Source: an optimization exercise on an open RTL-to-GDS flow (aim: small area). Production flows keep margins and buffers that such runs may drop.
RTL that was checked went through simulation tests only; none was proved equivalent to the original.
Not every run is shown, and edits may drop behaviour that the tests do not exercise.
Only the layout flow was run in run 3; the RTL was not checked for function there.
Power is estimated from default activity; no workload was simulated. The clock port is modelled as an ideal driver; clocking choices that lean on that would not hold on a real chip.

Fig. 1: run 1, M2 wires
Bar = 100 um.
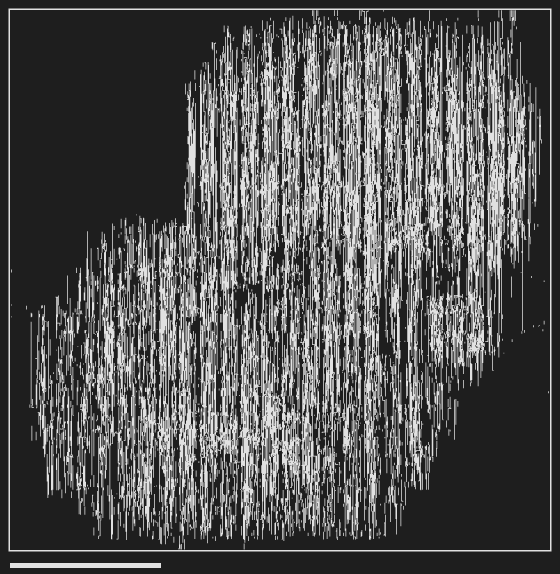
Fig. 2: run 1, cell classes on the final placement
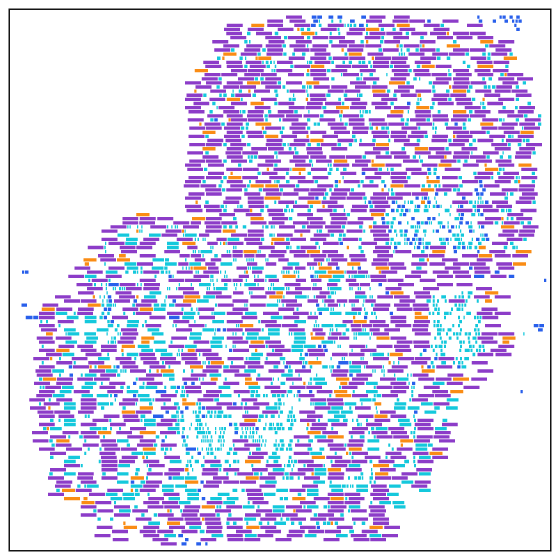
Fig. 3: run 1, IR drop over the die
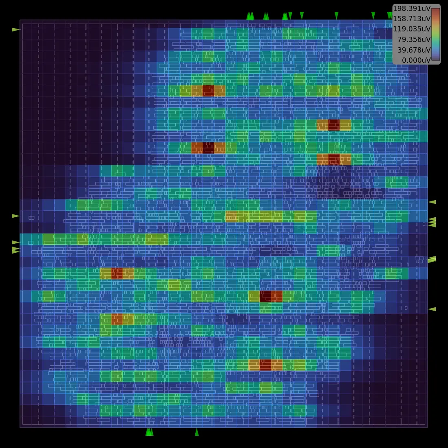
### run.sh
#!/bin/bash
# synth_recipe.tcl (not shown) runs the flow's synth.tcl, then flattens the netlist and writes it again
# the make line also repeats each setting of config.mk as NAME=value (left out here)
make -C /OpenROAD-flow-scripts/flow DESIGN_CONFIG=/design/flow/config.mk WORK_HOME=/design/flow/orfs CLKGATE_MAP_FILE= SYNTH_SCRIPT=/design/flow/synth_recipe.tcl finish
### config.mk
export PLATFORM = sky130hd
export DESIGN_NAME = bpu
export DESIGN_NICKNAME = bpu
export VERILOG_FILES = /design/flow/design.v
export SDC_FILE = /design/flow/constraint.sdc
export NUM_CORES = 4
export LEC_CHECK = 0
export CAP_MARGIN = 20
export CORE_MARGIN = 2
export CORE_UTILIZATION = 40
export SLEW_MARGIN = 20
### constraint.sdc
create_clock -name core_clock -period 8.0 [get_ports {clk}]
set_input_delay 1.6000 -clock core_clock [delete_from_list [all_inputs] [get_ports {clk}]]
set_output_delay 1.6000 -clock core_clock [all_outputs]
set_load 0.01 [all_outputs]
### design.v
package general_defines;
    parameter INT_DATA_W = 32;
    parameter POSIT_DATA_W = 8;
    parameter ROB_LENGTH = 16;
    parameter IQ_LENGTH = 8;
    parameter BYPASS_LENGTH = 3;
    parameter PHYS_REG_LENGTH = 64;
    parameter ARCH_REG_LENGTH = 32;
    parameter INSTR_MEM_LENGTH = 256;
    parameter DATA_MEM_LENGTH = 256;
    parameter FETCH_BUFFER_LENGTH = 8;
    parameter PHT_LENGTH = 256; 
    parameter BTB_LENGTH = 64;
    localparam ROB_IDX_W = (ROB_LENGTH > 1) ? $clog2(ROB_LENGTH) : 1;
    localparam IQ_IDX_W = (IQ_LENGTH > 1) ? $clog2(IQ_LENGTH) : 1;
    localparam BYPASS_IDX_W = (BYPASS_LENGTH > 1) ? $clog2(BYPASS_LENGTH) : 1;
    localparam PHYS_REG_IDX_W = (PHYS_REG_LENGTH > 1) ? $clog2(PHYS_REG_LENGTH) : 1;
    localparam ARCH_REG_IDX_W = (ARCH_REG_LENGTH > 1) ? $clog2(ARCH_REG_LENGTH) : 1;
    localparam INSTR_MEM_IDX_W = (INSTR_MEM_LENGTH > 1) ? $clog2(INSTR_MEM_LENGTH) : 1;
    localparam DATA_MEM_IDX_W = (DATA_MEM_LENGTH > 1) ? $clog2(DATA_MEM_LENGTH) : 1;
    localparam FETCH_BUFFER_IDX_W = (FETCH_BUFFER_LENGTH > 1) ? $clog2(FETCH_BUFFER_LENGTH) : 1;
    localparam PHT_IDX_W = (PHT_LENGTH> 1) ? $clog2(PHT_LENGTH) : 1;
    localparam BTB_IDX_W = (BTB_LENGTH > 1) ? $clog2(BTB_LENGTH) : 1;
    typedef struct packed{
        logic valid;
        logic [INSTR_MEM_IDX_W-1:0] pc;
        logic [ARCH_REG_IDX_W-1:0] logical_rd;
        logic [PHYS_REG_IDX_W-1:0] phys_rd;
        logic [PHYS_REG_IDX_W-1:0] old_phys_rd;   
        logic [INT_DATA_W-1:0] result;
        logic done;
        logic is_store;
        logic is_load;
        logic [6:0] opcode;
        logic [2:0] funct3;
        logic [6:0] funct7;
        logic is_branch;
        logic pred_taken;
        logic [INSTR_MEM_IDX_W-1:0] pred_target;
        logic branch_taken;                      
        logic [INSTR_MEM_IDX_W-1:0] branch_target;   
    } rob_entry_t;
    typedef struct packed {
        logic [6:0] opcode;
        logic [INSTR_MEM_IDX_W-1:0] pc;
        logic [PHYS_REG_IDX_W-1:0] phys_rd;
        logic [PHYS_REG_IDX_W-1:0] phys_rs1;
        logic [PHYS_REG_IDX_W-1:0] phys_rs2;
        logic [INT_DATA_W-1:0] imm;
        logic [2:0] fu_type;  
        logic rs1_ready;
        logic rs2_ready;
        logic [INT_DATA_W-1:0] rs1_value;  
        logic [INT_DATA_W-1:0] rs2_value;
        logic valid;
        logic [2:0] funct3;
        logic [6:0] funct7;
        logic [ROB_IDX_W-1:0] rob_idx;
    } iq_entry_t;
    typedef struct packed {
        logic valid;
        logic [PHYS_REG_IDX_W-1:0] phys_rd;
        logic [INT_DATA_W-1:0] result;
    } bypass_entry_t;
endpackage
import general_defines::*;
module bp(
    input  logic rst,
    input  logic clk,
    input  logic [INSTR_MEM_IDX_W-1:0] fetch_pc,    
    input  logic actual_taken,                      
    input  logic update_valid,                      
    input  logic [INSTR_MEM_IDX_W-1:0] update_pc,   
    output logic pred_taken                          
);
    logic [PHT_LENGTH-1:0] c1, c0;
    assign pred_taken = ~c1[fetch_pc];
    logic u1, u0, n1, n0;
    assign u1 = c1[update_pc];
    assign u0 = c0[update_pc];
    always_comb begin
        if (rst) begin
            n1 = 1'b1;
            n0 = 1'b0;
        end else if (actual_taken) begin    
            n1 = u1 & u0;
            n0 = u1 & ~u0;
        end else begin                      
            n1 = u1 | u0;
            n0 = u1 | ~u0;
        end
    end
    logic [PHT_LENGTH-1:0] we;
    always_comb begin
        for (int i = 0; i < PHT_LENGTH; i++)
            we[i] = rst | (update_valid & (update_pc == i[INSTR_MEM_IDX_W-1:0]));
    end
    always_ff @(posedge clk) begin
        for (int i = 0; i < PHT_LENGTH; i++) begin
            if (we[i]) begin
                c1[i] <= n1;
                c0[i] <= n0;
            end
        end
    end
endmodule
import general_defines::*;
module btb(
    input  logic clk,
    input  logic rst,
    input  logic [INSTR_MEM_IDX_W-1:0] fetch_pc,  
    output logic btb_hit,
    output logic [INSTR_MEM_IDX_W-1:0] btb_target,
    input  logic update_valid,
    input  logic [INSTR_MEM_IDX_W-1:0] update_pc,
    input  logic [INSTR_MEM_IDX_W-1:0] update_target
);
    localparam TAG_W = INSTR_MEM_IDX_W - BTB_IDX_W;
    logic [BTB_LENGTH-1:0] valid;
    logic [TAG_W-1:0]           tag    [0:BTB_LENGTH-1];
    logic [INSTR_MEM_IDX_W-1:0] target [0:BTB_LENGTH-1];
    logic [BTB_IDX_W-1:0] fetch_idx, update_idx;
    assign fetch_idx  = fetch_pc[BTB_IDX_W-1:0];
    assign update_idx = update_pc[BTB_IDX_W-1:0];
    assign btb_hit    = valid[fetch_idx] &&
                        (tag[fetch_idx] == fetch_pc[INSTR_MEM_IDX_W-1:BTB_IDX_W]);
    assign btb_target = btb_hit ? target[fetch_idx] : '0;
    logic [BTB_LENGTH-1:0] we;
    always_comb begin
        for (int i = 0; i < BTB_LENGTH; i++)
            we[i] = update_valid & (update_idx == i[BTB_IDX_W-1:0]);
    end
    always_ff @(posedge clk) begin
        for (int i = 0; i < BTB_LENGTH; i++) begin
            valid[i] <= ~rst & (valid[i] | we[i]);
            if (we[i]) begin
                tag[i]    <= update_pc[INSTR_MEM_IDX_W-1:BTB_IDX_W];
                target[i] <= update_target;
            end
        end
    end
endmodule
import general_defines::*;
module bpu (
    input  logic                        clk,
    input  logic                        rst,
    input  logic [INSTR_MEM_IDX_W-1:0]  fetch_pc,
    output logic                        pred_taken,
    output logic                        btb_hit,
    output logic [INSTR_MEM_IDX_W-1:0]  btb_target,
    input  logic                        update_valid,
    input  logic [INSTR_MEM_IDX_W-1:0]  update_pc,
    input  logic                        update_taken,
    input  logic [INSTR_MEM_IDX_W-1:0]  update_target
);
    bp bp_u (
        .clk          (clk),
        .rst          (rst),
        .fetch_pc     (fetch_pc),
        .actual_taken (update_taken),
        .update_valid (update_valid),
        .update_pc    (update_pc),
        .pred_taken   (pred_taken)
    );
    btb btb_u (
        .clk          (clk),
        .rst          (rst),
        .fetch_pc     (fetch_pc),
        .btb_hit      (btb_hit),
        .btb_target   (btb_target),
        .update_valid (update_valid),
        .update_pc    (update_pc),
        .update_target(update_target)
    );
endmodule
==> flow_metrics.py, run 1 <==
metrics = {
    "run_status": {
        "status": "no timing/DRC/antenna violations",
    },
    "critical_path": {
        "cp_max_fo": 21,
        "crit_chain": "clkdlybuf4s50_1, buf_12, nor4bb_1, nand3_1, nand4_1, nor4_1, and4_1, o21ai_0, nand3b_1, nor4_1, clkdlybuf4s50_1",
        "cp_top_family": "simple AND/OR/NAND/NOR gates",
        "crit_slowest_cell": "clkdlybuf4s50_1",
        "start_kind": "primary input",
        "path_buf_inv": 3,
        "worstSetupPathType": "primary input to output pin",
        "reg2reg_to": "bp_u.c1[253]$_DFFE_PP_",
    },
    "cts": {
        "htreeDepth": 3,
        "path_clk_slew_ns": 0.06,
        "cts_tree": "yes",
        "numCtsBuffers": 121,
        "cts_setup_buffers": 0,
        "cts_resized": 0,
    },
    "synth": {
        "yosysMostFrequentCell": "edfxtp_1",
        "synth.area.top_cells": "edfxtp_1, mux4_2, a22oi_1, dfxtp_1, nor2_1",
        "syn_inst": 3036,
        "syn_area_sq_mm": 0.0498,
        "yosysWarnings": 4,
        "synth_commonest_cells": "edfxtp_1, a22oi_1, mux4_2, nor2_1, nand2_1",
    },
    "finish": {
        "n_antenna_cell": 3,
        "clkCellAreaFrac": 0.0704,
        "num-multi-input-gates": 1584,
        "multiInputGateArea_sq_mm": 0.0131,
        "inv_count": 46,
        "largest_cell_class": "sequential cells",
        "drive_gt1_frac": 0.192,
        "bufAreaShareNonClock": 0.0263,
        "fin_cells": 4897,
        "finalInstanceArea_sq_mm": 0.0567,
        "final_cell_mix": "edfxtp_1, a22oi_1, mux4_2",
        "top_register": "btb_u.target",
    },
    "sta": {
        "skew_ns": 0.0307,
        "tightest_slew_ns": 1.20,
        "slew_violations": 0,
        "finalCriticalPeriod_ns": 7.44,
        "max_freq_mhz": 134,
        "finalWorstSetupSlack_ns": 0.560,
    },
    "pwr": {
        "power_leader": "registers",
        "intPower_mw": 11.1,
        "swShare": 0.233,
    },
    "global_routing": {
        "use_met2": 0.406,
        "antenna_found_initial": 9,
        "grt_busiest_layer": "met2",
        "grt_pass1_wl_um": 239000,
    },
    "drt": {
        "first_pass_iters": 5,
        "ant_nets": 0,
        "highest_layer": "met5",
        "viasPerCell": 6.44,
        "met3_length_um": 21500,
        "dr_total_vias": 31500,
        "wirelength_um": 173000,
    },
    "die": {
        "rows": 129,
        "die-height_um": 357,
        "coreArea_sq_mm": 0.124,
    },
    "place": {
        "hpwl_um": 107000,
        "place_area_sq_mm": 0.0527,
    },
    "min_path": {
        "min-delay-start": "btb_u.valid[2]$_DFF_P_",
    },
}
About Fig. 1:
share of all routed wire = 45%
longest straight run = 173 um
main direction = vertical
nets with wire on the layer = 2736

About Fig. 2:
blue -> other buffers and delay cells  # cells 183, share of their area 2.7%
purple -> flops  # cells 1216, share of their area 66%
cyan -> combinational and other logic  # cells 1630, share of their area 24%
orange -> clock drivers and dummy loads  # cells 228, share of their area 7.3%

About Fig. 3:
total power: 14.5 mW
net load switching power: 3.37 mW
power per cell area: 255 mW/mm^2

==> inputs of run 2 (changes only) <==
==> config.mk (replaced) <==
export PLATFORM = sky130hd
export DESIGN_NAME = bpu
export DESIGN_NICKNAME = bpu
export VERILOG_FILES = /design/flow/design.v
export SDC_FILE = /design/flow/constraint.sdc
export NUM_CORES = 4
export LEC_CHECK = 0
export CAP_MARGIN = 0
export CORE_MARGIN = 2
export CORE_UTILIZATION = 60
export CTS_BUF_LIST = sky130_fd_sc_hd__clkbuf_4 sky130_fd_sc_hd__clkbuf_8
export CTS_CLUSTER_DIAMETER = 50
export CTS_CLUSTER_SIZE = 20
export SLEW_MARGIN = 0
==> run 2 against run 1 <==
  * Still clean on timing, DRC and antenna
  * Power is 8.7% lower
  * Area after synthesis did not move
  * Worst hold slack gained 0.0095 ns
  * Die area is 33% lower
  * Critical path depth unchanged
  * Utilization rose by 21 points
  * Non-clock buffer count rose by 5
  * First-iteration DRC count decreased by 1.5%
  * Largest cell class unchanged
==> flow_metrics.py, run 2 <==
metrics = {
    "cts": {
        "htreeDepth": 3,
        "cts_setup_buffers": 0,
        "clock_latency_ns": 0.82,
        "numCtsBuffers": 118,
        "path_clk_slew_ns": 0.10,
        "cts_tree": "yes",
        "cts_resized": 0,
    },
    "critical_path": {
        "path_buf_inv": 3,
        "reg2reg_to": "bp_u.c0[160]$_DFFE_PP_",
        "crit_slowest_cell": "nor4b_1",
        "critPathLaunch": "fetch_pc[5]",
        "cp_max_fo": 18,
        "cp_top_family": "simple AND/OR/NAND/NOR gates",
        "worstSetupPathType": "primary input to output pin",
        "start_kind": "primary input",
        "crit_chain": "clkdlybuf4s50_1, buf_4, nor4b_1, nand3_1, nand4_1, nor4_1, and4_1, o21ai_0, nand3b_1, nor4_1, clkdlybuf4s50_1",
    },
    "synth": {
        "seq_area_frac_synth": 0.720,
        "syn_inst": 3036,
        "synth_edf_count": 1152,
        "yosys.area_share.simple": 0.0684,
        "synth_commonest_cells": "edfxtp_1, a22oi_1, mux4_2, nor2_1, nand2_1",
        "synth_compound_area_frac": 0.0798,
        "yosysWarnings": 4,
        "synth.area.top_cells": "edfxtp_1, mux4_2, a22oi_1, dfxtp_1, nor2_1",
        "syn_area_sq_mm": 0.0498,
        "yosysMostFrequentCell": "edfxtp_1",
        "synth_top_area_frac": 0.694,
    },
    "drt": {
        "viasPerCell": 7.31,
        "met3_length_um": 19800,
        "wl_met2_um": 79300,
        "highest_layer": "met5",
        "ant_nets": 0,
        "first_pass_iters": 8,
    },
    "sta": {
        "slew_headroom": 0.134,
        "max_freq_mhz": 134,
        "finalWorstSetupSlack_ns": 0.512,
        "tightest_slew_ns": 1.30,
        "skew_ns": 0.0540,
        "finalCriticalPeriod_ns": 7.49,
        "whs_ns": 0.477,
        "slew_violations": 0,
        "finalCritPeriodShare": 0.936,
    },
    "finish": {
        "bufAreaShareNonClock": 0.0276,
        "drive_gt1_frac": 0.200,
        "multiInputGateArea_sq_mm": 0.0130,
        "fin_cells": 4331,
        "num-nonclk-buffers": 188,
        "largest_cell_class": "sequential cells",
        "final_cell_mix": "edfxtp_1, a22oi_1, mux4_2",
        "inv_count": 46,
        "n_antenna_cell": 2,
        "top_register": "btb_u.target",
        "finalInstanceArea_sq_mm": 0.0548,
        "num-multi-input-gates": 1584,
        "utilization": 0.667,
        "clkCellAreaFrac": 0.0512,
    },
    "global_routing": {
        "grt_busiest_layer": "met2",
        "antenna_found_initial": 5,
        "grt_pass1_wl_um": 240000,
        "grtUsageMet1": 0.536,
    },
    "die": {
        "die-height_um": 292,
        "coreArea_sq_mm": 0.0821,
        "start_util": 0.607,
        "rows": 105,
    },
    "pwr": {
        "vdd_drop_max_mv": 0.166,
        "seq_power_mw": 7.59,
        "intPower_mw": 9.75,
        "total_power_mw": 13.2,
        "power_leader": "registers",
        "clkPwrFrac": 0.338,
        "swShare": 0.262,
        "p_leak_nw": 17.8,
    },
    "place": {
        "place_area_sq_mm": 0.0519,
        "numPortBuffers": 37,
        "place.gp.congestion": 1.02,
        "hpwl_um": 110000,
    },
    "run_status": {
        "status": "no timing/DRC/antenna violations",
    },
    "min_path": {
        "holdPathStages": 2,
        "min-delay-start": "btb_u.valid[30]$_DFF_P_",
    },
}
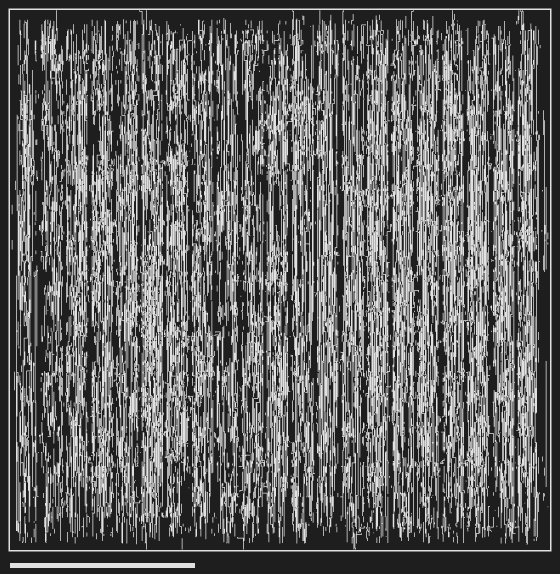
Fig. 4. M2 wires (run 2).
Bar = 100 um.
met2 Track Usage GR: 0.630
DRT Wirelength: 172000 um
vias: 31700

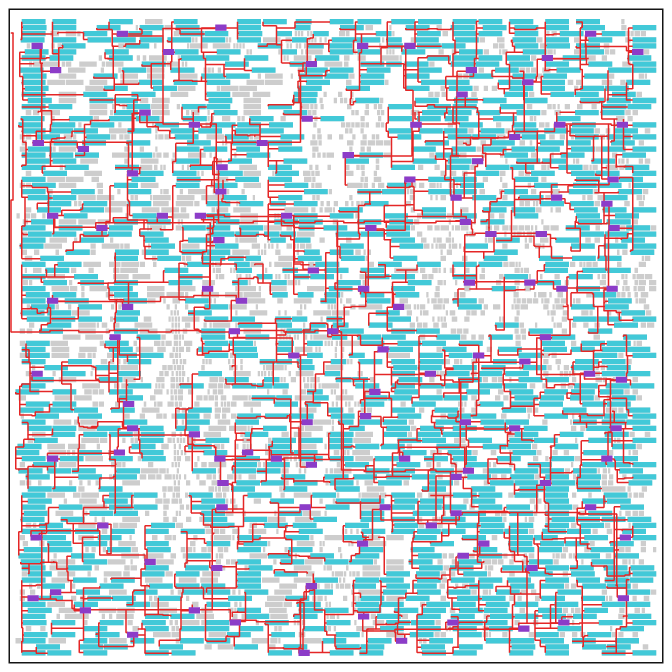
Fig. 5. Clock network drawn from the DEF (run 2).
purple -> clock drivers  # count 118
cyan -> flip-flops  # count 1216
red -> clock wires  # length 13400 um
flops lie = all over the die
routed clock nets = 119

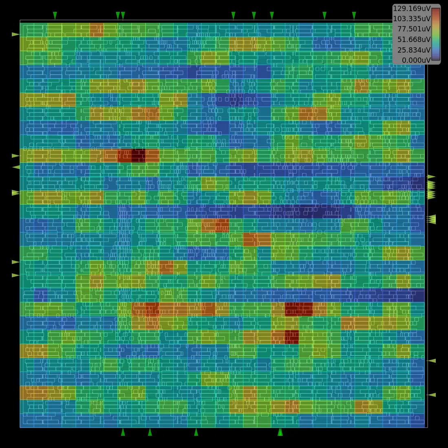
Fig. 6. IR drop over the die (run 2).
net load switching power: 3.45 mW
power per cell area: 241 mW/mm^2

==> inputs of run 3 (changes only) <==
--- a/design.v
+++ b/design.v
@@ -65,7 +65,7 @@
 endpackage
 import general_defines::*;
 module bp(
-    input  logic rst,
+    input  logic rst, 
     input  logic clk,
     input  logic [INSTR_MEM_IDX_W-1:0] fetch_pc,    
     input  logic actual_taken,                      
@@ -73,34 +73,50 @@
     input  logic [INSTR_MEM_IDX_W-1:0] update_pc,   
     output logic pred_taken                          
 );
-    logic [PHT_LENGTH-1:0] c1, c0;
-    assign pred_taken = ~c1[fetch_pc];
-    logic u1, u0, n1, n0;
-    assign u1 = c1[update_pc];
-    assign u0 = c0[update_pc];
+    logic [1:0] state [0:PHT_LENGTH-1];    
+    logic [PHT_IDX_W-1:0] pht_idx;
+    assign pht_idx = fetch_pc[PHT_IDX_W-1:0];
+    logic [PHT_IDX_W-1:0] upd_idx;
+    assign upd_idx = update_pc[PHT_IDX_W-1:0];
     always_comb begin
-        if (rst) begin
-            n1 = 1'b1;
-            n0 = 1'b0;
-        end else if (actual_taken) begin    
-            n1 = u1 & u0;
-            n0 = u1 & ~u0;
-        end else begin                      
-            n1 = u1 | u0;
-            n0 = u1 | ~u0;
-        end
-    end
-    logic [PHT_LENGTH-1:0] we;
-    always_comb begin
-        for (int i = 0; i < PHT_LENGTH; i++)
-            we[i] = rst | (update_valid & (update_pc == i[INSTR_MEM_IDX_W-1:0]));
+        if(state[pht_idx][1] == 1'b0)    
+            pred_taken = 1'b1;
+        else                             
+            pred_taken = 1'b0;
     end
     always_ff @(posedge clk) begin
-        for (int i = 0; i < PHT_LENGTH; i++) begin
-            if (we[i]) begin
-                c1[i] <= n1;
-                c0[i] <= n0;
+        if(rst) begin
+            for(int i = 0; i < PHT_LENGTH; i++) begin
+                state[i] <= 2'b10;
             end
+        end
+        else if(update_valid) begin
+            case(state[upd_idx])
+                2'b00: begin   
+                    if(actual_taken == 1'b1)
+                        state[upd_idx] <= 2'b00;  
+                    else
+                        state[upd_idx] <= 2'b01;  
+                end
+                2'b01: begin   
+                    if(actual_taken == 1'b1)
+                        state[upd_idx] <= 2'b00;  
+                    else
+                        state[upd_idx] <= 2'b10;  
+                end
+                2'b10: begin   
+                    if(actual_taken == 1'b1)
+                        state[upd_idx] <= 2'b01;  
+                    else
+                        state[upd_idx] <= 2'b11;  
+                end
+                2'b11: begin   
+                    if(actual_taken == 1'b1)
+                        state[upd_idx] <= 2'b10;  
+                    else
+                        state[upd_idx] <= 2'b11;  
+                end
+            endcase
         end
     end
 endmodule
@@ -115,28 +131,35 @@
     input  logic [INSTR_MEM_IDX_W-1:0] update_pc,
     input  logic [INSTR_MEM_IDX_W-1:0] update_target
 );
-    localparam TAG_W = INSTR_MEM_IDX_W - BTB_IDX_W;
-    logic [BTB_LENGTH-1:0] valid;
-    logic [TAG_W-1:0]           tag    [0:BTB_LENGTH-1];
+    logic [BTB_LENGTH-1:0] valid;  
+    logic [INSTR_MEM_IDX_W-1:0] tag    [0:BTB_LENGTH-1];
     logic [INSTR_MEM_IDX_W-1:0] target [0:BTB_LENGTH-1];
-    logic [BTB_IDX_W-1:0] fetch_idx, update_idx;
+    logic [BTB_IDX_W-1:0] fetch_idx;
+    logic [BTB_IDX_W-1:0] update_idx;
     assign fetch_idx  = fetch_pc[BTB_IDX_W-1:0];
     assign update_idx = update_pc[BTB_IDX_W-1:0];
-    assign btb_hit    = valid[fetch_idx] &&
-                        (tag[fetch_idx] == fetch_pc[INSTR_MEM_IDX_W-1:BTB_IDX_W]);
-    assign btb_target = btb_hit ? target[fetch_idx] : '0;
-    logic [BTB_LENGTH-1:0] we;
     always_comb begin
-        for (int i = 0; i < BTB_LENGTH; i++)
-            we[i] = update_valid & (update_idx == i[BTB_IDX_W-1:0]);
+        if(valid[fetch_idx] && tag[fetch_idx] == fetch_pc) begin
+            btb_hit    = 1'b1;
+            btb_target = target[fetch_idx];
+        end
+        else begin
+            btb_hit    = 1'b0;
+            btb_target = '0;
+        end
     end
     always_ff @(posedge clk) begin
-        for (int i = 0; i < BTB_LENGTH; i++) begin
-            valid[i] <= ~rst & (valid[i] | we[i]);
-            if (we[i]) begin
-                tag[i]    <= update_pc[INSTR_MEM_IDX_W-1:BTB_IDX_W];
-                target[i] <= update_target;
+        if(rst) begin
+            for(int i = 0; i < BTB_LENGTH; i++) begin
+                valid[i]  <= 1'b0;
+                tag[i]    <= '0;
+                target[i] <= '0;
             end
+        end
+        else if(update_valid) begin
+            valid[update_idx]  <= 1'b1;
+            tag[update_idx]    <= update_pc;
+            target[update_idx] <= update_target;
         end
     end
 endmodule
==> config.mk (replaced) <==
export PLATFORM = sky130hd
export DESIGN_NAME = bpu
export DESIGN_NICKNAME = bpu
export VERILOG_FILES = /design/flow/design.v
export SDC_FILE = /design/flow/constraint.sdc
export NUM_CORES = 4
export LEC_CHECK = 0
export CAP_MARGIN = 20
export CORE_MARGIN = 2
export CORE_UTILIZATION = 40
export SLEW_MARGIN = 20
==> run 3 against run 2 <==
  * Clock power is 74% higher
  * Final cell count increased by 76%
  * Design area increased by 52%
  * Area after synthesis grew 49%
  * Via count is 40% higher
  * Critical path type unchanged
  * Critical endpoint is now pred_taken
  * Largest cell class unchanged
  * Highest routed layer unchanged
==> flow_metrics.py, run 3 <==
metrics = {
    "sta": {
        "whs_ns": 0.467,
        "skew_ns": 0.0571,
        "slew_violations": 0,
    },
    "global_routing": {
        "grt_pass1_wl_um": 320000,
        "grtUsageMet1": 0.311,
        "use_met2": 0.375,
    },
    "cts": {
        "cts_setup_buffers": 0,
        "numCtsBuffers": 169,
        "path_clk_slew_ns": 0.06,
    },
    "pwr": {
        "seq_power_mw": 9.65,
        "p_leak_nw": 27.6,
        "clkPwrFrac": 0.407,
        "total_power_mw": 19.0,
        "power_leader": "registers",
        "vdd_drop_max_mv": 0.201,
        "intPower_mw": 14.4,
        "swShare": 0.244,
    },
    "synth": {
        "syn_inst": 4998,
        "yosys.area_share.simple": 0.129,
        "seq_area_frac_synth": 0.637,
        "yosysWarnings": 2,
        "synth_compound_area_frac": 0.0470,
    },
    "finish": {
        "num-nonclk-buffers": 205,
        "clkCellAreaFrac": 0.0649,
        "inv_count": 34,
        "drive_gt1_frac": 0.214,
        "num-multi-input-gates": 2973,
        "n_antenna_cell": 5,
        "utilization": 0.449,
        "bufAreaShareNonClock": 0.0217,
        "fin_cells": 7608,
        "finalInstanceArea_sq_mm": 0.0832,
    },
    "drt": {
        "first_pass_iters": 6,
        "highest_layer": "met5",
    },
    "run_status": {
        "status": "no timing/DRC/antenna violations",
    },
    "place": {
        "place_area_sq_mm": 0.0778,
        "hpwl_um": 133000,
        "numPortBuffers": 37,
    },
    "critical_path": {
        "path_buf_inv": 5,
        "crit_slowest_cell": "mux4_2",
        "crit_chain": "buf_8, buf_12, buf_12, mux4_2, mux4_2, mux4_2, mux4_2, inv_1, clkdlybuf4s50_1",
    },
}
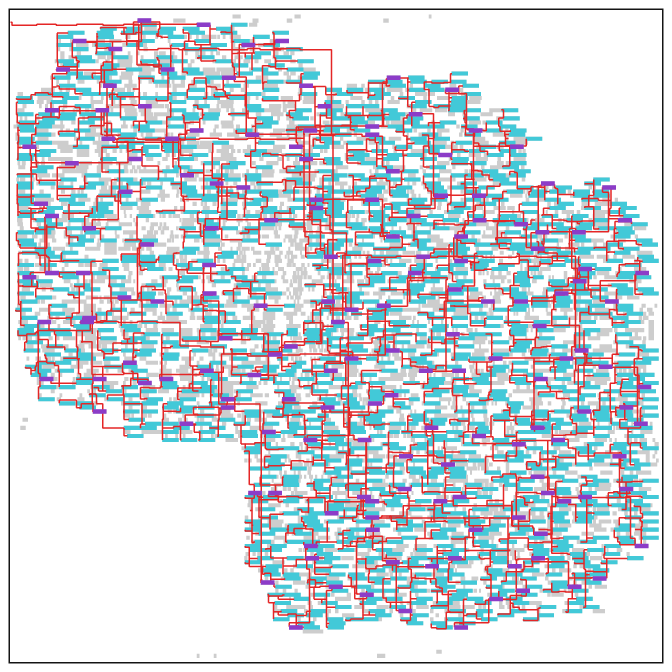
Fig. 7. Clock network drawn from the DEF (run 3).
red -> clock wires  # length 20.6 mm
cyan -> flip-flops  # count 1600
purple -> clock drivers  # count 169
flops lie = all over the die
routed clock nets = 170

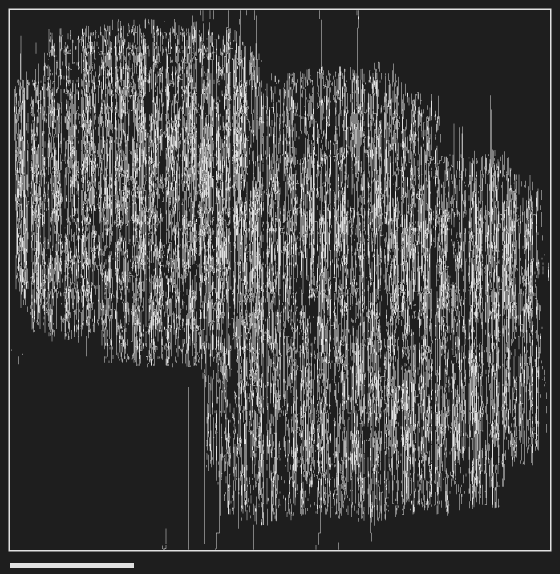
Fig. 8. M2 wires (run 3).
Bar = 100 um.
main direction = vertical
wire length on this layer = 107 mm
nets with wire on the layer = 4185
share of all routed wire = 48%

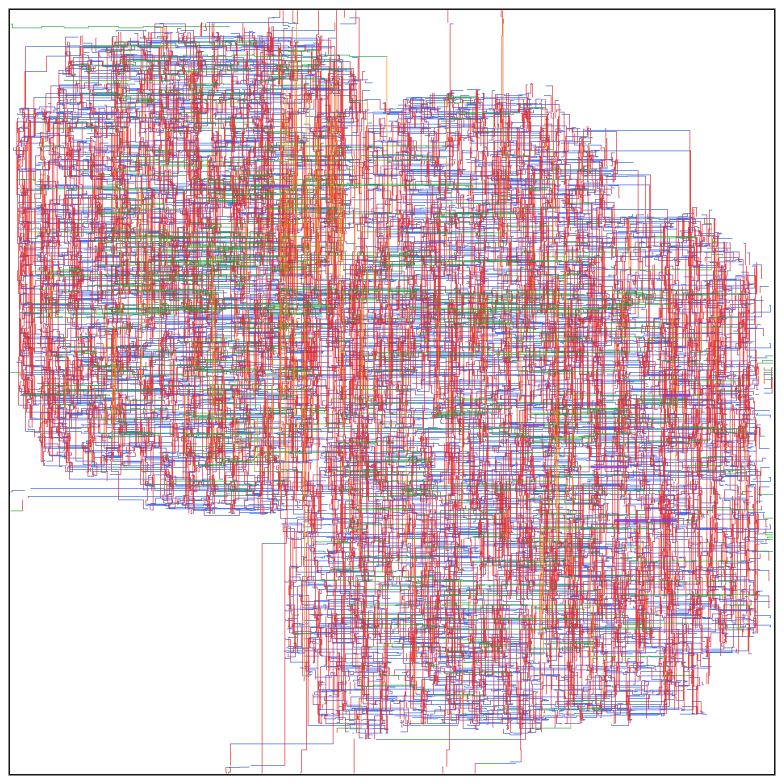
Fig. 9. Wiring by layer (run 3).
red -> metal 2  # wire length 107 mm
green -> metal 3  # wire length 18800 um
blue -> metal 1  # wire length 87.5 mm
purple -> metal 5  # wire length 89.2 um
orange -> metal 4  # wire length 7920 um

## Run 4: files that changed since run 3, shown whole
==> design.v <==
package general_defines;
    parameter INT_DATA_W = 32;
    parameter POSIT_DATA_W = 8;
    parameter ROB_LENGTH = 16;
    parameter IQ_LENGTH = 8;
    parameter BYPASS_LENGTH = 3;
    parameter PHYS_REG_LENGTH = 64;
    parameter ARCH_REG_LENGTH = 32;
    parameter INSTR_MEM_LENGTH = 256;
    parameter DATA_MEM_LENGTH = 256;
    parameter FETCH_BUFFER_LENGTH = 8;
    parameter PHT_LENGTH = 256; 
    parameter BTB_LENGTH = 64;
    localparam ROB_IDX_W = (ROB_LENGTH > 1) ? $clog2(ROB_LENGTH) : 1;
    localparam IQ_IDX_W = (IQ_LENGTH > 1) ? $clog2(IQ_LENGTH) : 1;
    localparam BYPASS_IDX_W = (BYPASS_LENGTH > 1) ? $clog2(BYPASS_LENGTH) : 1;
    localparam PHYS_REG_IDX_W = (PHYS_REG_LENGTH > 1) ? $clog2(PHYS_REG_LENGTH) : 1;
    localparam ARCH_REG_IDX_W = (ARCH_REG_LENGTH > 1) ? $clog2(ARCH_REG_LENGTH) : 1;
    localparam INSTR_MEM_IDX_W = (INSTR_MEM_LENGTH > 1) ? $clog2(INSTR_MEM_LENGTH) : 1;
    localparam DATA_MEM_IDX_W = (DATA_MEM_LENGTH > 1) ? $clog2(DATA_MEM_LENGTH) : 1;
    localparam FETCH_BUFFER_IDX_W = (FETCH_BUFFER_LENGTH > 1) ? $clog2(FETCH_BUFFER_LENGTH) : 1;
    localparam PHT_IDX_W = (PHT_LENGTH> 1) ? $clog2(PHT_LENGTH) : 1;
    localparam BTB_IDX_W = (BTB_LENGTH > 1) ? $clog2(BTB_LENGTH) : 1;
    typedef struct packed{
        logic valid;
        logic [INSTR_MEM_IDX_W-1:0] pc;
        logic [ARCH_REG_IDX_W-1:0] logical_rd;
        logic [PHYS_REG_IDX_W-1:0] phys_rd;
        logic [PHYS_REG_IDX_W-1:0] old_phys_rd;   
        logic [INT_DATA_W-1:0] result;
        logic done;
        logic is_store;
        logic is_load;
        logic [6:0] opcode;
        logic [2:0] funct3;
        logic [6:0] funct7;
        logic is_branch;
        logic pred_taken;
        logic [INSTR_MEM_IDX_W-1:0] pred_target;
        logic branch_taken;                      
        logic [INSTR_MEM_IDX_W-1:0] branch_target;   
    } rob_entry_t;
    typedef struct packed {
        logic [6:0] opcode;
        logic [INSTR_MEM_IDX_W-1:0] pc;
        logic [PHYS_REG_IDX_W-1:0] phys_rd;
        logic [PHYS_REG_IDX_W-1:0] phys_rs1;
        logic [PHYS_REG_IDX_W-1:0] phys_rs2;
        logic [INT_DATA_W-1:0] imm;
        logic [2:0] fu_type;  
        logic rs1_ready;
        logic rs2_ready;
        logic [INT_DATA_W-1:0] rs1_value;  
        logic [INT_DATA_W-1:0] rs2_value;
        logic valid;
        logic [2:0] funct3;
        logic [6:0] funct7;
        logic [ROB_IDX_W-1:0] rob_idx;
    } iq_entry_t;
    typedef struct packed {
        logic valid;
        logic [PHYS_REG_IDX_W-1:0] phys_rd;
        logic [INT_DATA_W-1:0] result;
    } bypass_entry_t;
endpackage
module bpu_aoi222 (
    input  logic s0, d0,
    input  logic s1, d1,
    input  logic s2, d2,
    output logic y
);
    assign y = ~((s0 & d0) | (s1 & d1) | (s2 & d2));
endmodule
module bpu_sel64 (
    input  logic [63:0] sel,
    input  logic [63:0] d,
    output logic        y
);
    logic [20:0] t;      
    for (genvar g = 0; g < 21; g++) begin : g_aoi
        bpu_aoi222 u (
            .s0(sel[3*g]),   .d0(d[3*g]),
            .s1(sel[3*g+1]), .d1(d[3*g+1]),
            .s2(sel[3*g+2]), .d2(d[3*g+2]),
            .y (t[g])
        );
    end
    assign y = ~(&t) | (sel[63] & d[63]);
endmodule
import general_defines::*;
module bpu (
    input  logic                        clk,
    input  logic                        rst,
    input  logic [INSTR_MEM_IDX_W-1:0]  fetch_pc,
    output logic                        pred_taken,
    output logic                        btb_hit,
    output logic [INSTR_MEM_IDX_W-1:0]  btb_target,
    input  logic                        update_valid,
    input  logic [INSTR_MEM_IDX_W-1:0]  update_pc,
    input  logic                        update_taken,
    input  logic [INSTR_MEM_IDX_W-1:0]  update_target
);
    localparam NS    = BTB_LENGTH;                   
    localparam NB    = PHT_LENGTH / BTB_LENGTH;      
    localparam TAG_W = INSTR_MEM_IDX_W - BTB_IDX_W;  
    logic [PHT_LENGTH-1:0] c1, c0;
    logic [NS-1:0]         valid;
    logic [NS-1:0]         tag    [0:TAG_W-1];
    logic [NS-1:0]         target [0:INSTR_MEM_IDX_W-1];
    logic [NS-1:0] fsel;                             
    always_comb begin
        for (int i = 0; i < NS; i++)
            fsel[i] = (fetch_pc[BTB_IDX_W-1:0] == i[BTB_IDX_W-1:0]);
    end
    logic [NB-1:0] bank1;                            
    for (genvar h = 0; h < NB; h++) begin : g_fbank
        bpu_sel64 u (.sel(fsel), .d(c1[h*NS +: NS]), .y(bank1[h]));
    end
    assign pred_taken = ~bank1[fetch_pc[INSTR_MEM_IDX_W-1:BTB_IDX_W]];
    logic                       r_valid;
    logic [TAG_W-1:0]           r_tag;
    logic [INSTR_MEM_IDX_W-1:0] r_target;
    bpu_sel64 u_rvalid (.sel(fsel), .d(valid), .y(r_valid));
    for (genvar b = 0; b < TAG_W; b++) begin : g_rtag
        bpu_sel64 u (.sel(fsel), .d(tag[b]), .y(r_tag[b]));
    end
    for (genvar b = 0; b < INSTR_MEM_IDX_W; b++) begin : g_rtgt
        bpu_sel64 u (.sel(fsel), .d(target[b]), .y(r_target[b]));
    end
    assign btb_hit    = r_valid && (r_tag == fetch_pc[INSTR_MEM_IDX_W-1:BTB_IDX_W]);
    assign btb_target = btb_hit ? r_target : '0;
    logic [NS-1:0] swe;
    always_comb begin
        for (int i = 0; i < NS; i++)
            swe[i] = rst | (update_valid & (update_pc[BTB_IDX_W-1:0] == i[BTB_IDX_W-1:0]));
    end
    logic [NB-1:0] ub1, ub0;
    for (genvar h = 0; h < NB; h++) begin : g_ubank
        bpu_sel64 u1 (.sel(swe), .d(c1[h*NS +: NS]), .y(ub1[h]));
        bpu_sel64 u0 (.sel(swe), .d(c0[h*NS +: NS]), .y(ub0[h]));
    end
    logic u1, u0, n1, n0;
    assign u1 = ub1[update_pc[INSTR_MEM_IDX_W-1:BTB_IDX_W]];
    assign u0 = ub0[update_pc[INSTR_MEM_IDX_W-1:BTB_IDX_W]];
    always_comb begin
        if (update_taken) begin             
            n1 = u1 & u0;
            n0 = u1 & ~u0;
        end else begin                      
            n1 = u1 | u0;
            n0 = u1 | ~u0;
        end
    end
    logic [NB-1:0] d1, d0;
    always_comb begin
        for (int h = 0; h < NB; h++) begin
            if (rst) begin
                d1[h] = 1'b1;
                d0[h] = 1'b0;
            end else if (update_pc[INSTR_MEM_IDX_W-1:BTB_IDX_W] == h[TAG_W-1:0]) begin
                d1[h] = n1;
                d0[h] = n0;
            end else begin
                d1[h] = ub1[h];
                d0[h] = ub0[h];
            end
        end
    end
    always_ff @(posedge clk) begin
        for (int i = 0; i < NS; i++) begin
            if (swe[i]) begin
                for (int h = 0; h < NB; h++) begin
                    c1[h*NS + i] <= d1[h];
                    c0[h*NS + i] <= d0[h];
                end
            end
            valid[i] <= ~rst & (valid[i] | swe[i]);
            if (swe[i]) begin
                for (int b = 0; b < TAG_W; b++)
                    tag[b][i] <= update_pc[BTB_IDX_W + b];
                for (int b = 0; b < INSTR_MEM_IDX_W; b++)
                    target[b][i] <= update_target[b];
            end
        end
    end
endmodule
==> config.mk <==
export PLATFORM = sky130hd
export DESIGN_NAME = bpu
export DESIGN_NICKNAME = bpu
export VERILOG_FILES = /design/flow/design.v
export SDC_FILE = /design/flow/constraint.sdc
export NUM_CORES = 4
export LEC_CHECK = 0
export CAP_MARGIN = 20
export CORE_MARGIN = 2
export CORE_UTILIZATION = 60
export CTS_BUF_LIST = sky130_fd_sc_hd__clkbuf_4 sky130_fd_sc_hd__clkbuf_8
export CTS_CLUSTER_DIAMETER = 50
export CTS_CLUSTER_SIZE = 20
export SETUP_SLACK_MARGIN = 0.2
export SLEW_MARGIN = 20
export SYNTH_HIERARCHICAL = 1
export SYNTH_MINIMUM_KEEP_SIZE = 0
==> run 4 against run 3 <==
  * Routed wire length down 42%
  * Setup slack lost 0.39 ns
  * Synthesized cell count decreased by 53%
  * First-iteration DRC count grew 17%
  * Die area shrank 60%
  * Combinational power is 57% lower
  * Via count down 38%
  * Register-to-register slack better by 0.57 ns
  * Critical path depth rose by 2
  * Area after synthesis down 41%
  * Largest cell class unchanged
  * Highest routed layer unchanged
==> flow_metrics.py, run 4 <==
metrics = {
    "run_status": {
        "status": "no timing/DRC/antenna violations",
    },
    "synth": {
        "synth.area.top_cells": "edfxtp_1, a222oi_1, dfxtp_1, nand2_1, nand4_1",
        "yosysMostFrequentCell": "edfxtp_1",
        "syn_inst": 2372,
        "seq_area_frac_synth": 0.813,
        "synth_compound_area_frac": 0.123,
        "yosys.area_share.simple": 0.0561,
        "yosysWarnings": 11,
    },
    "finish": {
        "n_antenna_cell": 4,
        "bufAreaShareNonClock": 0.0374,
        "num-multi-input-gates": 1097,
        "final_cell_mix": "edfxtp_1, a222oi_1, nand2_1",
        "utilization": 0.681,
        "finalInstanceArea_sq_mm": 0.0496,
        "clkCellAreaFrac": 0.0512,
        "fin_cells": 3707,
        "inv_count": 7,
        "drive_gt1_frac": 0.156,
        "num-nonclk-buffers": 228,
    },
    "pwr": {
        "vdd_drop_max_mv": 0.282,
        "power_leader": "registers",
        "pg_clk_mw": 4.05,
        "swShare": 0.251,
        "seq_power_mw": 7.48,
    },
    "min_path": {
        "hold_path.class": "flip-flop to flip-flop",
    },
    "global_routing": {
        "grt-ovfl-total": 0,
        "use_met2": 0.511,
        "grt_pass1_wl_um": 182000,
        "grtUsageMet1": 0.484,
        "antenna_found_initial": 2,
    },
    "critical_path": {
        "r2r-start": "c0[131]$_DFFE_PP_",
        "crit_slowest_cell": "nor4_1",
        "crit_chain": "clkdlybuf4s50_1, nand2b_2, nor2_1, buf_4, a222oi_1, nand4_1, nor4_1, nand2_1, mux4_2, inv_1, clkdlybuf4s50_1",
        "path_buf_inv": 4,
        "cp-endpoint": "pred_taken",
    },
    "sta": {
        "finalCritPeriodShare": 0.957,
        "finalSetupViolCount": 0,
        "whs_ns": 0.482,
        "slew_violations": 0,
    },
    "cts": {
        "htreeDepth": 3,
        "cts_setup_buffers": 0,
        "cts_buffer_depth": 3,
        "clock_sinks": 1216,
        "numCtsBuffers": 106,
        "path_clk_slew_ns": 0.10,
    },
    "drt": {
        "first_pass_iters": 13,
        "viasPerCell": 7.41,
        "highest_layer": "met5",
    },
    "place": {
        "hpwl_um": 84300,
        "numPortBuffers": 37,
        "place_area_sq_mm": 0.0470,
    },
}
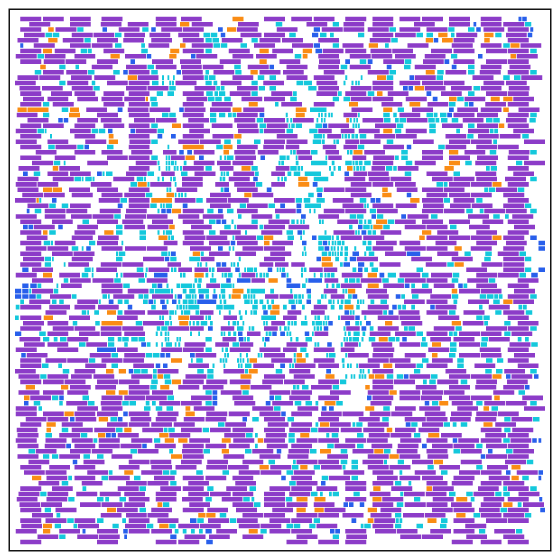
Fig. 10. Cell classes on the final placement (run 4).
cyan -> combinational and other logic  # cells 1104, share of their area 17%
blue -> other buffers and delay cells  # cells 228, share of their area 3.8%
purple -> flops  # cells 1216, share of their area 74%
orange -> clock drivers and dummy loads  # cells 196, share of their area 5.3%

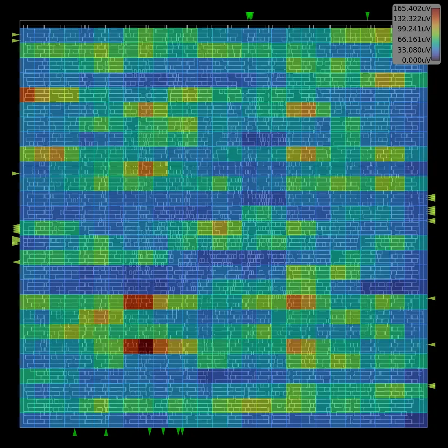
Fig. 11. IR drop over the die (run 4).
total power: 12.2 mW
net load switching power: 3.07 mW
power per cell area: 247 mW/mm^2
Int Pwr: 9.17 mW

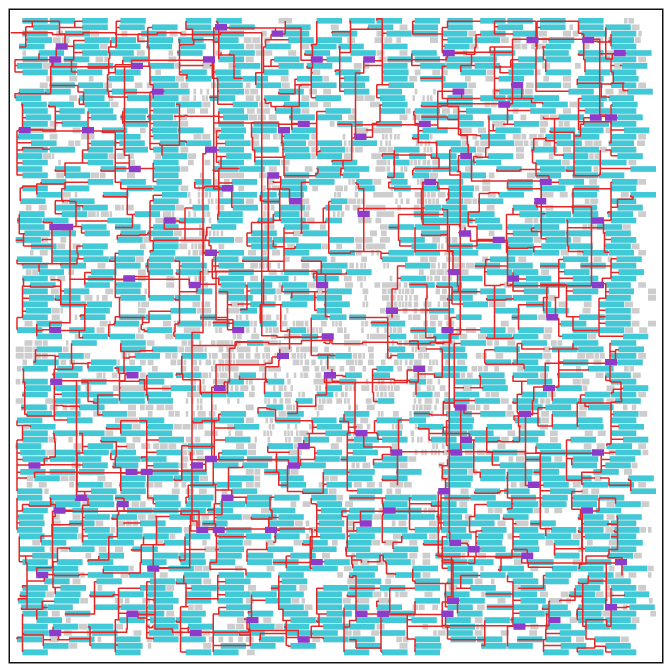
Fig. 12. Clock network drawn from the DEF (run 4).
Clock power frac: 0.331
later-pin clock latency in the skew report: 0.78 ns
Clock Skew: 0.0361 ns

==> inputs of run 5 (changes only) <==
==> config.mk (replaced) <==
export PLATFORM = sky130hd
export DESIGN_NAME = bpu
export DESIGN_NICKNAME = bpu
export VERILOG_FILES = /design/flow/design.v
export SDC_FILE = /design/flow/constraint.sdc
export NUM_CORES = 4
export LEC_CHECK = 0
export CAP_MARGIN = 20
export CORE_MARGIN = 2
export CORE_UTILIZATION = 75
export CTS_BUF_LIST = sky130_fd_sc_hd__clkbuf_8
export CTS_CLUSTER_DIAMETER = 80
export CTS_CLUSTER_SIZE = 16
export SETUP_SLACK_MARGIN = 0.2
export SLEW_MARGIN = 20
export SYNTH_HIERARCHICAL = 1
export SYNTH_MINIMUM_KEEP_SIZE = 0
==> run 5 against run 4 <==
  * Largest power group unchanged
  * Power shrank 9.6%
  * Critical path depth is the same
  * Routed wire length shrank 4.4%
  * Flip-flop and latch count is the same
  * Via count grew 1.6%
  * Largest cell class unchanged
  * Final cell count shrank 7.4%
  * Critical path type unchanged
  * Still clean on timing, DRC and antenna
  * Clock power shrank 29%
  * Synthesized cell count is the same
  * Combinational power shrank 2%
==> flow_metrics.py, run 5 <==
metrics = {
    "cts": {
        "root_buffer": "clkbuf_8",
        "numCtsBuffers": 85,
        "cts_buffer_depth": 3,
        "htreeDepth": 3,
        "clock_sinks": 1216,
        "path_clk_slew_ns": 0.10,
        "cts_setup_buffers": 0,
        "clock_latency_ns": 0.74,
    },
    "finish": {
        "num-multi-input-gates": 1097,
        "drive_gt1_frac": 0.117,
        "reg_top3": "target x512, c0 x256, c1 x256",
        "bufAreaShareNonClock": 0.0330,
        "fin_cells": 3433,
        "utilization": 0.829,
        "num-nonclk-buffers": 206,
        "seq-cell-share": 0.747,
        "largest_cell_class": "sequential cells",
        "multi_input_area_share": 0.170,
        "clkCellAreaFrac": 0.0294,
        "final_cell_mix": "edfxtp_1, a222oi_1, nand2_1",
        "inv_count": 7,
        "n_antenna_cell": 3,
        "largest_reg_flops": 512,
        "finalInstanceArea_sq_mm": 0.0480,
    },
    "critical_path": {
        "r2r-start": "c1[118]$_DFFE_PP_",
        "cp_max_fo": 15,
        "path_buf_inv": 4,
        "crit_chain": "clkdlybuf4s50_1, or2_1, nor2_1, buf_4, a222oi_1, nand4_1, nor4_1, nand2_1, mux4_2, inv_1, clkdlybuf4s50_1",
        "cp-endpoint": "pred_taken",
        "crit_slowest_cell": "nor4_1",
        "reg2reg_to": "c1[69]$_DFFE_PP_",
        "arrival_ns": 6.27,
        "max_stage_delay_ns": 0.93,
        "critPathLaunch": "fetch_pc[5]",
    },
    "synth": {
        "yosysWarnings": 11,
        "synth_compound_area_frac": 0.123,
        "synth_edf_count": 1152,
        "yosys.area_share.simple": 0.0561,
        "syn_inst": 2372,
        "seq_area_frac_synth": 0.813,
        "syn_area_sq_mm": 0.0441,
        "synth_top_area_frac": 0.784,
        "synth.area.top_cells": "edfxtp_1, a222oi_1, dfxtp_1, nand2_1, nand4_1",
        "yosysMostFrequentCell": "edfxtp_1",
        "synth_commonest_cells": "edfxtp_1, a222oi_1, nand2_1, nor2_1, nand4_1",
        "synth_adder_area_share": 0.000681,
    },
    "sta": {
        "skew_ns": 0.0422,
        "slew_violations": 0,
        "finalCritPeriodShare": 0.984,
        "finalSetupViolCount": 0,
        "tns_ns": 0,
        "whs_ns": 0.482,
        "finalWorstSetupSlack_ns": 0.125,
    },
    "drt": {
        "highest_layer": "met5",
        "viasPerCell": 8.13,
        "dr_total_vias": 27900,
        "first_pass_iters": 14,
        "wirelength_um": 122000,
    },
    "place": {
        "place_area_sq_mm": 0.0465,
        "numPortBuffers": 37,
        "hpwl_um": 79900,
    },
    "die": {
        "fp.dieW_um": 247,
        "die-height_um": 247,
        "rows": 88,
    },
    "pwr": {
        "clkPwrFrac": 0.259,
        "pg_clk_mw": 2.87,
        "vdd_drop_max_mv": 0.239,
        "power_leader": "registers",
        "seq_power_mw": 7.50,
        "swShare": 0.226,
    },
    "min_path": {
        "min_to": "valid[5]$_DFF_P_",
        "hold_path.class": "flip-flop to flip-flop",
    },
    "global_routing": {
        "grt_pass1_vias": 26300,
        "grt-ovfl-total": 0,
        "grt_usage": 0.409,
        "antenna_found_initial": 2,
        "grtUsageMet1": 0.570,
        "grt_use_met3": 0.116,
        "use_met2": 0.596,
        "grt_max_degree": 71,
        "grt_pass1_wl_um": 176000,
    },
    "run": {
        "drv_cap": 0,
    },
    "run_status": {
        "status": "no timing/DRC/antenna violations",
    },
}
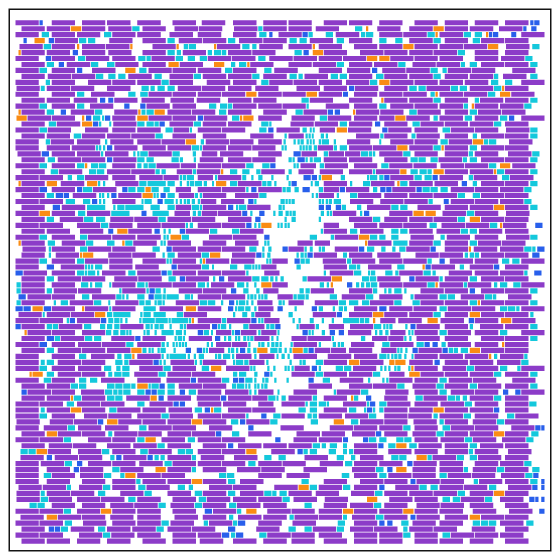
Fig. 13. Cell classes on the final placement (run 5).
cyan -> combinational and other logic  # cells 1104, share of their area 17%
blue -> other buffers and delay cells  # cells 206, share of their area 3.4%
orange -> clock drivers and dummy loads  # cells 139, share of their area 3.0%
purple -> flops  # cells 1216, share of their area 76%

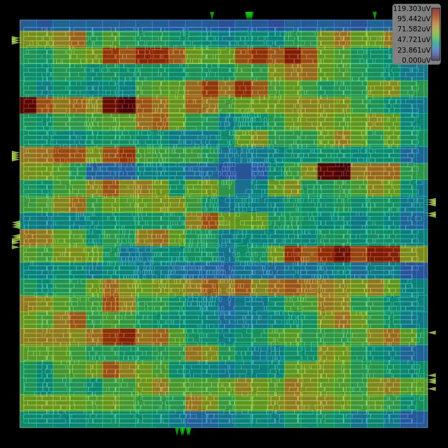
Fig. 14. IR drop over the die (run 5).
total power: 11.1 mW
power per cell area: 230 mW/mm^2
net load switching power: 2.50 mW
Int Pwr: 8.56 mW

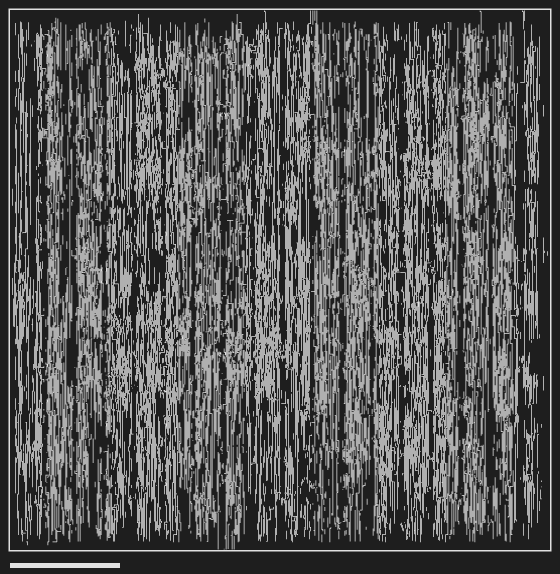
Fig. 15. M2 wires (run 5).
Bar = 50 um.
nets with wire on the layer = 2385
wire length on this layer = 53.9 mm
main direction = vertical

==> inputs of run 6 (changes only) <==
--- a/config.mk
+++ b/config.mk
@@ -7,7 +7,7 @@
 export LEC_CHECK = 0
 export CAP_MARGIN = 20
 export CORE_MARGIN = 2
-export CORE_UTILIZATION = 75
+export CORE_UTILIZATION = 60
 export CTS_BUF_LIST = sky130_fd_sc_hd__clkbuf_8
 export CTS_CLUSTER_DIAMETER = 80
 export CTS_CLUSTER_SIZE = 16
==> run 6 against run 5 <==
  * Synthesized cell count unchanged
  * Worst hold slack hardly changed
  * Via count shrank 2.4%
  * Clock power about the same
  * Die area grew 25%
  * Flip-flop and latch count is the same
  * Clock skew is 0.0076 ns lower
  * Combinational power grew 2%
  * Sequential power hardly changed
  * Global-route usage fell by 7.2 points
  * Routed wire length up 3.9%
  * Setup slack improved by 0.22 ns
  * Largest power group unchanged
==> flow_metrics.py, run 6 <==
metrics = {
    "finish": {
        "num-nonclk-buffers": 228,
        "n_antenna_cell": 2,
        "seq-cell-share": 0.740,
        "reg_top3": "target x512, c0 x256, c1 x256",
        "bufAreaShareNonClock": 0.0383,
        "largest_cell_class": "sequential cells",
        "multi_input_area_share": 0.168,
        "final_cell_mix": "edfxtp_1, a222oi_1, nand2_1",
        "fin_cells": 3640,
        "inv_count": 7,
        "largest_reg_flops": 512,
        "drive_gt1_frac": 0.121,
        "num-multi-input-gates": 1097,
        "utilization": 0.665,
        "finalInstanceArea_sq_mm": 0.0485,
        "clkCellAreaFrac": 0.0285,
    },
    "synth": {
        "ys_async_sr_fraction": 0,
        "synth_edf_count": 1152,
        "yosys.area_share.simple": 0.0561,
        "synth_adder_area_share": 0.000681,
        "yosysMostFrequentCell": "edfxtp_1",
        "yosysWarnings": 11,
        "avgSynthCellArea_sq_um": 18.6,
        "synth_commonest_cells": "edfxtp_1, a222oi_1, nand2_1, nor2_1, nand4_1",
        "syn_inst": 2372,
        "synth-xor-area-share": 0.000397,
        "synth_compound_area_frac": 0.123,
        "syn_area_sq_mm": 0.0441,
        "synthFlopType": "edfxtp_1",
        "synth_top_area_frac": 0.784,
        "synth.area.top_cells": "edfxtp_1, a222oi_1, dfxtp_1, nand2_1, nand4_1",
        "seq_area_frac_synth": 0.813,
    },
    "critical_path": {
        "arrival_ns": 6.05,
        "crit_slowest_cell": "nor4_1",
        "cp_max_fo": 16,
        "r2r-start": "c1[54]$_DFFE_PP_",
        "path_buf_inv": 4,
        "reg2reg_to": "c1[51]$_DFFE_PP_",
        "cp-endpoint": "pred_taken",
        "max_stage_delay_ns": 0.74,
        "crit_chain": "clkdlybuf4s50_1, nand2b_2, nor2_1, buf_4, a222oi_1, nand4_1, nor4_1, nand2_1, mux4_2, inv_1, clkdlybuf4s50_1",
        "cp.depth": 11,
        "critPathLaunch": "fetch_pc[4]",
        "r2r_slack_ns": 4.44,
    },
    "pwr": {
        "total_power_mw": 11.1,
        "vdd_drop_max_mv": 0.172,
        "intPower_mw": 8.54,
        "swShare": 0.227,
        "seq_power_mw": 7.48,
        "switchingPower_mw": 2.51,
        "power_leader": "registers",
        "powerComb_uw": 707,
        "power_density_mw_per_mm2": 228,
    },
    "sta": {
        "slew_violations": 0,
        "finalCritPeriodShare": 0.957,
        "finalWorstSetupSlack_ns": 0.346,
        "finalCriticalPeriod_ns": 7.65,
        "finalSetupViolCount": 0,
        "tns_ns": 0,
        "tightest_slew_ns": 1.09,
        "whs_ns": 0.482,
    },
    "cts": {
        "root_buffer": "clkbuf_8",
        "numCtsBuffers": 85,
        "cts_buffer_depth": 3,
        "cts_setup_buffers": 0,
        "clock_sinks": 1216,
        "ctsHoldBuffers": 0,
        "clock_latency_ns": 0.74,
        "htreeDepth": 3,
        "path_clk_slew_ns": 0.09,
    },
    "global_routing": {
        "grt-ovfl-total": 0,
        "antenna_found_initial": 6,
        "grt_max_degree": 67,
        "grt_pass1_vias": 25400,
        "grt_use_met3": 0.0726,
        "grt_pass1_wl_um": 180000,
        "grtUsageMet1": 0.484,
        "use_met2": 0.504,
    },
    "drt": {
        "dr_total_vias": 27200,
        "viasPerCell": 7.48,
        "first_pass_iters": 14,
        "highest_layer": "met5",
        "routedWlPerCell_um": 35.0,
        "met1Wirelength_um": 47400,
    },
    "run": {
        "drv_cap": 0,
    },
    "min_path": {
        "hold_path.class": "flip-flop to flip-flop",
        "min_to": "valid[5]$_DFF_P_",
        "holdPathStages": 2,
    },
    "place": {
        "hpwl_um": 84300,
        "numPortBuffers": 37,
        "pre_cts_slack_ns": 0.237,
        "place_area_sq_mm": 0.0470,
    },
    "die": {
        "die-height_um": 275,
        "fp.dieW_um": 275,
        "rows": 99,
        "die_area_sq_mm": 0.0757,
    },
    "run_status": {
        "status": "no timing/DRC/antenna violations",
    },
}
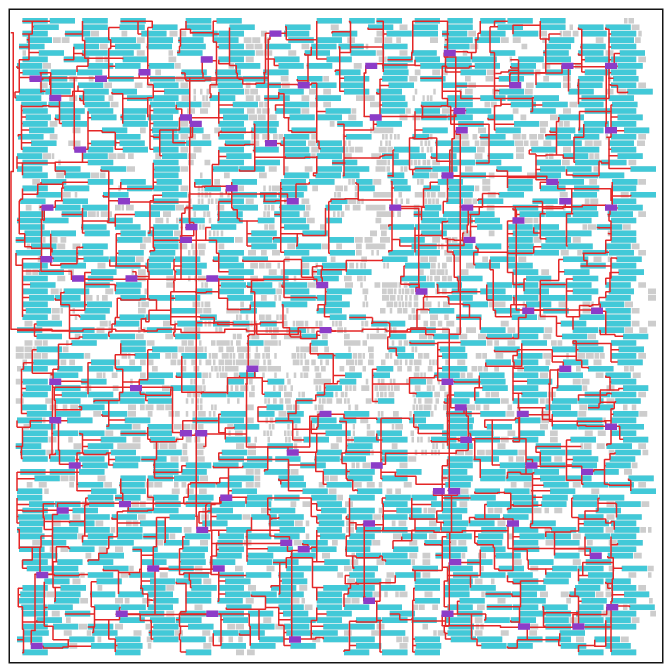
Fig. 16. Clock network drawn from the DEF (run 6).
Clock power frac: 0.259
Clock Skew: 0.0346 ns
Clk. pwr: 2.87 mW

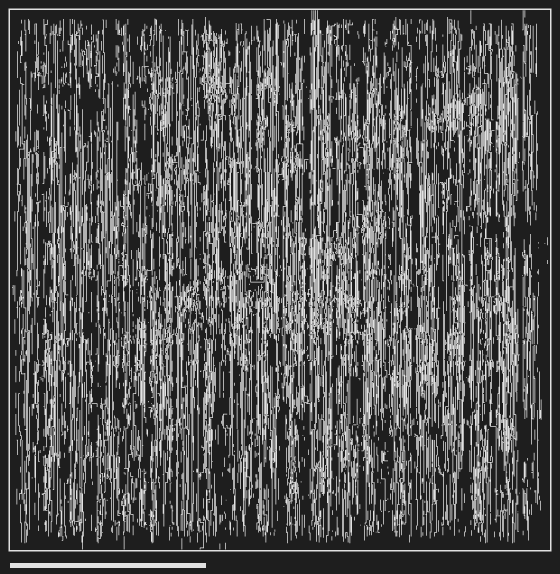
Fig. 17. M2 wires (run 6).
Bar = 100 um.
main direction = vertical
share of all routed wire = 45%

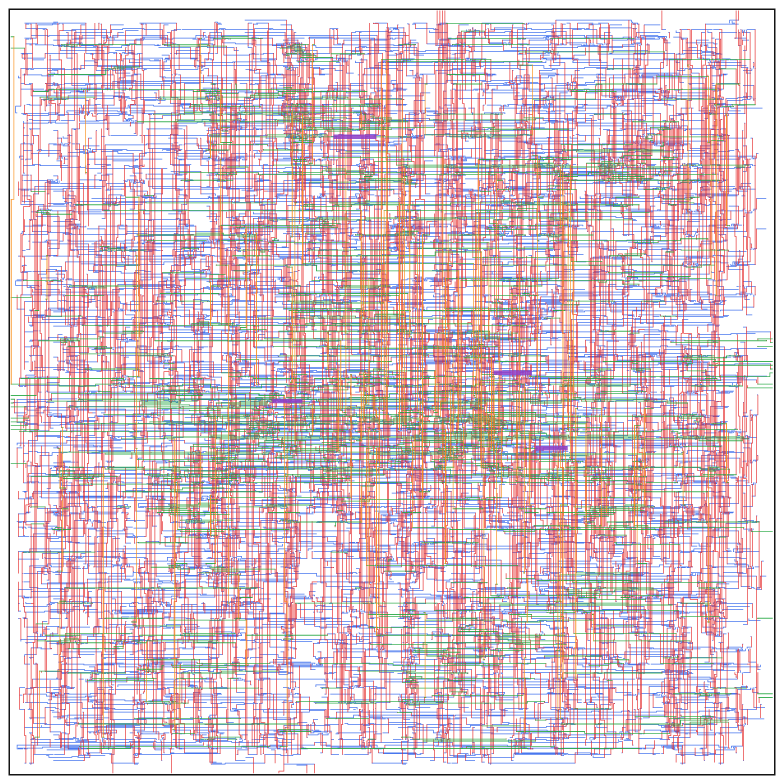
Fig. 18. Wiring by layer (run 6).
DRT Wirelength: 127000 um
Tot GR Track Use: 0.336

==> inputs of run 7 (changes only) <==
==> flow/run.sh (new file) <==
#!/bin/bash
set -uo pipefail
export BUFFER_PORTS_ARGS="-buffer_cell sky130_fd_sc_hd__buf_2"
export RECOVER_POWER=100
bash standard.sh > standard.log 2>&1
==> standard.sh (new file) <==
#!/bin/bash
# synth_recipe.tcl (not shown) runs the flow's synth.tcl, then flattens the netlist and writes it again
# the make line also repeats each setting of config.mk as NAME=value (left out here)
make -C /OpenROAD-flow-scripts/flow DESIGN_CONFIG=/design/flow/config.mk WORK_HOME=/design/flow/orfs CLKGATE_MAP_FILE= SYNTH_SCRIPT=/design/flow/synth_recipe.tcl "${@:-finish}"
removed: run.sh
==> run 7 against run 6 <==
  * Now fails the layout checks on max-capacitance violations, max-slew violations
  * Utilization decreased by 1.2 points
  * Design area down 1.8%
  * Global-route usage up 0.48 points
  * Clock skew up 0.0072 ns
  * Register-to-register slack lost 0.50 ns
  * Critical path type is now primary input to flip-flop
  * Fmax rose by 3.8%
  * First-iteration DRC count down 3.8%
==> flow_metrics.py, run 7 <==
metrics = {
    "critical_path": {
        "crit_slowest_cell": "nor4b_1",
        "path_buf_inv": 4,
        "cp-endpoint": "c0[95]$_DFFE_PP_",
        "arrival_ns": 7.78,
        "r2r_slack_ns": 3.94,
        "cp.depth": 13,
        "r2r-start": "c0[100]$_DFFE_PP_",
        "crit_chain": "clkbuf_1, nor4b_1, nand2_1, nand2_1, buf_4, a222oi_1, nand4_1, nor4_1, nand2_1, inv_1, maj3_1, a21oi_1, clkbuf_2",
    },
    "sta": {
        "whs_ns": 0.478,
        "slew_violations": 837,
        "finalSetupViolCount": 0,
        "finalWorstSetupSlack_ns": 0.622,
        "skew_ns": 0.0419,
        "tightest_slew_ns": 3.77,
        "finalCritPeriodShare": 0.922,
    },
    "finish": {
        "clkCellAreaFrac": 0.0279,
        "bufAreaShareNonClock": 0.0236,
        "seq-cell-share": 0.754,
        "largest_cell_class": "sequential cells",
        "finalInstanceArea_sq_mm": 0.0476,
        "utilization": 0.653,
        "num-multi-input-gates": 1097,
        "drive_gt1_frac": 0.0802,
    },
    "min_path": {
        "min_to": "valid[10]$_DFF_P_",
    },
    "cts": {
        "root_buffer": "clkbuf_8",
        "htreeDepth": 3,
        "clock_latency_ns": 0.75,
        "path_clk_slew_ns": 0.10,
        "cts_setup_buffers": 0,
        "clock_sinks": 1216,
        "cts_buffer_depth": 3,
        "ctsHoldBuffers": 0,
    },
    "place": {
        "pre_cts_slack_ns": 1.04,
        "numPortBuffers": 37,
        "hpwl_um": 83400,
    },
    "drt": {
        "first_pass_iters": 10,
        "viasPerCell": 7.52,
        "highest_layer": "met5",
    },
    "run_status": {
        "status": "complete, but fails checks",
        "so_faults": "max-capacitance violations, max-slew violations",
    },
    "pwr": {
        "powerComb_uw": 645,
        "vdd_drop_max_mv": 0.219,
        "power_density_mw_per_mm2": 231,
        "clkPwrFrac": 0.259,
        "intPower_mw": 8.51,
        "seq_power_mw": 7.50,
        "power_leader": "registers",
    },
    "die": {
        "fp.dieW_um": 275,
        "die_area_sq_mm": 0.0757,
    },
    "global_routing": {
        "grt_max_degree": 71,
        "antenna_found_initial": 5,
        "grt_pass1_wl_um": 182000,
        "grtUsageMet1": 0.475,
    },
    "synth": {
        "synth-xor-area-share": 0.000397,
        "synth_top_area_frac": 0.784,
        "ys_async_sr_fraction": 0,
        "syn_area_sq_mm": 0.0441,
        "yosysWarnings": 11,
        "seq_area_frac_synth": 0.813,
        "synth_edf_count": 1152,
        "synth.area.top_cells": "edfxtp_1, a222oi_1, dfxtp_1, nand2_1, nand4_1",
        "synth_adder_area_share": 0.000681,
        "synthFlopType": "edfxtp_1",
        "synth_commonest_cells": "edfxtp_1, a222oi_1, nand2_1, nor2_1, nand4_1",
        "synth_compound_area_frac": 0.123,
        "yosysMostFrequentCell": "edfxtp_1",
        "yosys.area_share.simple": 0.0561,
    },
    "run": {
        "drv_cap": 18,
    },
}
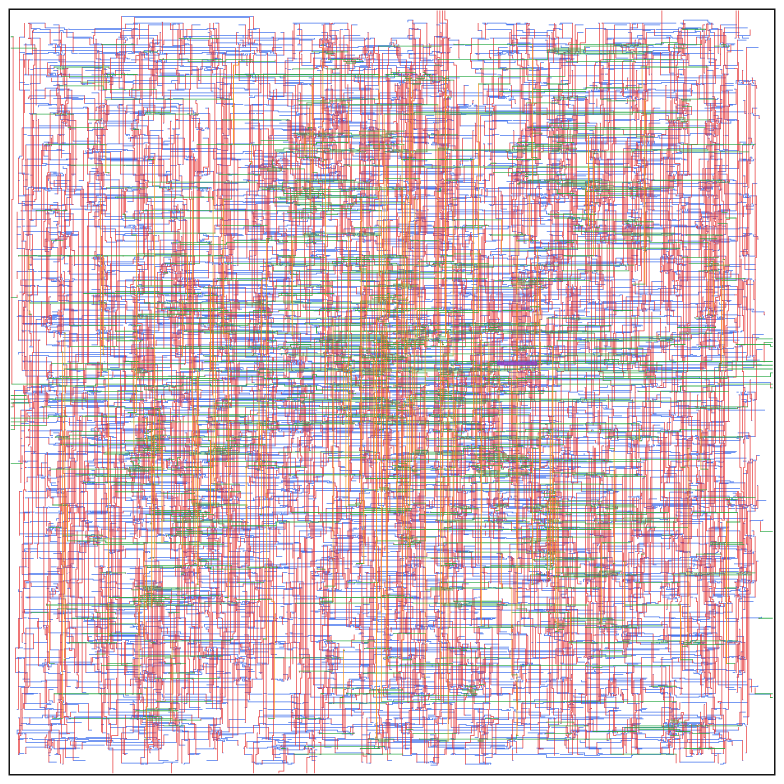
Fig. 19. Wiring by layer (run 7).
drt wl/cell: 35.7 um
vias: 27100
Tot GR Track Use: 0.341
DRT Wirelength: 129000 um

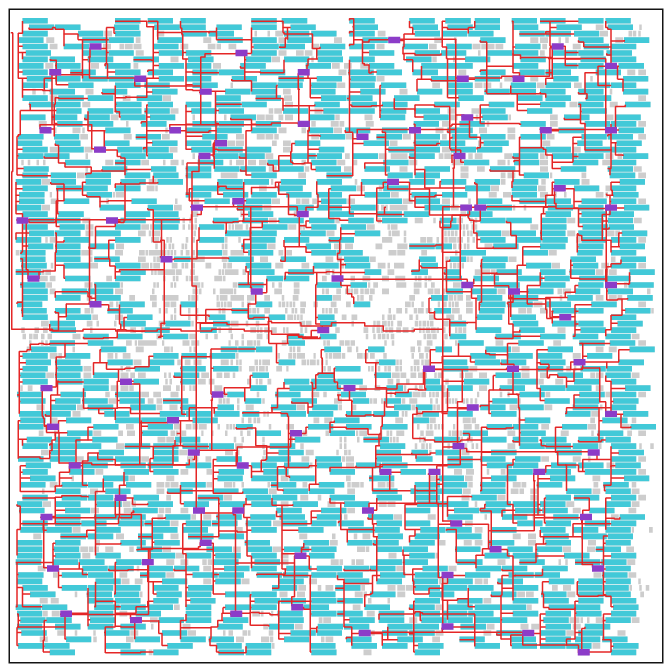
Fig. 20. Clock network drawn from the DEF (run 7).
red -> clock wires  # length 11600 um
cyan -> flip-flops  # count 1216
purple -> clock drivers  # count 85
flops lie = all over the die
routed clock nets = 86

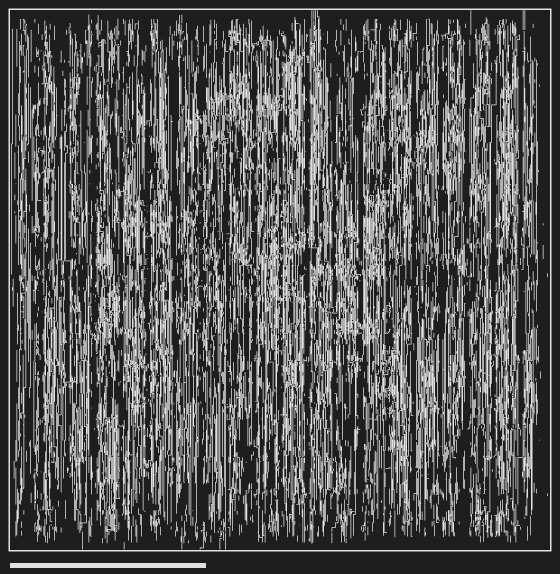
Fig. 21. M2 wires (run 7).
Bar = 100 um.
met2 Track Usage GR: 0.531

==> inputs of run 8 (changes only) <==
==> flow/run.sh (replaced) <==
#!/bin/bash
# The standard layout (standard.sh, standard synthesis unchanged),
# with port buffers of a plain buffer cell instead of the default delay
# buffer. The whole make output goes to standard.log in this folder.
set -uo pipefail
export BUFFER_PORTS_ARGS="-buffer_cell sky130_fd_sc_hd__buf_2"
bash standard.sh > standard.log 2>&1
--- a/config.mk
+++ b/config.mk
@@ -7,7 +7,7 @@
 export LEC_CHECK = 0
 export CAP_MARGIN = 20
 export CORE_MARGIN = 2
-export CORE_UTILIZATION = 60
+export CORE_UTILIZATION = 75
 export CTS_BUF_LIST = sky130_fd_sc_hd__clkbuf_8
 export CTS_CLUSTER_DIAMETER = 80
 export CTS_CLUSTER_SIZE = 16
==> run 8 against run 7 <==
  * First-iteration DRC count grew 31%
  * Critical endpoint is now pred_taken
  * Critical path type is now primary input to output pin
  * Synthesized cell count is the same
  * Clock skew grew 0.0053 ns
  * Design area grew 0.43%
  * Area after synthesis is the same
  * The run now finishes clean
  * Register-to-register slack lost 0.07 ns
==> flow_metrics.py, run 8 <==
metrics = {
    "global_routing": {
        "antenna_found_initial": 6,
        "grt_pass1_wl_um": 179000,
        "grtUsageMet1": 0.596,
        "grt_usage": 0.421,
        "grt_max_degree": 71,
        "grt-ovfl-total": 0,
    },
    "drt": {
        "drt-initial-drc-count": 7730,
        "routedWlPerCell_um": 36.6,
        "viasPerCell": 8.14,
        "first_pass_iters": 13,
        "highest_layer": "met5",
    },
    "die": {
        "nWellTaps": 765,
        "coreArea_sq_mm": 0.0579,
        "die-height_um": 247,
        "fp.dieW_um": 247,
        "die_area_sq_mm": 0.0608,
        "start_util": 0.762,
    },
    "synth": {
        "yosysUniqueCellTypes": 38,
        "muxShareOfSynthArea": 0.000510,
        "syn_area_sq_mm": 0.0441,
        "synth_commonest_cells": "edfxtp_1, a222oi_1, nand2_1, nor2_1, nand4_1",
        "synth_top_area_frac": 0.784,
        "synth.area.top_cells": "edfxtp_1, a222oi_1, dfxtp_1, nand2_1, nand4_1",
        "yosys.area_share.simple": 0.0561,
        "synth_compound_area_frac": 0.123,
        "ys_async_sr_fraction": 0,
        "yosysWarnings": 11,
        "synthFlopType": "edfxtp_1",
        "yosysMostFrequentCell": "edfxtp_1",
        "synth_edf_count": 1152,
        "synth_adder_area_share": 0.000681,
        "seq_area_frac_synth": 0.813,
        "synth-xor-area-share": 0.000397,
        "ys_seq_elements": 1216,
    },
    "cts": {
        "cts_resized": 0,
        "path_clk_slew_ns": 0.11,
        "ctsHoldBuffers": 0,
        "cts_setup_buffers": 0,
        "root_buffer": "clkbuf_8",
        "clock_sinks": 1216,
        "clock_latency_ns": 0.76,
        "cts_buffer_depth": 3,
        "htreeDepth": 3,
    },
    "sta": {
        "finalCritPeriodShare": 0.903,
        "finalSetupViolCount": 0,
        "tightest_slew_ns": 1.19,
        "hold_viol": 0,
        "slew_violations": 0,
        "rsz0062_at_grt": "false",
        "skew_ns": 0.0472,
        "finalWorstSetupSlack_ns": 0.779,
        "whs_ns": 0.486,
    },
    "critical_path": {
        "arrival_ns": 5.62,
        "reg2reg_depth": 7,
        "path_buf_inv": 4,
        "cp-endpoint": "pred_taken",
        "crit_slowest_cell": "nor4_1",
        "r2r-start": "c0[3]$_DFFE_PP_",
        "crit_chain": "buf_2, or2_1, nor2_1, buf_4, a222oi_1, nand4_1, nor4_1, nand2_1, mux4_2, inv_1, buf_2",
        "r2r_slack_ns": 3.87,
        "critPathLaunch": "fetch_pc[4]",
        "cp.depth": 11,
        "start_kind": "primary input",
        "cp_max_fo": 16,
        "crit_top_cell": "buf_2",
    },
    "place": {
        "hpwl_um": 79700,
        "pre_cts_slack_ns": 0.962,
        "numPortBuffers": 37,
    },
    "pwr": {
        "vdd_drop_max_mv": 0.226,
        "power_leader": "registers",
        "pwr-share-comb": 0.060,
        "clkPwrFrac": 0.261,
        "intPower_mw": 8.55,
        "seq_power_mw": 7.50,
        "power_density_mw_per_mm2": 231,
        "powerComb_uw": 667,
    },
    "finish": {
        "clkCellAreaFrac": 0.0297,
        "utilization": 0.825,
        "reg_top3": "target x512, c0 x256, c1 x256",
        "nClkBuffers": 88,
        "bufAreaShareNonClock": 0.0293,
        "largest_reg_flops": 512,
        "layout_commonest_cell": "edfxtp_1",
        "finalInstanceArea_sq_mm": 0.0478,
        "seq_area_sq_mm": 0.0359,
        "fill_cells": 2775,
        "drive_gt1_frac": 0.118,
        "seq_cells": 1216,
        "seq-cell-share": 0.751,
        "final_cell_mix": "edfxtp_1, a222oi_1, nand2_1",
        "num-multi-input-gates": 1097,
        "largest_cell_class": "sequential cells",
    },
    "run_status": {
        "status": "no timing/DRC/antenna violations",
    },
    "run": {
        "drv_cap": 0,
    },
    "min_path": {
        "min_to": "valid[16]$_DFF_P_",
    },
}
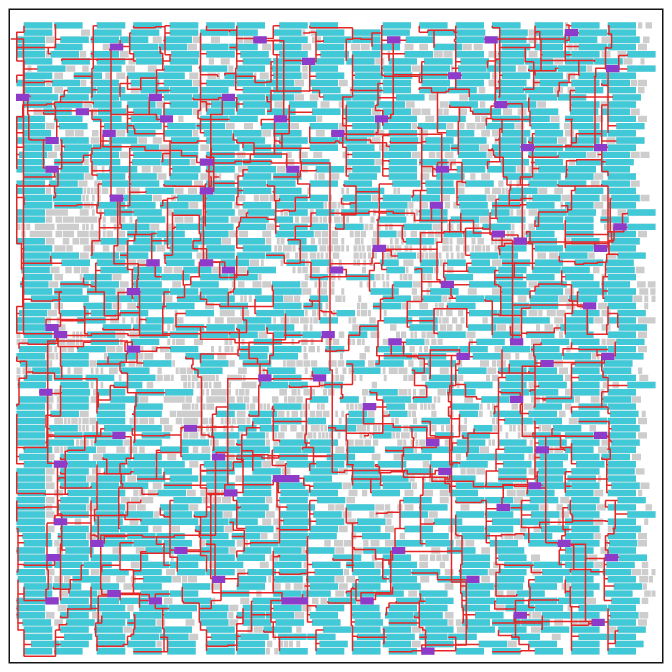
Fig. 22. Clock network drawn from the DEF (run 8).
cyan -> flip-flops  # count 1216
red -> clock wires  # length 10800 um
purple -> clock drivers  # count 85
routed clock nets = 86
flops lie = all over the die

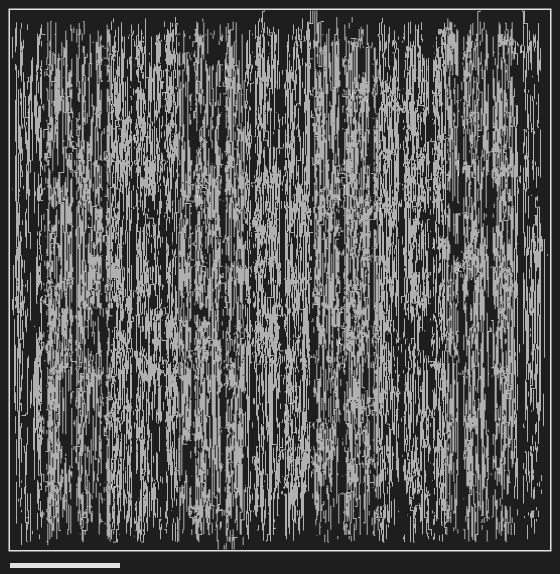
Fig. 23. M2 wires (run 8).
Bar = 50 um.
met2 Track Usage GR: 0.616
vias: 27900
DRT Wirelength: 125000 um

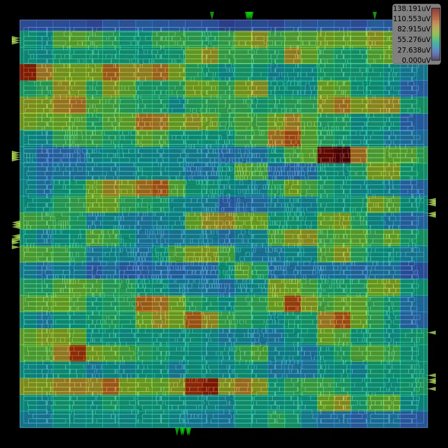
Fig. 24. IR drop over the die (run 8).
net load switching power: 2.50 mW
total power: 11.0 mW

==> inputs of run 9 (changes only) <==
==> flow/run.sh (replaced) <==
#!/bin/bash
set -uo pipefail
export BUFFER_PORTS_ARGS="-buffer_cell sky130_fd_sc_hd__buf_2"
export CTS_ARGS="-sink_clustering_enable -repair_clock_nets -sink_clustering_size 30 -sink_clustering_max_diameter 80 -buf_list sky130_fd_sc_hd__clkbuf_16 -dont_use_dummy_load"
bash standard.sh > standard.log 2>&1
==> run 9 against run 8 <==
  * Area after synthesis stayed put
  * Synthesized cell count stayed put
  * Clock-buffer cell count is 41 lower
  * Via count is 0.24% higher
  * Design area is 0.53% lower
  * Fmax is 1.4% lower
  * Flip-flop and latch count stayed put
  * Worst hold slack worse by 0.0031 ns
==> flow_metrics.py, run 9 <==
metrics = {
    "cts": {
        "root_buffer": "clkbuf_16",
        "clock_latency_ns": 0.66,
        "cts_resized": 0,
        "htreeDepth": 2,
        "clock_sinks": 1216,
        "path_clk_slew_ns": 0.11,
        "cts_buffer_depth": 3,
    },
    "global_routing": {
        "grtUsageMet1": 0.601,
        "antenna_found_initial": 4,
        "grt_usage": 0.425,
    },
    "synth": {
        "synth_commonest_cells": "edfxtp_1, a222oi_1, nand2_1, nor2_1, nand4_1",
        "synth_compound_area_frac": 0.123,
        "syn_area_sq_mm": 0.0441,
        "synth-xor-area-share": 0.000397,
        "ys_seq_elements": 1216,
        "yosysWarnings": 11,
        "yosysUniqueCellTypes": 38,
        "yosysMostFrequentCell": "edfxtp_1",
        "yosys.area_share.simple": 0.0561,
        "seq_area_frac_synth": 0.813,
    },
    "finish": {
        "largest_reg_flops": 512,
        "drive_gt1_frac": 0.105,
        "clkCellAreaFrac": 0.0247,
        "num-multi-input-gates": 1097,
        "fill_cells": 2804,
        "utilization": 0.821,
        "layout_commonest_cell": "edfxtp_1",
        "reg_top3": "target x512, c0 x256, c1 x256",
    },
    "sta": {
        "rsz0062_at_grt": "false",
        "finalWorstSetupSlack_ns": 0.673,
        "finalSetupViolCount": 0,
        "finalCritPeriodShare": 0.916,
        "skew_ns": 0.0765,
        "whs_ns": 0.482,
        "slew_violations": 0,
    },
    "die": {
        "nWellTaps": 765,
        "die_area_sq_mm": 0.0608,
        "coreArea_sq_mm": 0.0579,
    },
    "run": {
        "drv_cap": 0,
    },
    "pwr": {
        "powerComb_uw": 672,
    },
    "drt": {
        "routedWlPerCell_um": 38.0,
        "highest_layer": "met5",
        "first_pass_iters": 12,
        "drt-initial-drc-count": 8183,
    },
    "critical_path": {
        "crit_top_cell": "buf_2",
        "cp_max_fo": 16,
        "reg2reg_depth": 7,
    },
    "place": {
        "numPortBuffers": 37,
        "pre_cts_slack_ns": 0.962,
    },
    "run_status": {
        "status": "no timing/DRC/antenna violations",
    },
}
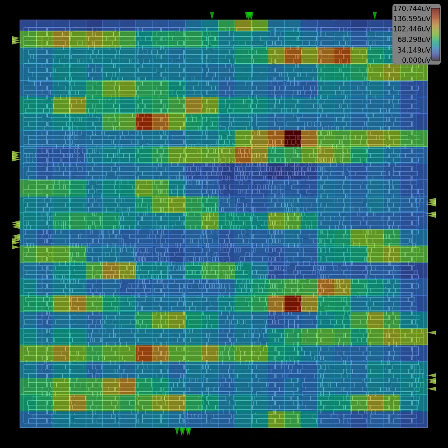
Fig. 25. IR drop over the die (run 9).
Int Pwr: 8.58 mW
power per cell area: 231 mW/mm^2
total power: 11.0 mW

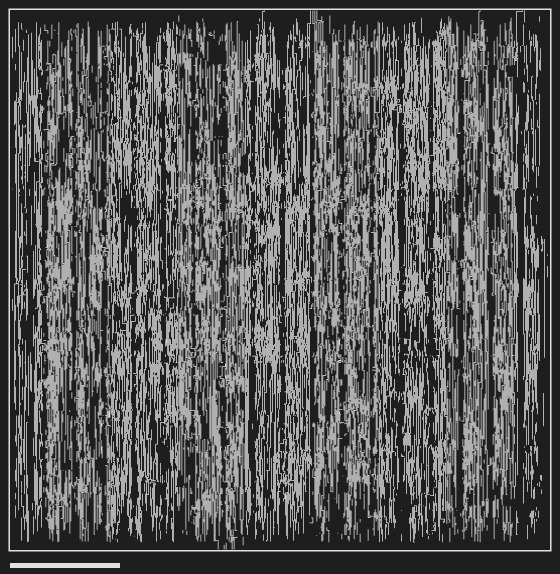
Fig. 26. M2 wires (run 9).
Bar = 50 um.
main direction = vertical
nets with wire on the layer = 2358

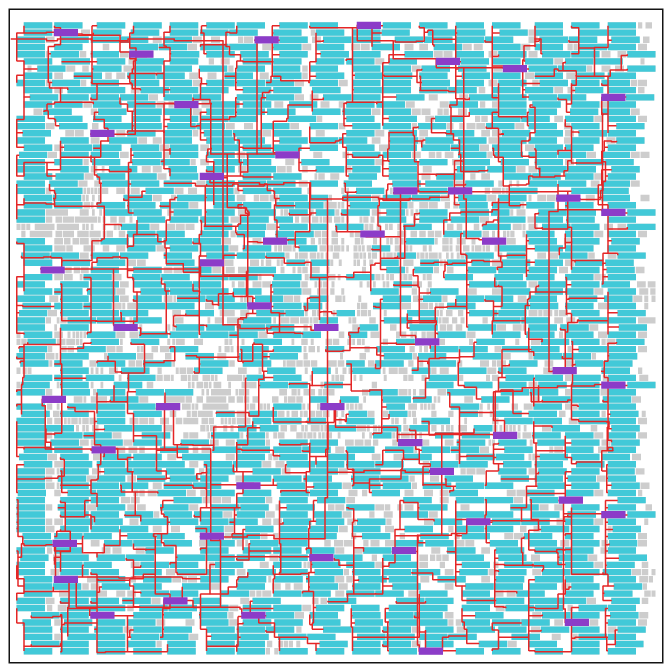
Fig. 27. Clock network drawn from the DEF (run 9).
purple -> clock drivers  # count 47
red -> clock wires  # length 9860 um
cyan -> flip-flops  # count 1216
flops lie = all over the die

==> inputs of run 10 (changes only) <==
==> flow/run.sh (replaced) <==
#!/bin/bash
set -uo pipefail
export BUFFER_PORTS_ARGS="-buffer_cell sky130_fd_sc_hd__buf_2"
export CTS_ARGS="-sink_clustering_enable -repair_clock_nets -sink_clustering_size 16 -sink_clustering_max_diameter 80 -buf_list sky130_fd_sc_hd__clkbuf_8 -dont_use_dummy_load"
bash standard.sh > standard.log 2>&1
==> run 10 against run 9 <==
  * Sequential share of layout area hardly changed
  * Worst hold slack better by 0.0036 ns
  * Combinational power is 0.7% lower
  * Design area hardly changed
  * Area after synthesis stayed put
  * Global-route usage is 0.59 points lower
  * Flip-flop and latch count stayed put
  * Register-to-register slack better by 0.02 ns
  * Clock skew is 0.0026 ns higher
  * Setup slack worse by 0.026 ns
  * Fmax is 0.35% lower
  * First-iteration DRC count is 6.9% lower
==> flow_metrics.py, run 10 <==
metrics = {
    "synth": {
        "syn_area_sq_mm": 0.0441,
        "ys_async_sr_fraction": 0,
        "muxShareOfSynthArea": 0.000510,
        "synth.area.top_cells": "edfxtp_1, a222oi_1, dfxtp_1, nand2_1, nand4_1",
        "synth-xor-area-share": 0.000397,
        "seq_area_frac_synth": 0.813,
        "ys_seq_elements": 1216,
        "yosysMostFrequentCell": "edfxtp_1",
        "synth_adder_area_share": 0.000681,
        "synth_top_area_frac": 0.784,
        "yosysTopAreaCell": "edfxtp_1",
        "yosysWarnings": 11,
        "yosysUniqueCellTypes": 38,
        "yosys.area_share.simple": 0.0561,
        "synth_commonest_cells": "edfxtp_1, a222oi_1, nand2_1, nor2_1, nand4_1",
        "synth_top_family_by_area": "compound AO/OA/AOI/OAI gates",
        "synth_compound_area_frac": 0.123,
    },
    "drt": {
        "drc": 0,
        "highest_layer": "met5",
        "first_pass_iters": 11,
        "wirelength_um": 125000,
        "routedWlPerCell_um": 37.0,
        "drt-initial-drc-count": 7615,
    },
    "global_routing": {
        "grtUsageMet1": 0.593,
        "grt_usage": 0.419,
        "use_met2": 0.611,
        "grt_busiest_layer": "met2",
        "grt_pass1_vias": 26000,
        "antenna_found_initial": 10,
        "grt-ovfl-total": 0,
    },
    "pwr": {
        "seq_power_mw": 7.49,
        "pwr-share-comb": 0.061,
        "powerComb_uw": 667,
        "p_leak_nw": 15.2,
    },
    "sta": {
        "finalSetupViolCount": 0,
        "finalWorstSetupSlack_ns": 0.647,
        "tns_ns": 0,
        "finalCritPeriodShare": 0.919,
        "slew_violations": 0,
        "skew_ns": 0.0792,
        "rsz0062_at_grt": "false",
        "tightest_slew_ns": 1.17,
        "whs_ns": 0.486,
    },
    "critical_path": {
        "cp_max_fo": 16,
        "crit_slowest_cell": "nor4_1",
        "arrival_ns": 5.75,
        "r2r_slack_ns": 3.84,
        "crit_chain": "buf_2, nand2b_1, nor2_1, a222oi_1, nand4_1, nor4_1, nand2_1, mux4_2, inv_1, buf_2",
        "end_kind": "output pin",
        "crit_top_cell": "buf_2",
        "worstPathRequired_ns": 6.40,
        "reg2reg_to": "c1[36]$_DFFE_PP_",
        "cp_top_family": "simple AND/OR/NAND/NOR gates",
        "reg2reg_depth": 7,
        "cp.depth": 10,
        "cp-endpoint": "pred_taken",
    },
    "finish": {
        "num-nonclk-buffers": 196,
        "utilization": 0.821,
        "seq_area_sq_mm": 0.0359,
        "clkCellAreaFrac": 0.0246,
        "finalInstanceArea_sq_mm": 0.0475,
        "fill_cells": 2815,
        "fin_cells": 3372,
        "largest_reg_flops": 512,
        "nets": 2631,
        "seq_cells": 1216,
        "seq-cell-share": 0.755,
        "reg_top3": "target x512, c0 x256, c1 x256",
        "num-multi-input-gates": 1097,
        "layout_commonest_cell": "edfxtp_1",
        "nClkBuffers": 85,
        "drive_gt1_frac": 0.118,
    },
    "cts": {
        "root_buffer": "clkbuf_8",
        "htreeDepth": 3,
        "cts_tree": "yes",
        "path_clk_slew_ns": 0.10,
        "cts_buffer_depth": 3,
        "clock_latency_ns": 0.75,
        "cts_setup_buffers": 0,
        "numCtsBuffers": 85,
        "clock_sinks": 1216,
        "cts_resized": 0,
    },
    "place": {
        "place_inst": 3280,
        "pre_cts_slack_ns": 0.962,
        "hpwl_um": 79700,
        "numPortBuffers": 37,
    },
    "die": {
        "coreArea_sq_mm": 0.0579,
        "fp.dieW_um": 247,
        "die_area_sq_mm": 0.0608,
        "die-height_um": 247,
        "rows": 88,
        "nWellTaps": 765,
    },
    "min_path": {
        "min-delay-start": "valid[44]$_DFF_P_",
        "hold_path.class": "flip-flop to flip-flop",
        "min_to": "valid[44]$_DFF_P_",
    },
    "run_status": {
        "status": "no timing/DRC/antenna violations",
    },
    "run": {
        "drv_cap": 0,
    },
}
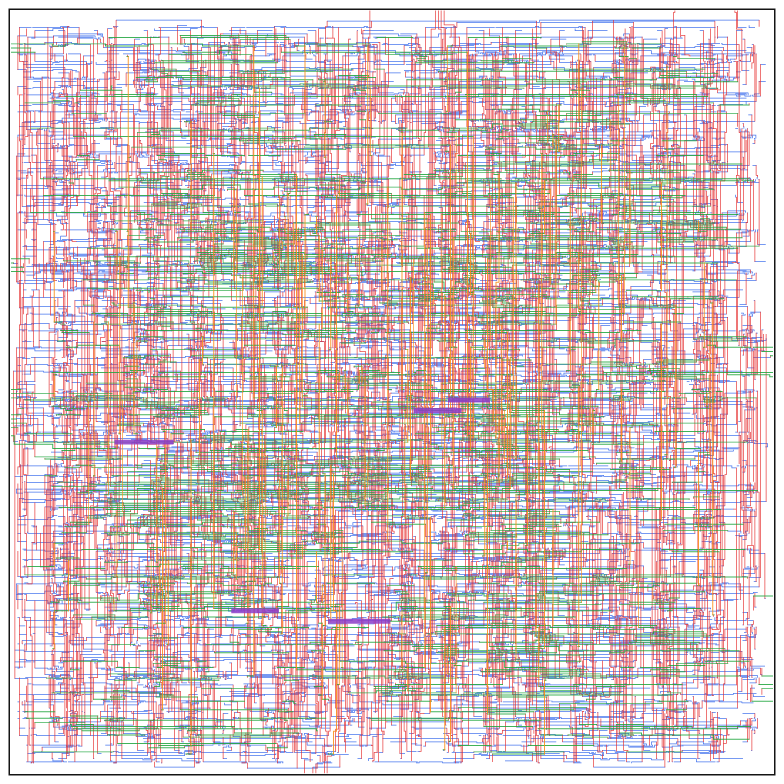
Fig. 28. Wiring by layer (run 10).
green -> metal 3  # wire length 22.2 mm
orange -> metal 4  # wire length 7080 um
blue -> metal 1  # wire length 39.9 mm
purple -> metal 5  # wire length 75.4 um
red -> metal 2  # wire length 55.3 mm

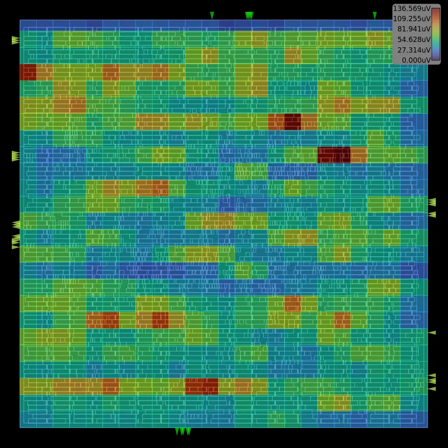
Fig. 29. IR drop over the die (run 10).
total power: 10.9 mW
Int Pwr: 8.48 mW
net load switching power: 2.41 mW
power per cell area: 229 mW/mm^2

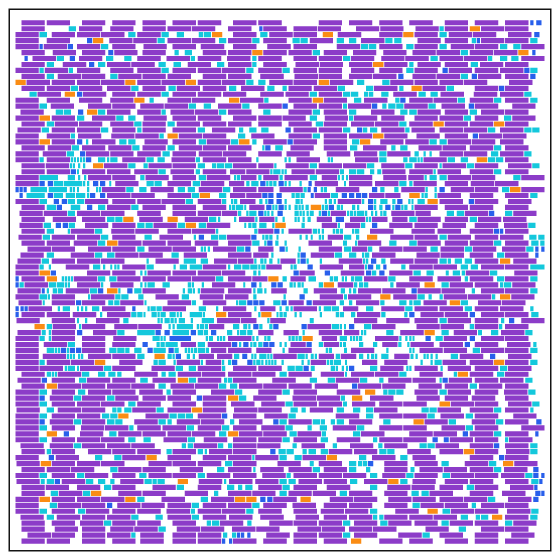
Fig. 30. Cell classes on the final placement (run 10).
orange -> clock drivers  # cells 85, share of their area 2.5%
cyan -> combinational and other logic  # cells 1104, share of their area 17%
blue -> other buffers and delay cells  # cells 196, share of their area 3.0%
purple -> flops  # cells 1216, share of their area 77%

==> inputs of run 11 (changes only) <==
==> flow/run.sh (replaced) <==
#!/bin/bash
set -uo pipefail
here=$(pwd)
export BUFFER_PORTS_ARGS="-buffer_cell sky130_fd_sc_hd__buf_2"
export CTS_ARGS="-sink_clustering_enable -repair_clock_nets -sink_clustering_size 16 -sink_clustering_max_diameter 80 -buf_list sky130_fd_sc_hd__clkbuf_8 -dont_use_dummy_load"
export PRE_GLOBAL_PLACE_TCL="$here/flow/pre_gpl.tcl"
bash standard.sh > standard.log 2>&1
==> flow/pre_gpl.tcl (new file) <==
# Remove the buffers synthesis inserted, as ORFS does before timing-driven
# global placement; repair_design after placement buffers what needs it.
remove_buffers
--- a/config.mk
+++ b/config.mk
@@ -11,7 +11,8 @@
 export CTS_BUF_LIST = sky130_fd_sc_hd__clkbuf_8
 export CTS_CLUSTER_DIAMETER = 80
 export CTS_CLUSTER_SIZE = 16
-export SETUP_SLACK_MARGIN = 0.2
+export GPL_TIMING_DRIVEN = 0
+export SETUP_SLACK_MARGIN = 0.05
 export SLEW_MARGIN = 20
 export SYNTH_HIERARCHICAL = 1
 export SYNTH_MINIMUM_KEEP_SIZE = 0
==> run 11 against run 10 <==
  * Clock power is essentially flat
  * Final cell count shrank 4.2%
  * Worst hold slack lost 0.0024 ns
  * Critical path type unchanged
  * Largest power group unchanged
==> flow_metrics.py, run 11 <==
metrics = {
    "die": {
        "die_area_sq_mm": 0.0608,
        "nWellTaps": 765,
        "coreArea_sq_mm": 0.0579,
        "rows": 88,
        "die-height_um": 247,
    },
    "cts": {
        "cts_tree": "yes",
        "clock_latency_ns": 0.73,
        "path_clk_slew_ns": 0.12,
        "cts_buffer_depth": 3,
        "root_buffer": "clkbuf_8",
        "clock_sinks": 1216,
        "cts_setup_buffers": 0,
        "numCtsBuffers": 85,
        "htreeDepth": 3,
    },
    "critical_path": {
        "worstPathRequired_ns": 6.40,
        "crit_chain": "buf_2, nand2_1, nor2_2, a222oi_1, nand4_1, nor4_1, nand2_1, xnor2_1, and3_1, and2_1, buf_2",
        "cp_top_family": "simple AND/OR/NAND/NOR gates",
        "reg2reg_depth": 7,
        "end_kind": "output pin",
        "cp.depth": 11,
        "crit_slowest_cell": "nor4_1",
        "reg2reg_to": "c0[215]$_DFFE_PP_",
        "path_buf_inv": 2,
        "arrival_ns": 6.27,
        "cp_max_fo": 16,
        "worstSetupPathType": "primary input to output pin",
        "cp-endpoint": "btb_target[2]",
    },
    "synth": {
        "synth_commonest_cells": "edfxtp_1, a222oi_1, nand2_1, nor2_1, nand4_1",
        "synth-xor-area-share": 0.000397,
        "synth_adder_area_share": 0.000681,
        "yosysUniqueCellTypes": 38,
        "yosys.area_share.simple": 0.0561,
        "synth_top_family_by_area": "compound AO/OA/AOI/OAI gates",
        "yosysWarnings": 11,
        "syn_area_sq_mm": 0.0441,
        "muxShareOfSynthArea": 0.000510,
        "synth_compound_area_frac": 0.123,
        "yosysTopAreaCell": "edfxtp_1",
        "synth_top_area_frac": 0.784,
        "yosysMostFrequentCell": "edfxtp_1",
        "syn_inst": 2372,
        "synth.area.top_cells": "edfxtp_1, a222oi_1, dfxtp_1, nand2_1, nand4_1",
        "seq_area_frac_synth": 0.813,
        "ys_async_sr_fraction": 0,
        "ys_seq_elements": 1216,
    },
    "finish": {
        "reg_top3": "target x512, c0 x256, c1 x256",
        "num-nonclk-buffers": 55,
        "nClkBuffers": 85,
        "num-multi-input-gates": 1097,
        "seq-cell-share": 0.763,
        "seq_area_sq_mm": 0.0359,
        "finalInstanceArea_sq_mm": 0.0470,
        "drive_gt1_frac": 0.116,
        "fill_cells": 2942,
        "largest_reg_flops": 512,
        "seq_cells": 1216,
        "fin_cells": 3232,
        "utilization": 0.812,
        "clkCellAreaFrac": 0.0249,
        "nets": 2490,
    },
    "sta": {
        "whs_ns": 0.484,
        "finalWorstSetupSlack_ns": 0.128,
        "finalCritPeriodShare": 0.984,
        "slew_headroom": 0.160,
        "skew_ns": 0.0352,
        "slew_violations": 0,
        "tns_ns": 0,
        "tightest_slew_ns": 1.25,
    },
    "run_status": {
        "status": "no timing/DRC/antenna violations",
    },
    "drt": {
        "drt-initial-drc-count": 6712,
        "first_pass_iters": 9,
        "wirelength_um": 114000,
        "highest_layer": "met5",
        "drc": 0,
        "wl_met2_um": 52200,
    },
    "place": {
        "pre_cts_slack_ns": 0.486,
        "numPortBuffers": 37,
        "hpwl_um": 67200,
        "place_inst": 3138,
    },
    "min_path": {
        "hold_path.class": "flip-flop to flip-flop",
        "holdPathStages": 2,
        "min-delay-start": "valid[37]$_DFF_P_",
        "min_to": "valid[37]$_DFF_P_",
    },
    "global_routing": {
        "grt-ovfl-total": 0,
        "use_met2": 0.576,
        "grtUsageMet1": 0.521,
        "grt_pass1_vias": 25000,
        "antenna_found_initial": 14,
        "grt_busiest_layer": "met2",
    },
    "pwr": {
        "total_power_mw": 10.8,
        "intPower_mw": 8.46,
        "powerComb_uw": 627,
        "power_density_mw_per_mm2": 230,
        "seq_power_mw": 7.49,
        "switchingPower_mw": 2.36,
    },
    "run": {
        "drv_cap": 0,
    },
}
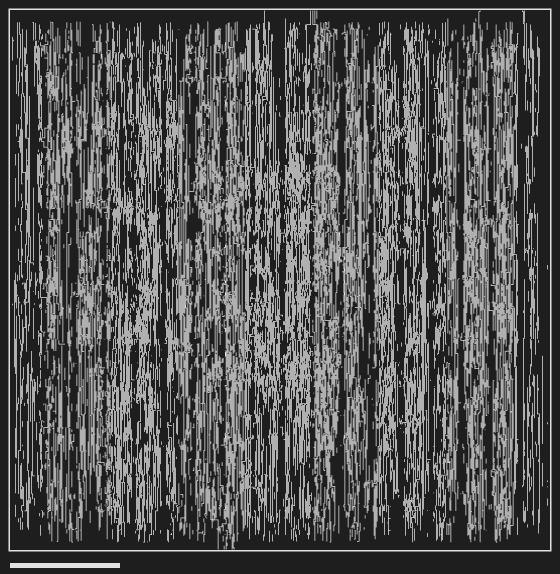
Fig. 31. M2 wires (run 11).
Bar = 50 um.
nets with wire on the layer = 2213
longest straight run = 112 um
share of all routed wire = 46%
main direction = vertical
wire length on this layer = 52.2 mm

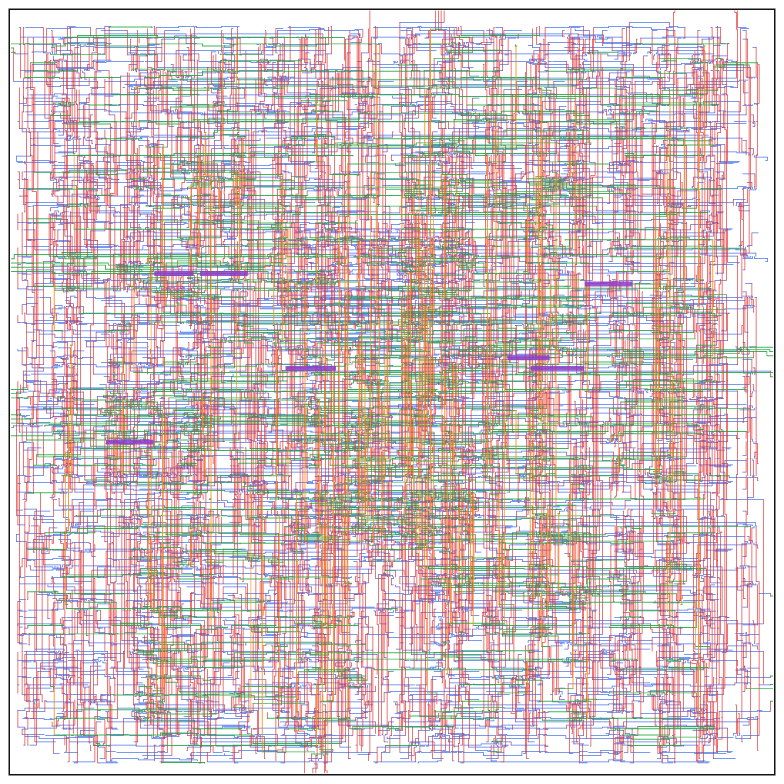
Fig. 32. Wiring by layer (run 11).
Tot GR Track Use: 0.379
drt wl/cell: 35.3 um

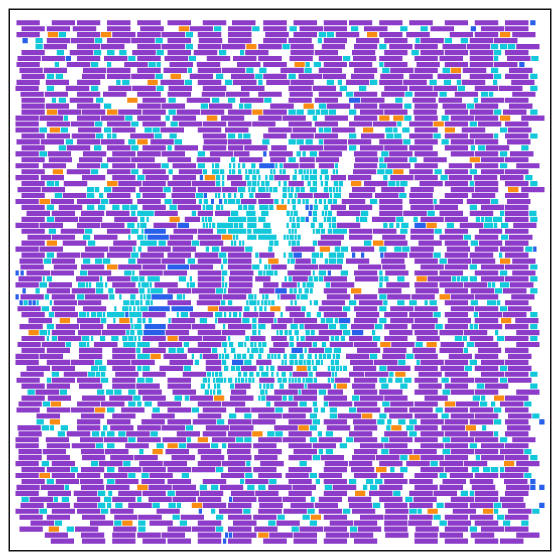
Fig. 33. Cell classes on the final placement (run 11).
purple -> flops  # cells 1216, share of their area 78%
cyan -> combinational and other logic  # cells 1104, share of their area 18%
blue -> other buffers and delay cells  # cells 55, share of their area 1.3%
orange -> clock drivers  # cells 85, share of their area 2.5%

==> inputs of run 12 (changes only) <==
--- a/config.mk
+++ b/config.mk
@@ -12,7 +12,8 @@
 export CTS_CLUSTER_DIAMETER = 80
 export CTS_CLUSTER_SIZE = 16
 export GPL_TIMING_DRIVEN = 0
-export SETUP_SLACK_MARGIN = 0.05
+export PLACE_DENSITY = 0.85
+export SETUP_SLACK_MARGIN = 0.2
 export SLEW_MARGIN = 20
 export SYNTH_HIERARCHICAL = 1
 export SYNTH_MINIMUM_KEEP_SIZE = 0
==> run 12 against run 11 <==
  * Critical path depth unchanged
  * Clock skew up 0.018 ns
  * Power up 0.21%
  * Critical path type unchanged
  * Critical endpoint unchanged
  * Largest cell class unchanged
==> flow_metrics.py, run 12 <==
metrics = {
    "synth": {
        "synth_top_family_by_area": "compound AO/OA/AOI/OAI gates",
        "yosysWarnings": 11,
        "synth_adder_area_share": 0.000681,
        "seq_area_frac_synth": 0.813,
        "yosysTopAreaCell": "edfxtp_1",
        "yosys.area_share.simple": 0.0561,
        "synth_compound_area_frac": 0.123,
        "synth-xor-area-share": 0.000397,
        "synth_top_area_frac": 0.784,
    },
    "pwr": {
        "power_density_mw_per_mm2": 230,
        "switchingPower_mw": 2.38,
        "intPower_mw": 8.47,
        "total_power_mw": 10.8,
        "seq_power_mw": 7.50,
    },
    "run_status": {
        "status": "no timing/DRC/antenna violations",
    },
    "sta": {
        "tns_ns": 0,
        "finalCritPeriodShare": 0.976,
        "slew_headroom": 0.157,
        "finalWorstSetupSlack_ns": 0.194,
    },
    "cts": {
        "cts_buffer_depth": 3,
        "root_buffer": "clkbuf_8",
        "clock_sinks": 1216,
        "numCtsBuffers": 85,
    },
    "finish": {
        "finalInstanceArea_sq_mm": 0.0472,
        "largest_reg_flops": 512,
        "fin_cells": 3243,
        "utilization": 0.815,
        "num-multi-input-gates": 1097,
        "seq_area_sq_mm": 0.0359,
        "seq-cell-share": 0.760,
        "seq_cells": 1216,
        "reg_top3": "target x512, c0 x256, c1 x256",
    },
    "critical_path": {
        "cp-endpoint": "btb_target[2]",
        "arrival_ns": 6.21,
        "cp.depth": 11,
        "crit_chain": "buf_2, nand2_1, nor2_1, a222oi_1, nand4_1, nor4_1, nand2_1, xnor2_1, and3_1, and2_1, buf_2",
        "cp_max_fo": 16,
        "cp_top_family": "simple AND/OR/NAND/NOR gates",
    },
    "global_routing": {
        "antenna_found_initial": 7,
        "use_met2": 0.590,
        "grt_busiest_layer": "met2",
    },
    "place": {
        "pre_cts_slack_ns": 0.604,
        "numPortBuffers": 37,
    },
    "min_path": {
        "hold_path.class": "flip-flop to flip-flop",
        "min-delay-start": "valid[51]$_DFF_P_",
    },
    "die": {
        "die-height_um": 247,
    },
}
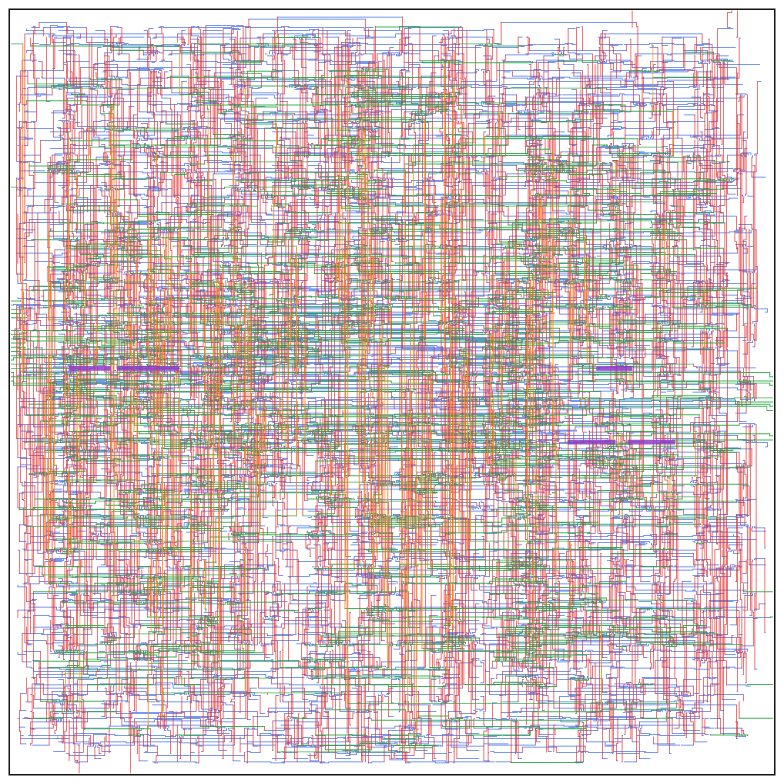
Fig. 34. Wiring by layer (run 12).
drt wl/cell: 36.3 um
Tot GR Track Use: 0.394
vias: 27200
DRT Wirelength: 118000 um

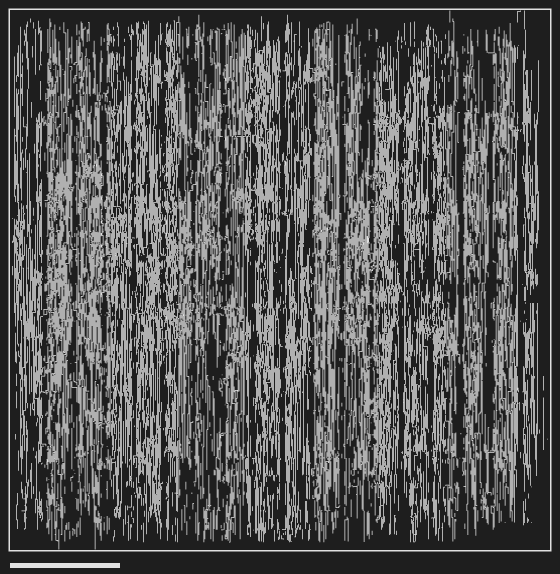
Fig. 35. M2 wires (run 12).
Bar = 50 um.
longest straight run = 101 um
nets with wire on the layer = 2264
main direction = vertical
share of all routed wire = 45%

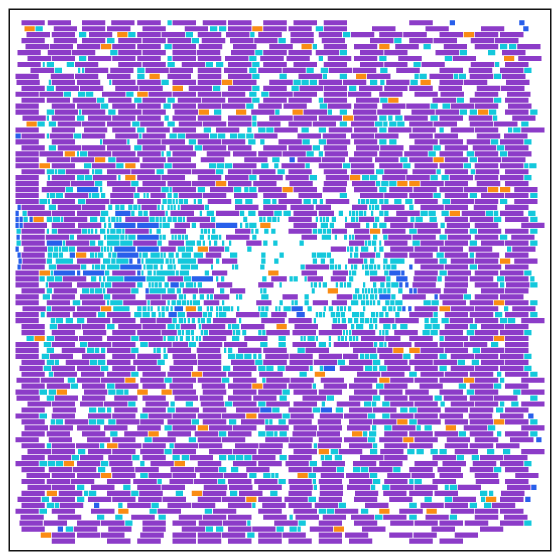
Fig. 36. Cell classes on the final placement (run 12).
purple -> flops  # cells 1216, share of their area 78%
blue -> other buffers and delay cells  # cells 64, share of their area 1.7%
orange -> clock drivers  # cells 85, share of their area 2.5%
cyan -> combinational and other logic  # cells 1104, share of their area 18%

==> inputs of run 13 (changes only) <==
--- a/config.mk
+++ b/config.mk
@@ -12,7 +12,6 @@
 export CTS_CLUSTER_DIAMETER = 80
 export CTS_CLUSTER_SIZE = 16
 export GPL_TIMING_DRIVEN = 0
-export PLACE_DENSITY = 0.85
 export SETUP_SLACK_MARGIN = 0.2
 export SLEW_MARGIN = 20
 export SYNTH_HIERARCHICAL = 1
==> run 13 against run 12 <==
  * Critical path depth is the same
  * Synthesized cell count is the same
  * Non-clock buffer count is 9 lower
  * Power fell by 0.21%
  * Flip-flop and latch count did not move
  * Critical endpoint unchanged
  * Largest power group unchanged
==> flow_metrics.py, run 13 <==
metrics = {
    "drt": {
        "wirelength_um": 114000,
        "dr_total_vias": 26500,
        "wl_met2_um": 52500,
        "routedWlPerCell_um": 35.3,
        "highest_layer": "met5",
    },
    "global_routing": {
        "antenna_found_initial": 14,
        "grt_max_degree": 72,
        "grt_use_met3": 0.0995,
        "grt_busiest_layer": "met2",
        "use_met2": 0.576,
        "grt_usage": 0.379,
        "grt_pass1_wl_um": 164000,
    },
    "sta": {
        "finalCritPeriodShare": 0.955,
        "slew_violations": 0,
        "slew_headroom": 0.160,
        "max_freq_mhz": 131,
        "tns_ns": 0,
        "rsz0062_at_grt": "false",
        "finalWorstSetupSlack_ns": 0.363,
        "finalSetupViolCount": 0,
    },
    "cts": {
        "htreeDepth": 3,
        "path_clk_slew_ns": 0.12,
        "clock_sinks": 1216,
        "cts_buffer_depth": 3,
        "root_buffer": "clkbuf_8",
        "numCtsBuffers": 85,
    },
    "finish": {
        "reg_top3": "target x512, c0 x256, c1 x256",
        "seq-cell-share": 0.762,
        "nClkBuffers": 85,
        "inv_count": 7,
        "syn2layout_area_growth_pct": 6.65,
        "utilization": 0.813,
        "seq_area_sq_mm": 0.0359,
        "largest_reg_flops": 512,
        "seq_cells": 1216,
        "num-nonclk-buffers": 55,
        "final_cell_mix": "edfxtp_1, a222oi_1, nand2_1",
        "fin_cells": 3233,
        "num-multi-input-gates": 1097,
        "multiInputGateArea_sq_mm": 0.00843,
        "finalInstanceArea_sq_mm": 0.0471,
    },
    "synth": {
        "synth-xor-area-share": 0.000397,
        "synth_edf_count": 1152,
        "yosys.area_share.simple": 0.0561,
        "synth_compound_area_frac": 0.123,
        "yosysTopAreaCell": "edfxtp_1",
        "avgSynthCellArea_sq_um": 18.6,
        "synth_top_area_frac": 0.784,
        "ys_async_sr_fraction": 0,
        "synth_commonest_cells": "edfxtp_1, a222oi_1, nand2_1, nor2_1, nand4_1",
        "synth_adder_area_share": 0.000681,
        "yosysWarnings": 11,
        "seq_area_frac_synth": 0.813,
        "synth_top_family_by_area": "compound AO/OA/AOI/OAI gates",
        "synthFlopType": "edfxtp_1",
    },
    "critical_path": {
        "cp_top_family": "simple AND/OR/NAND/NOR gates",
        "arrival_ns": 6.04,
        "max_stage_delay_ns": 0.80,
        "cp-endpoint": "btb_target[2]",
        "cp.depth": 11,
        "crit_slowest_cell": "nor4_4",
        "crit_chain": "buf_2, nand2_1, nor2_2, a222oi_1, nand4_1, nor4_4, nand2_1, xnor2_1, and3_1, and2_1, buf_2",
        "reg2reg_depth": 7,
        "cp_max_fo": 16,
    },
    "die": {
        "die-height_um": 247,
        "die_area_sq_mm": 0.0608,
        "io_pins": 38,
        "fp.dieW_um": 247,
    },
    "pwr": {
        "power_leader": "registers",
        "p_leak_nw": 14.5,
        "seq_power_mw": 7.49,
        "total_power_mw": 10.8,
        "pwr-share-comb": 0.058,
        "power_density_mw_per_mm2": 230,
        "intPower_mw": 8.46,
        "switchingPower_mw": 2.36,
    },
    "min_path": {
        "min-delay-start": "valid[37]$_DFF_P_",
        "hold_path.class": "flip-flop to flip-flop",
    },
    "place": {
        "pre_cts_slack_ns": 0.486,
        "hpwl_um": 67200,
        "numPortBuffers": 37,
    },
    "run_status": {
        "status": "no timing/DRC/antenna violations",
    },
}
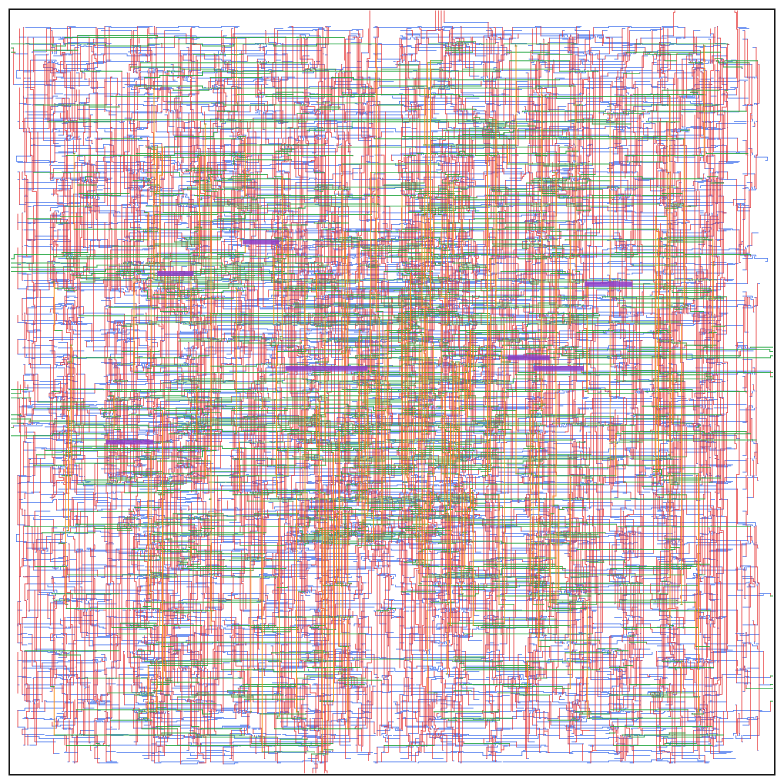
Fig. 37. Wiring by layer (run 13).
red -> metal 2  # wire length 52.5 mm
green -> metal 3  # wire length 17800 um
blue -> metal 1  # wire length 37.5 mm
purple -> metal 5  # wire length 99.4 um
orange -> metal 4  # wire length 6210 um

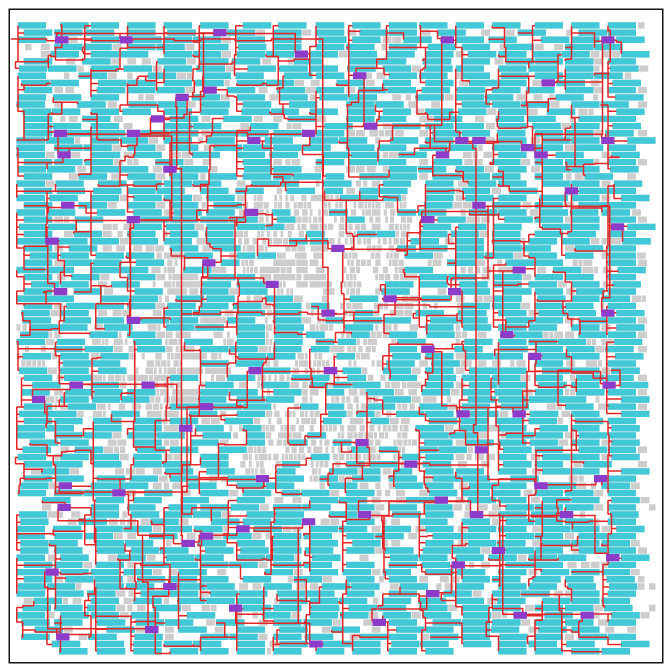
Fig. 38. Clock network drawn from the DEF (run 13).
purple -> clock drivers  # count 85
cyan -> flip-flops  # count 1216
red -> clock wires  # length 10500 um
routed clock nets = 86

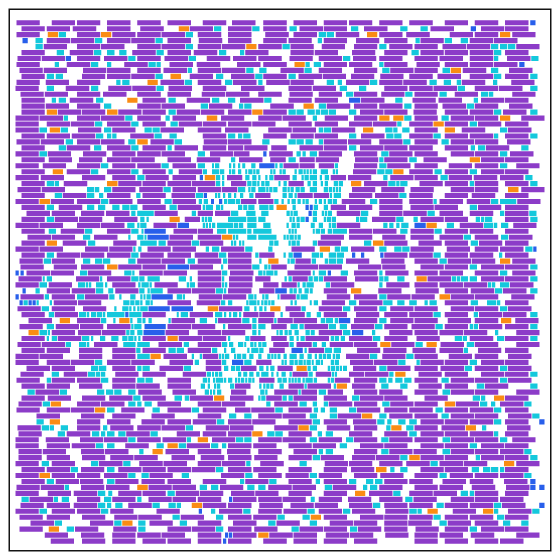
Fig. 39. Cell classes on the final placement (run 13).
purple -> flops  # cells 1216, share of their area 78%
blue -> other buffers and delay cells  # cells 55, share of their area 1.3%
orange -> clock drivers  # cells 85, share of their area 2.5%
cyan -> combinational and other logic  # cells 1104, share of their area 18%


## Gallery

IR drop over the die.
Plate I
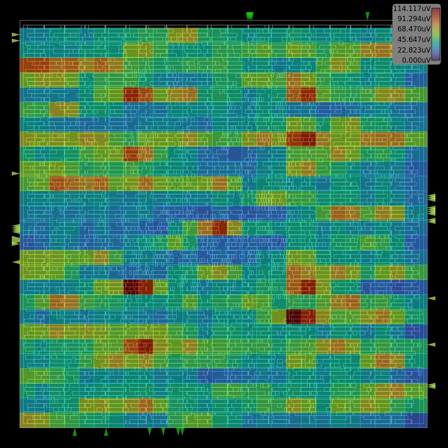
Plate II
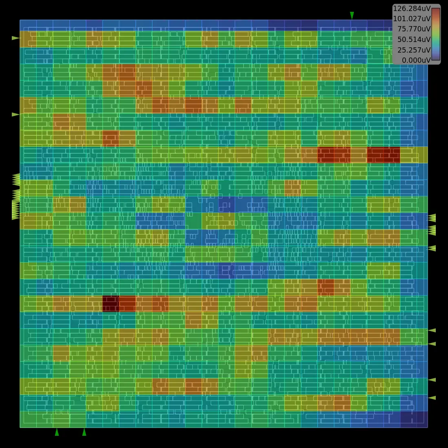
Plate III
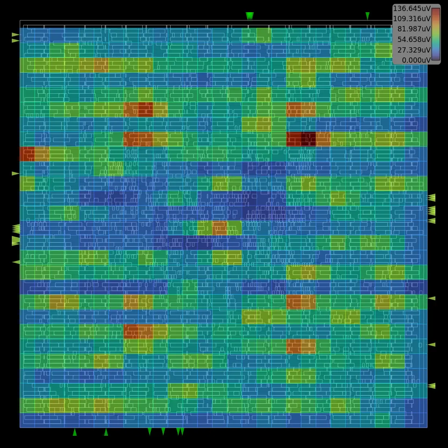
Plate IV
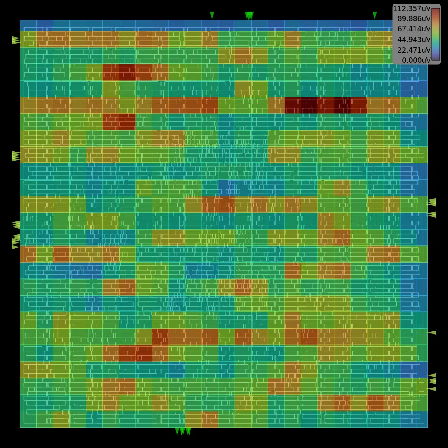
Plate V
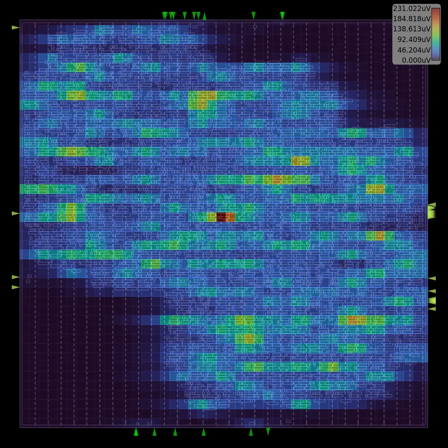
run 3 -> Plate V
run 11 -> Plate IV
run 7 -> Plate III
run 6 -> Plate I
run 12 -> Plate II


==> screenshots <==
Clock network drawn from the DEF.
panel A
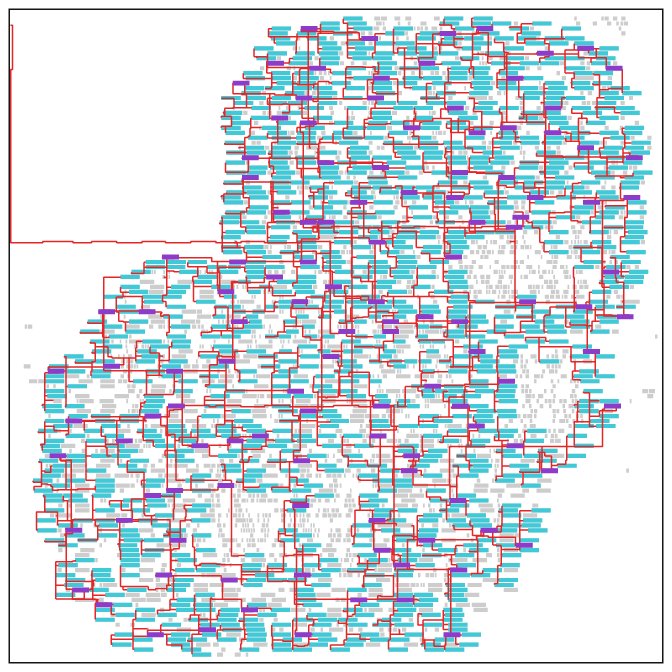
panel B
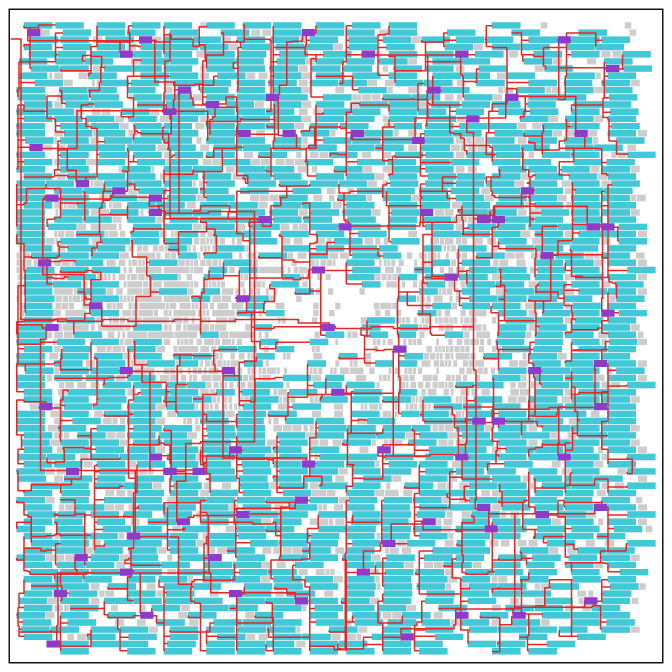
panel C
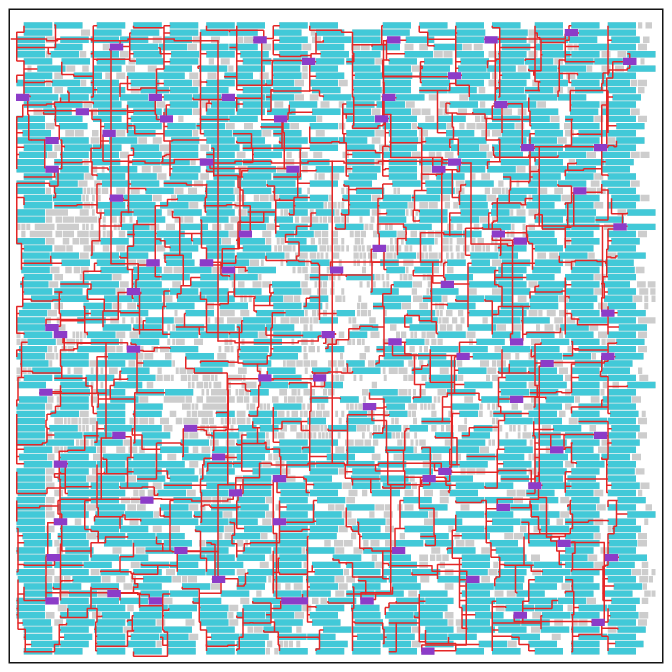
panel D
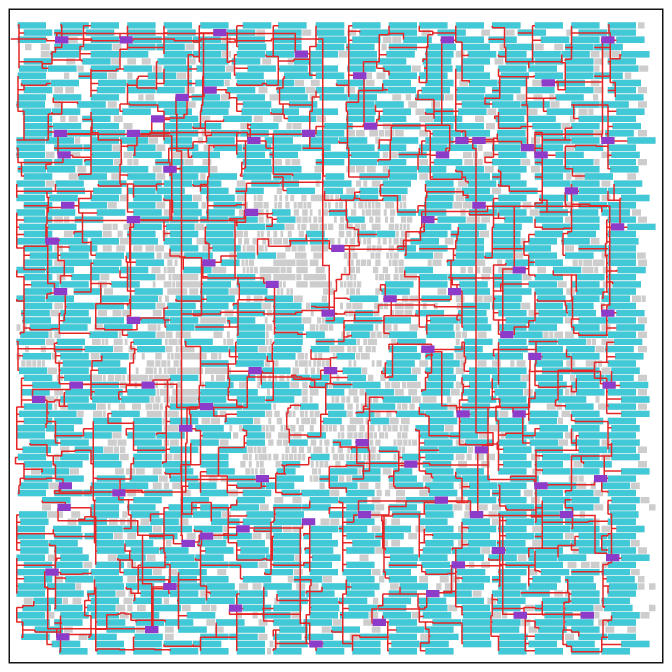
For run 1, see panel A.
For run 12, see panel B.
For run 11, see panel D.
For run 10, see panel C.

re-timing with driven ports:
Ports are ideal in the flow. The routed layouts listed here were re-timed in OpenROAD.
Step 1, drivers: a clkbuf_16 drives clk and a buf_2 each remaining input, both assumed.
Step 2, shift: input delay + t, output delay - t, t = (earliest + latest rising clock arrival at the registers) / 2. This alone moves slack from input paths to output paths.
Three values: ideal ports, drivers, drivers and shift; two values: the first two.
run | shift t [ns] | setup slack, ns | hold slack, ns | worst setup path after step 2
run 1 | 0.801 | 0.560 / 0.518 / 0.518 | 0.467 / 0.467 / 0.467 | input to output
run 2 | 0.847 | 0.512 / 0.462 / 0.462 | 0.477 / 0.477 / 0.477 | input to output
run 3 | 0.899 | 0.733 / 0.678 / 0.678 | 0.467 / 0.467 / 0.467 | input to output
run 4 | 0.827 | 0.344 / 0.317 / 0.317 | 0.482 / 0.482 / 0.482 | input to output
run 5 | 0.783 | 0.125 / 0.097 / 0.097 | 0.482 / 0.482 / 0.482 | input to output
run 6 | 0.785 | 0.346 / 0.308 / 0.308 | 0.482 / 0.482 / 0.482 | input to output
run 7 | 0.784 | 0.622 / 0.577 / -0.175 | 0.478 / 0.478 / 0.478 | input to register
run 8 | 0.802 | 0.779 / 0.671 / 0.671 | 0.486 / 0.486 / 0.486 | input to output
run 9 | 0.685 | 0.673 / 0.572 / 0.572 | 0.482 / 0.482 / 0.482 | input to output
run 10 | 0.778 | 0.647 / 0.538 / 0.538 | 0.486 / 0.486 / 0.486 | input to output
run 11 | 0.771 | 0.128 / 0.052 / 0.052 | 0.484 / 0.484 / 0.484 | input to output
run 12 | 0.778 | 0.194 / 0.134 / 0.134 | 0.486 / 0.486 / 0.486 | input to output
run 13 | 0.768 | 0.363 / 0.282 / 0.101 | 0.483 / 0.483 / 0.483 | input to register
For run 7, which loses most, drivers alone change the setup slack by -0.045 ns; drivers and shift together by -0.797 ns.
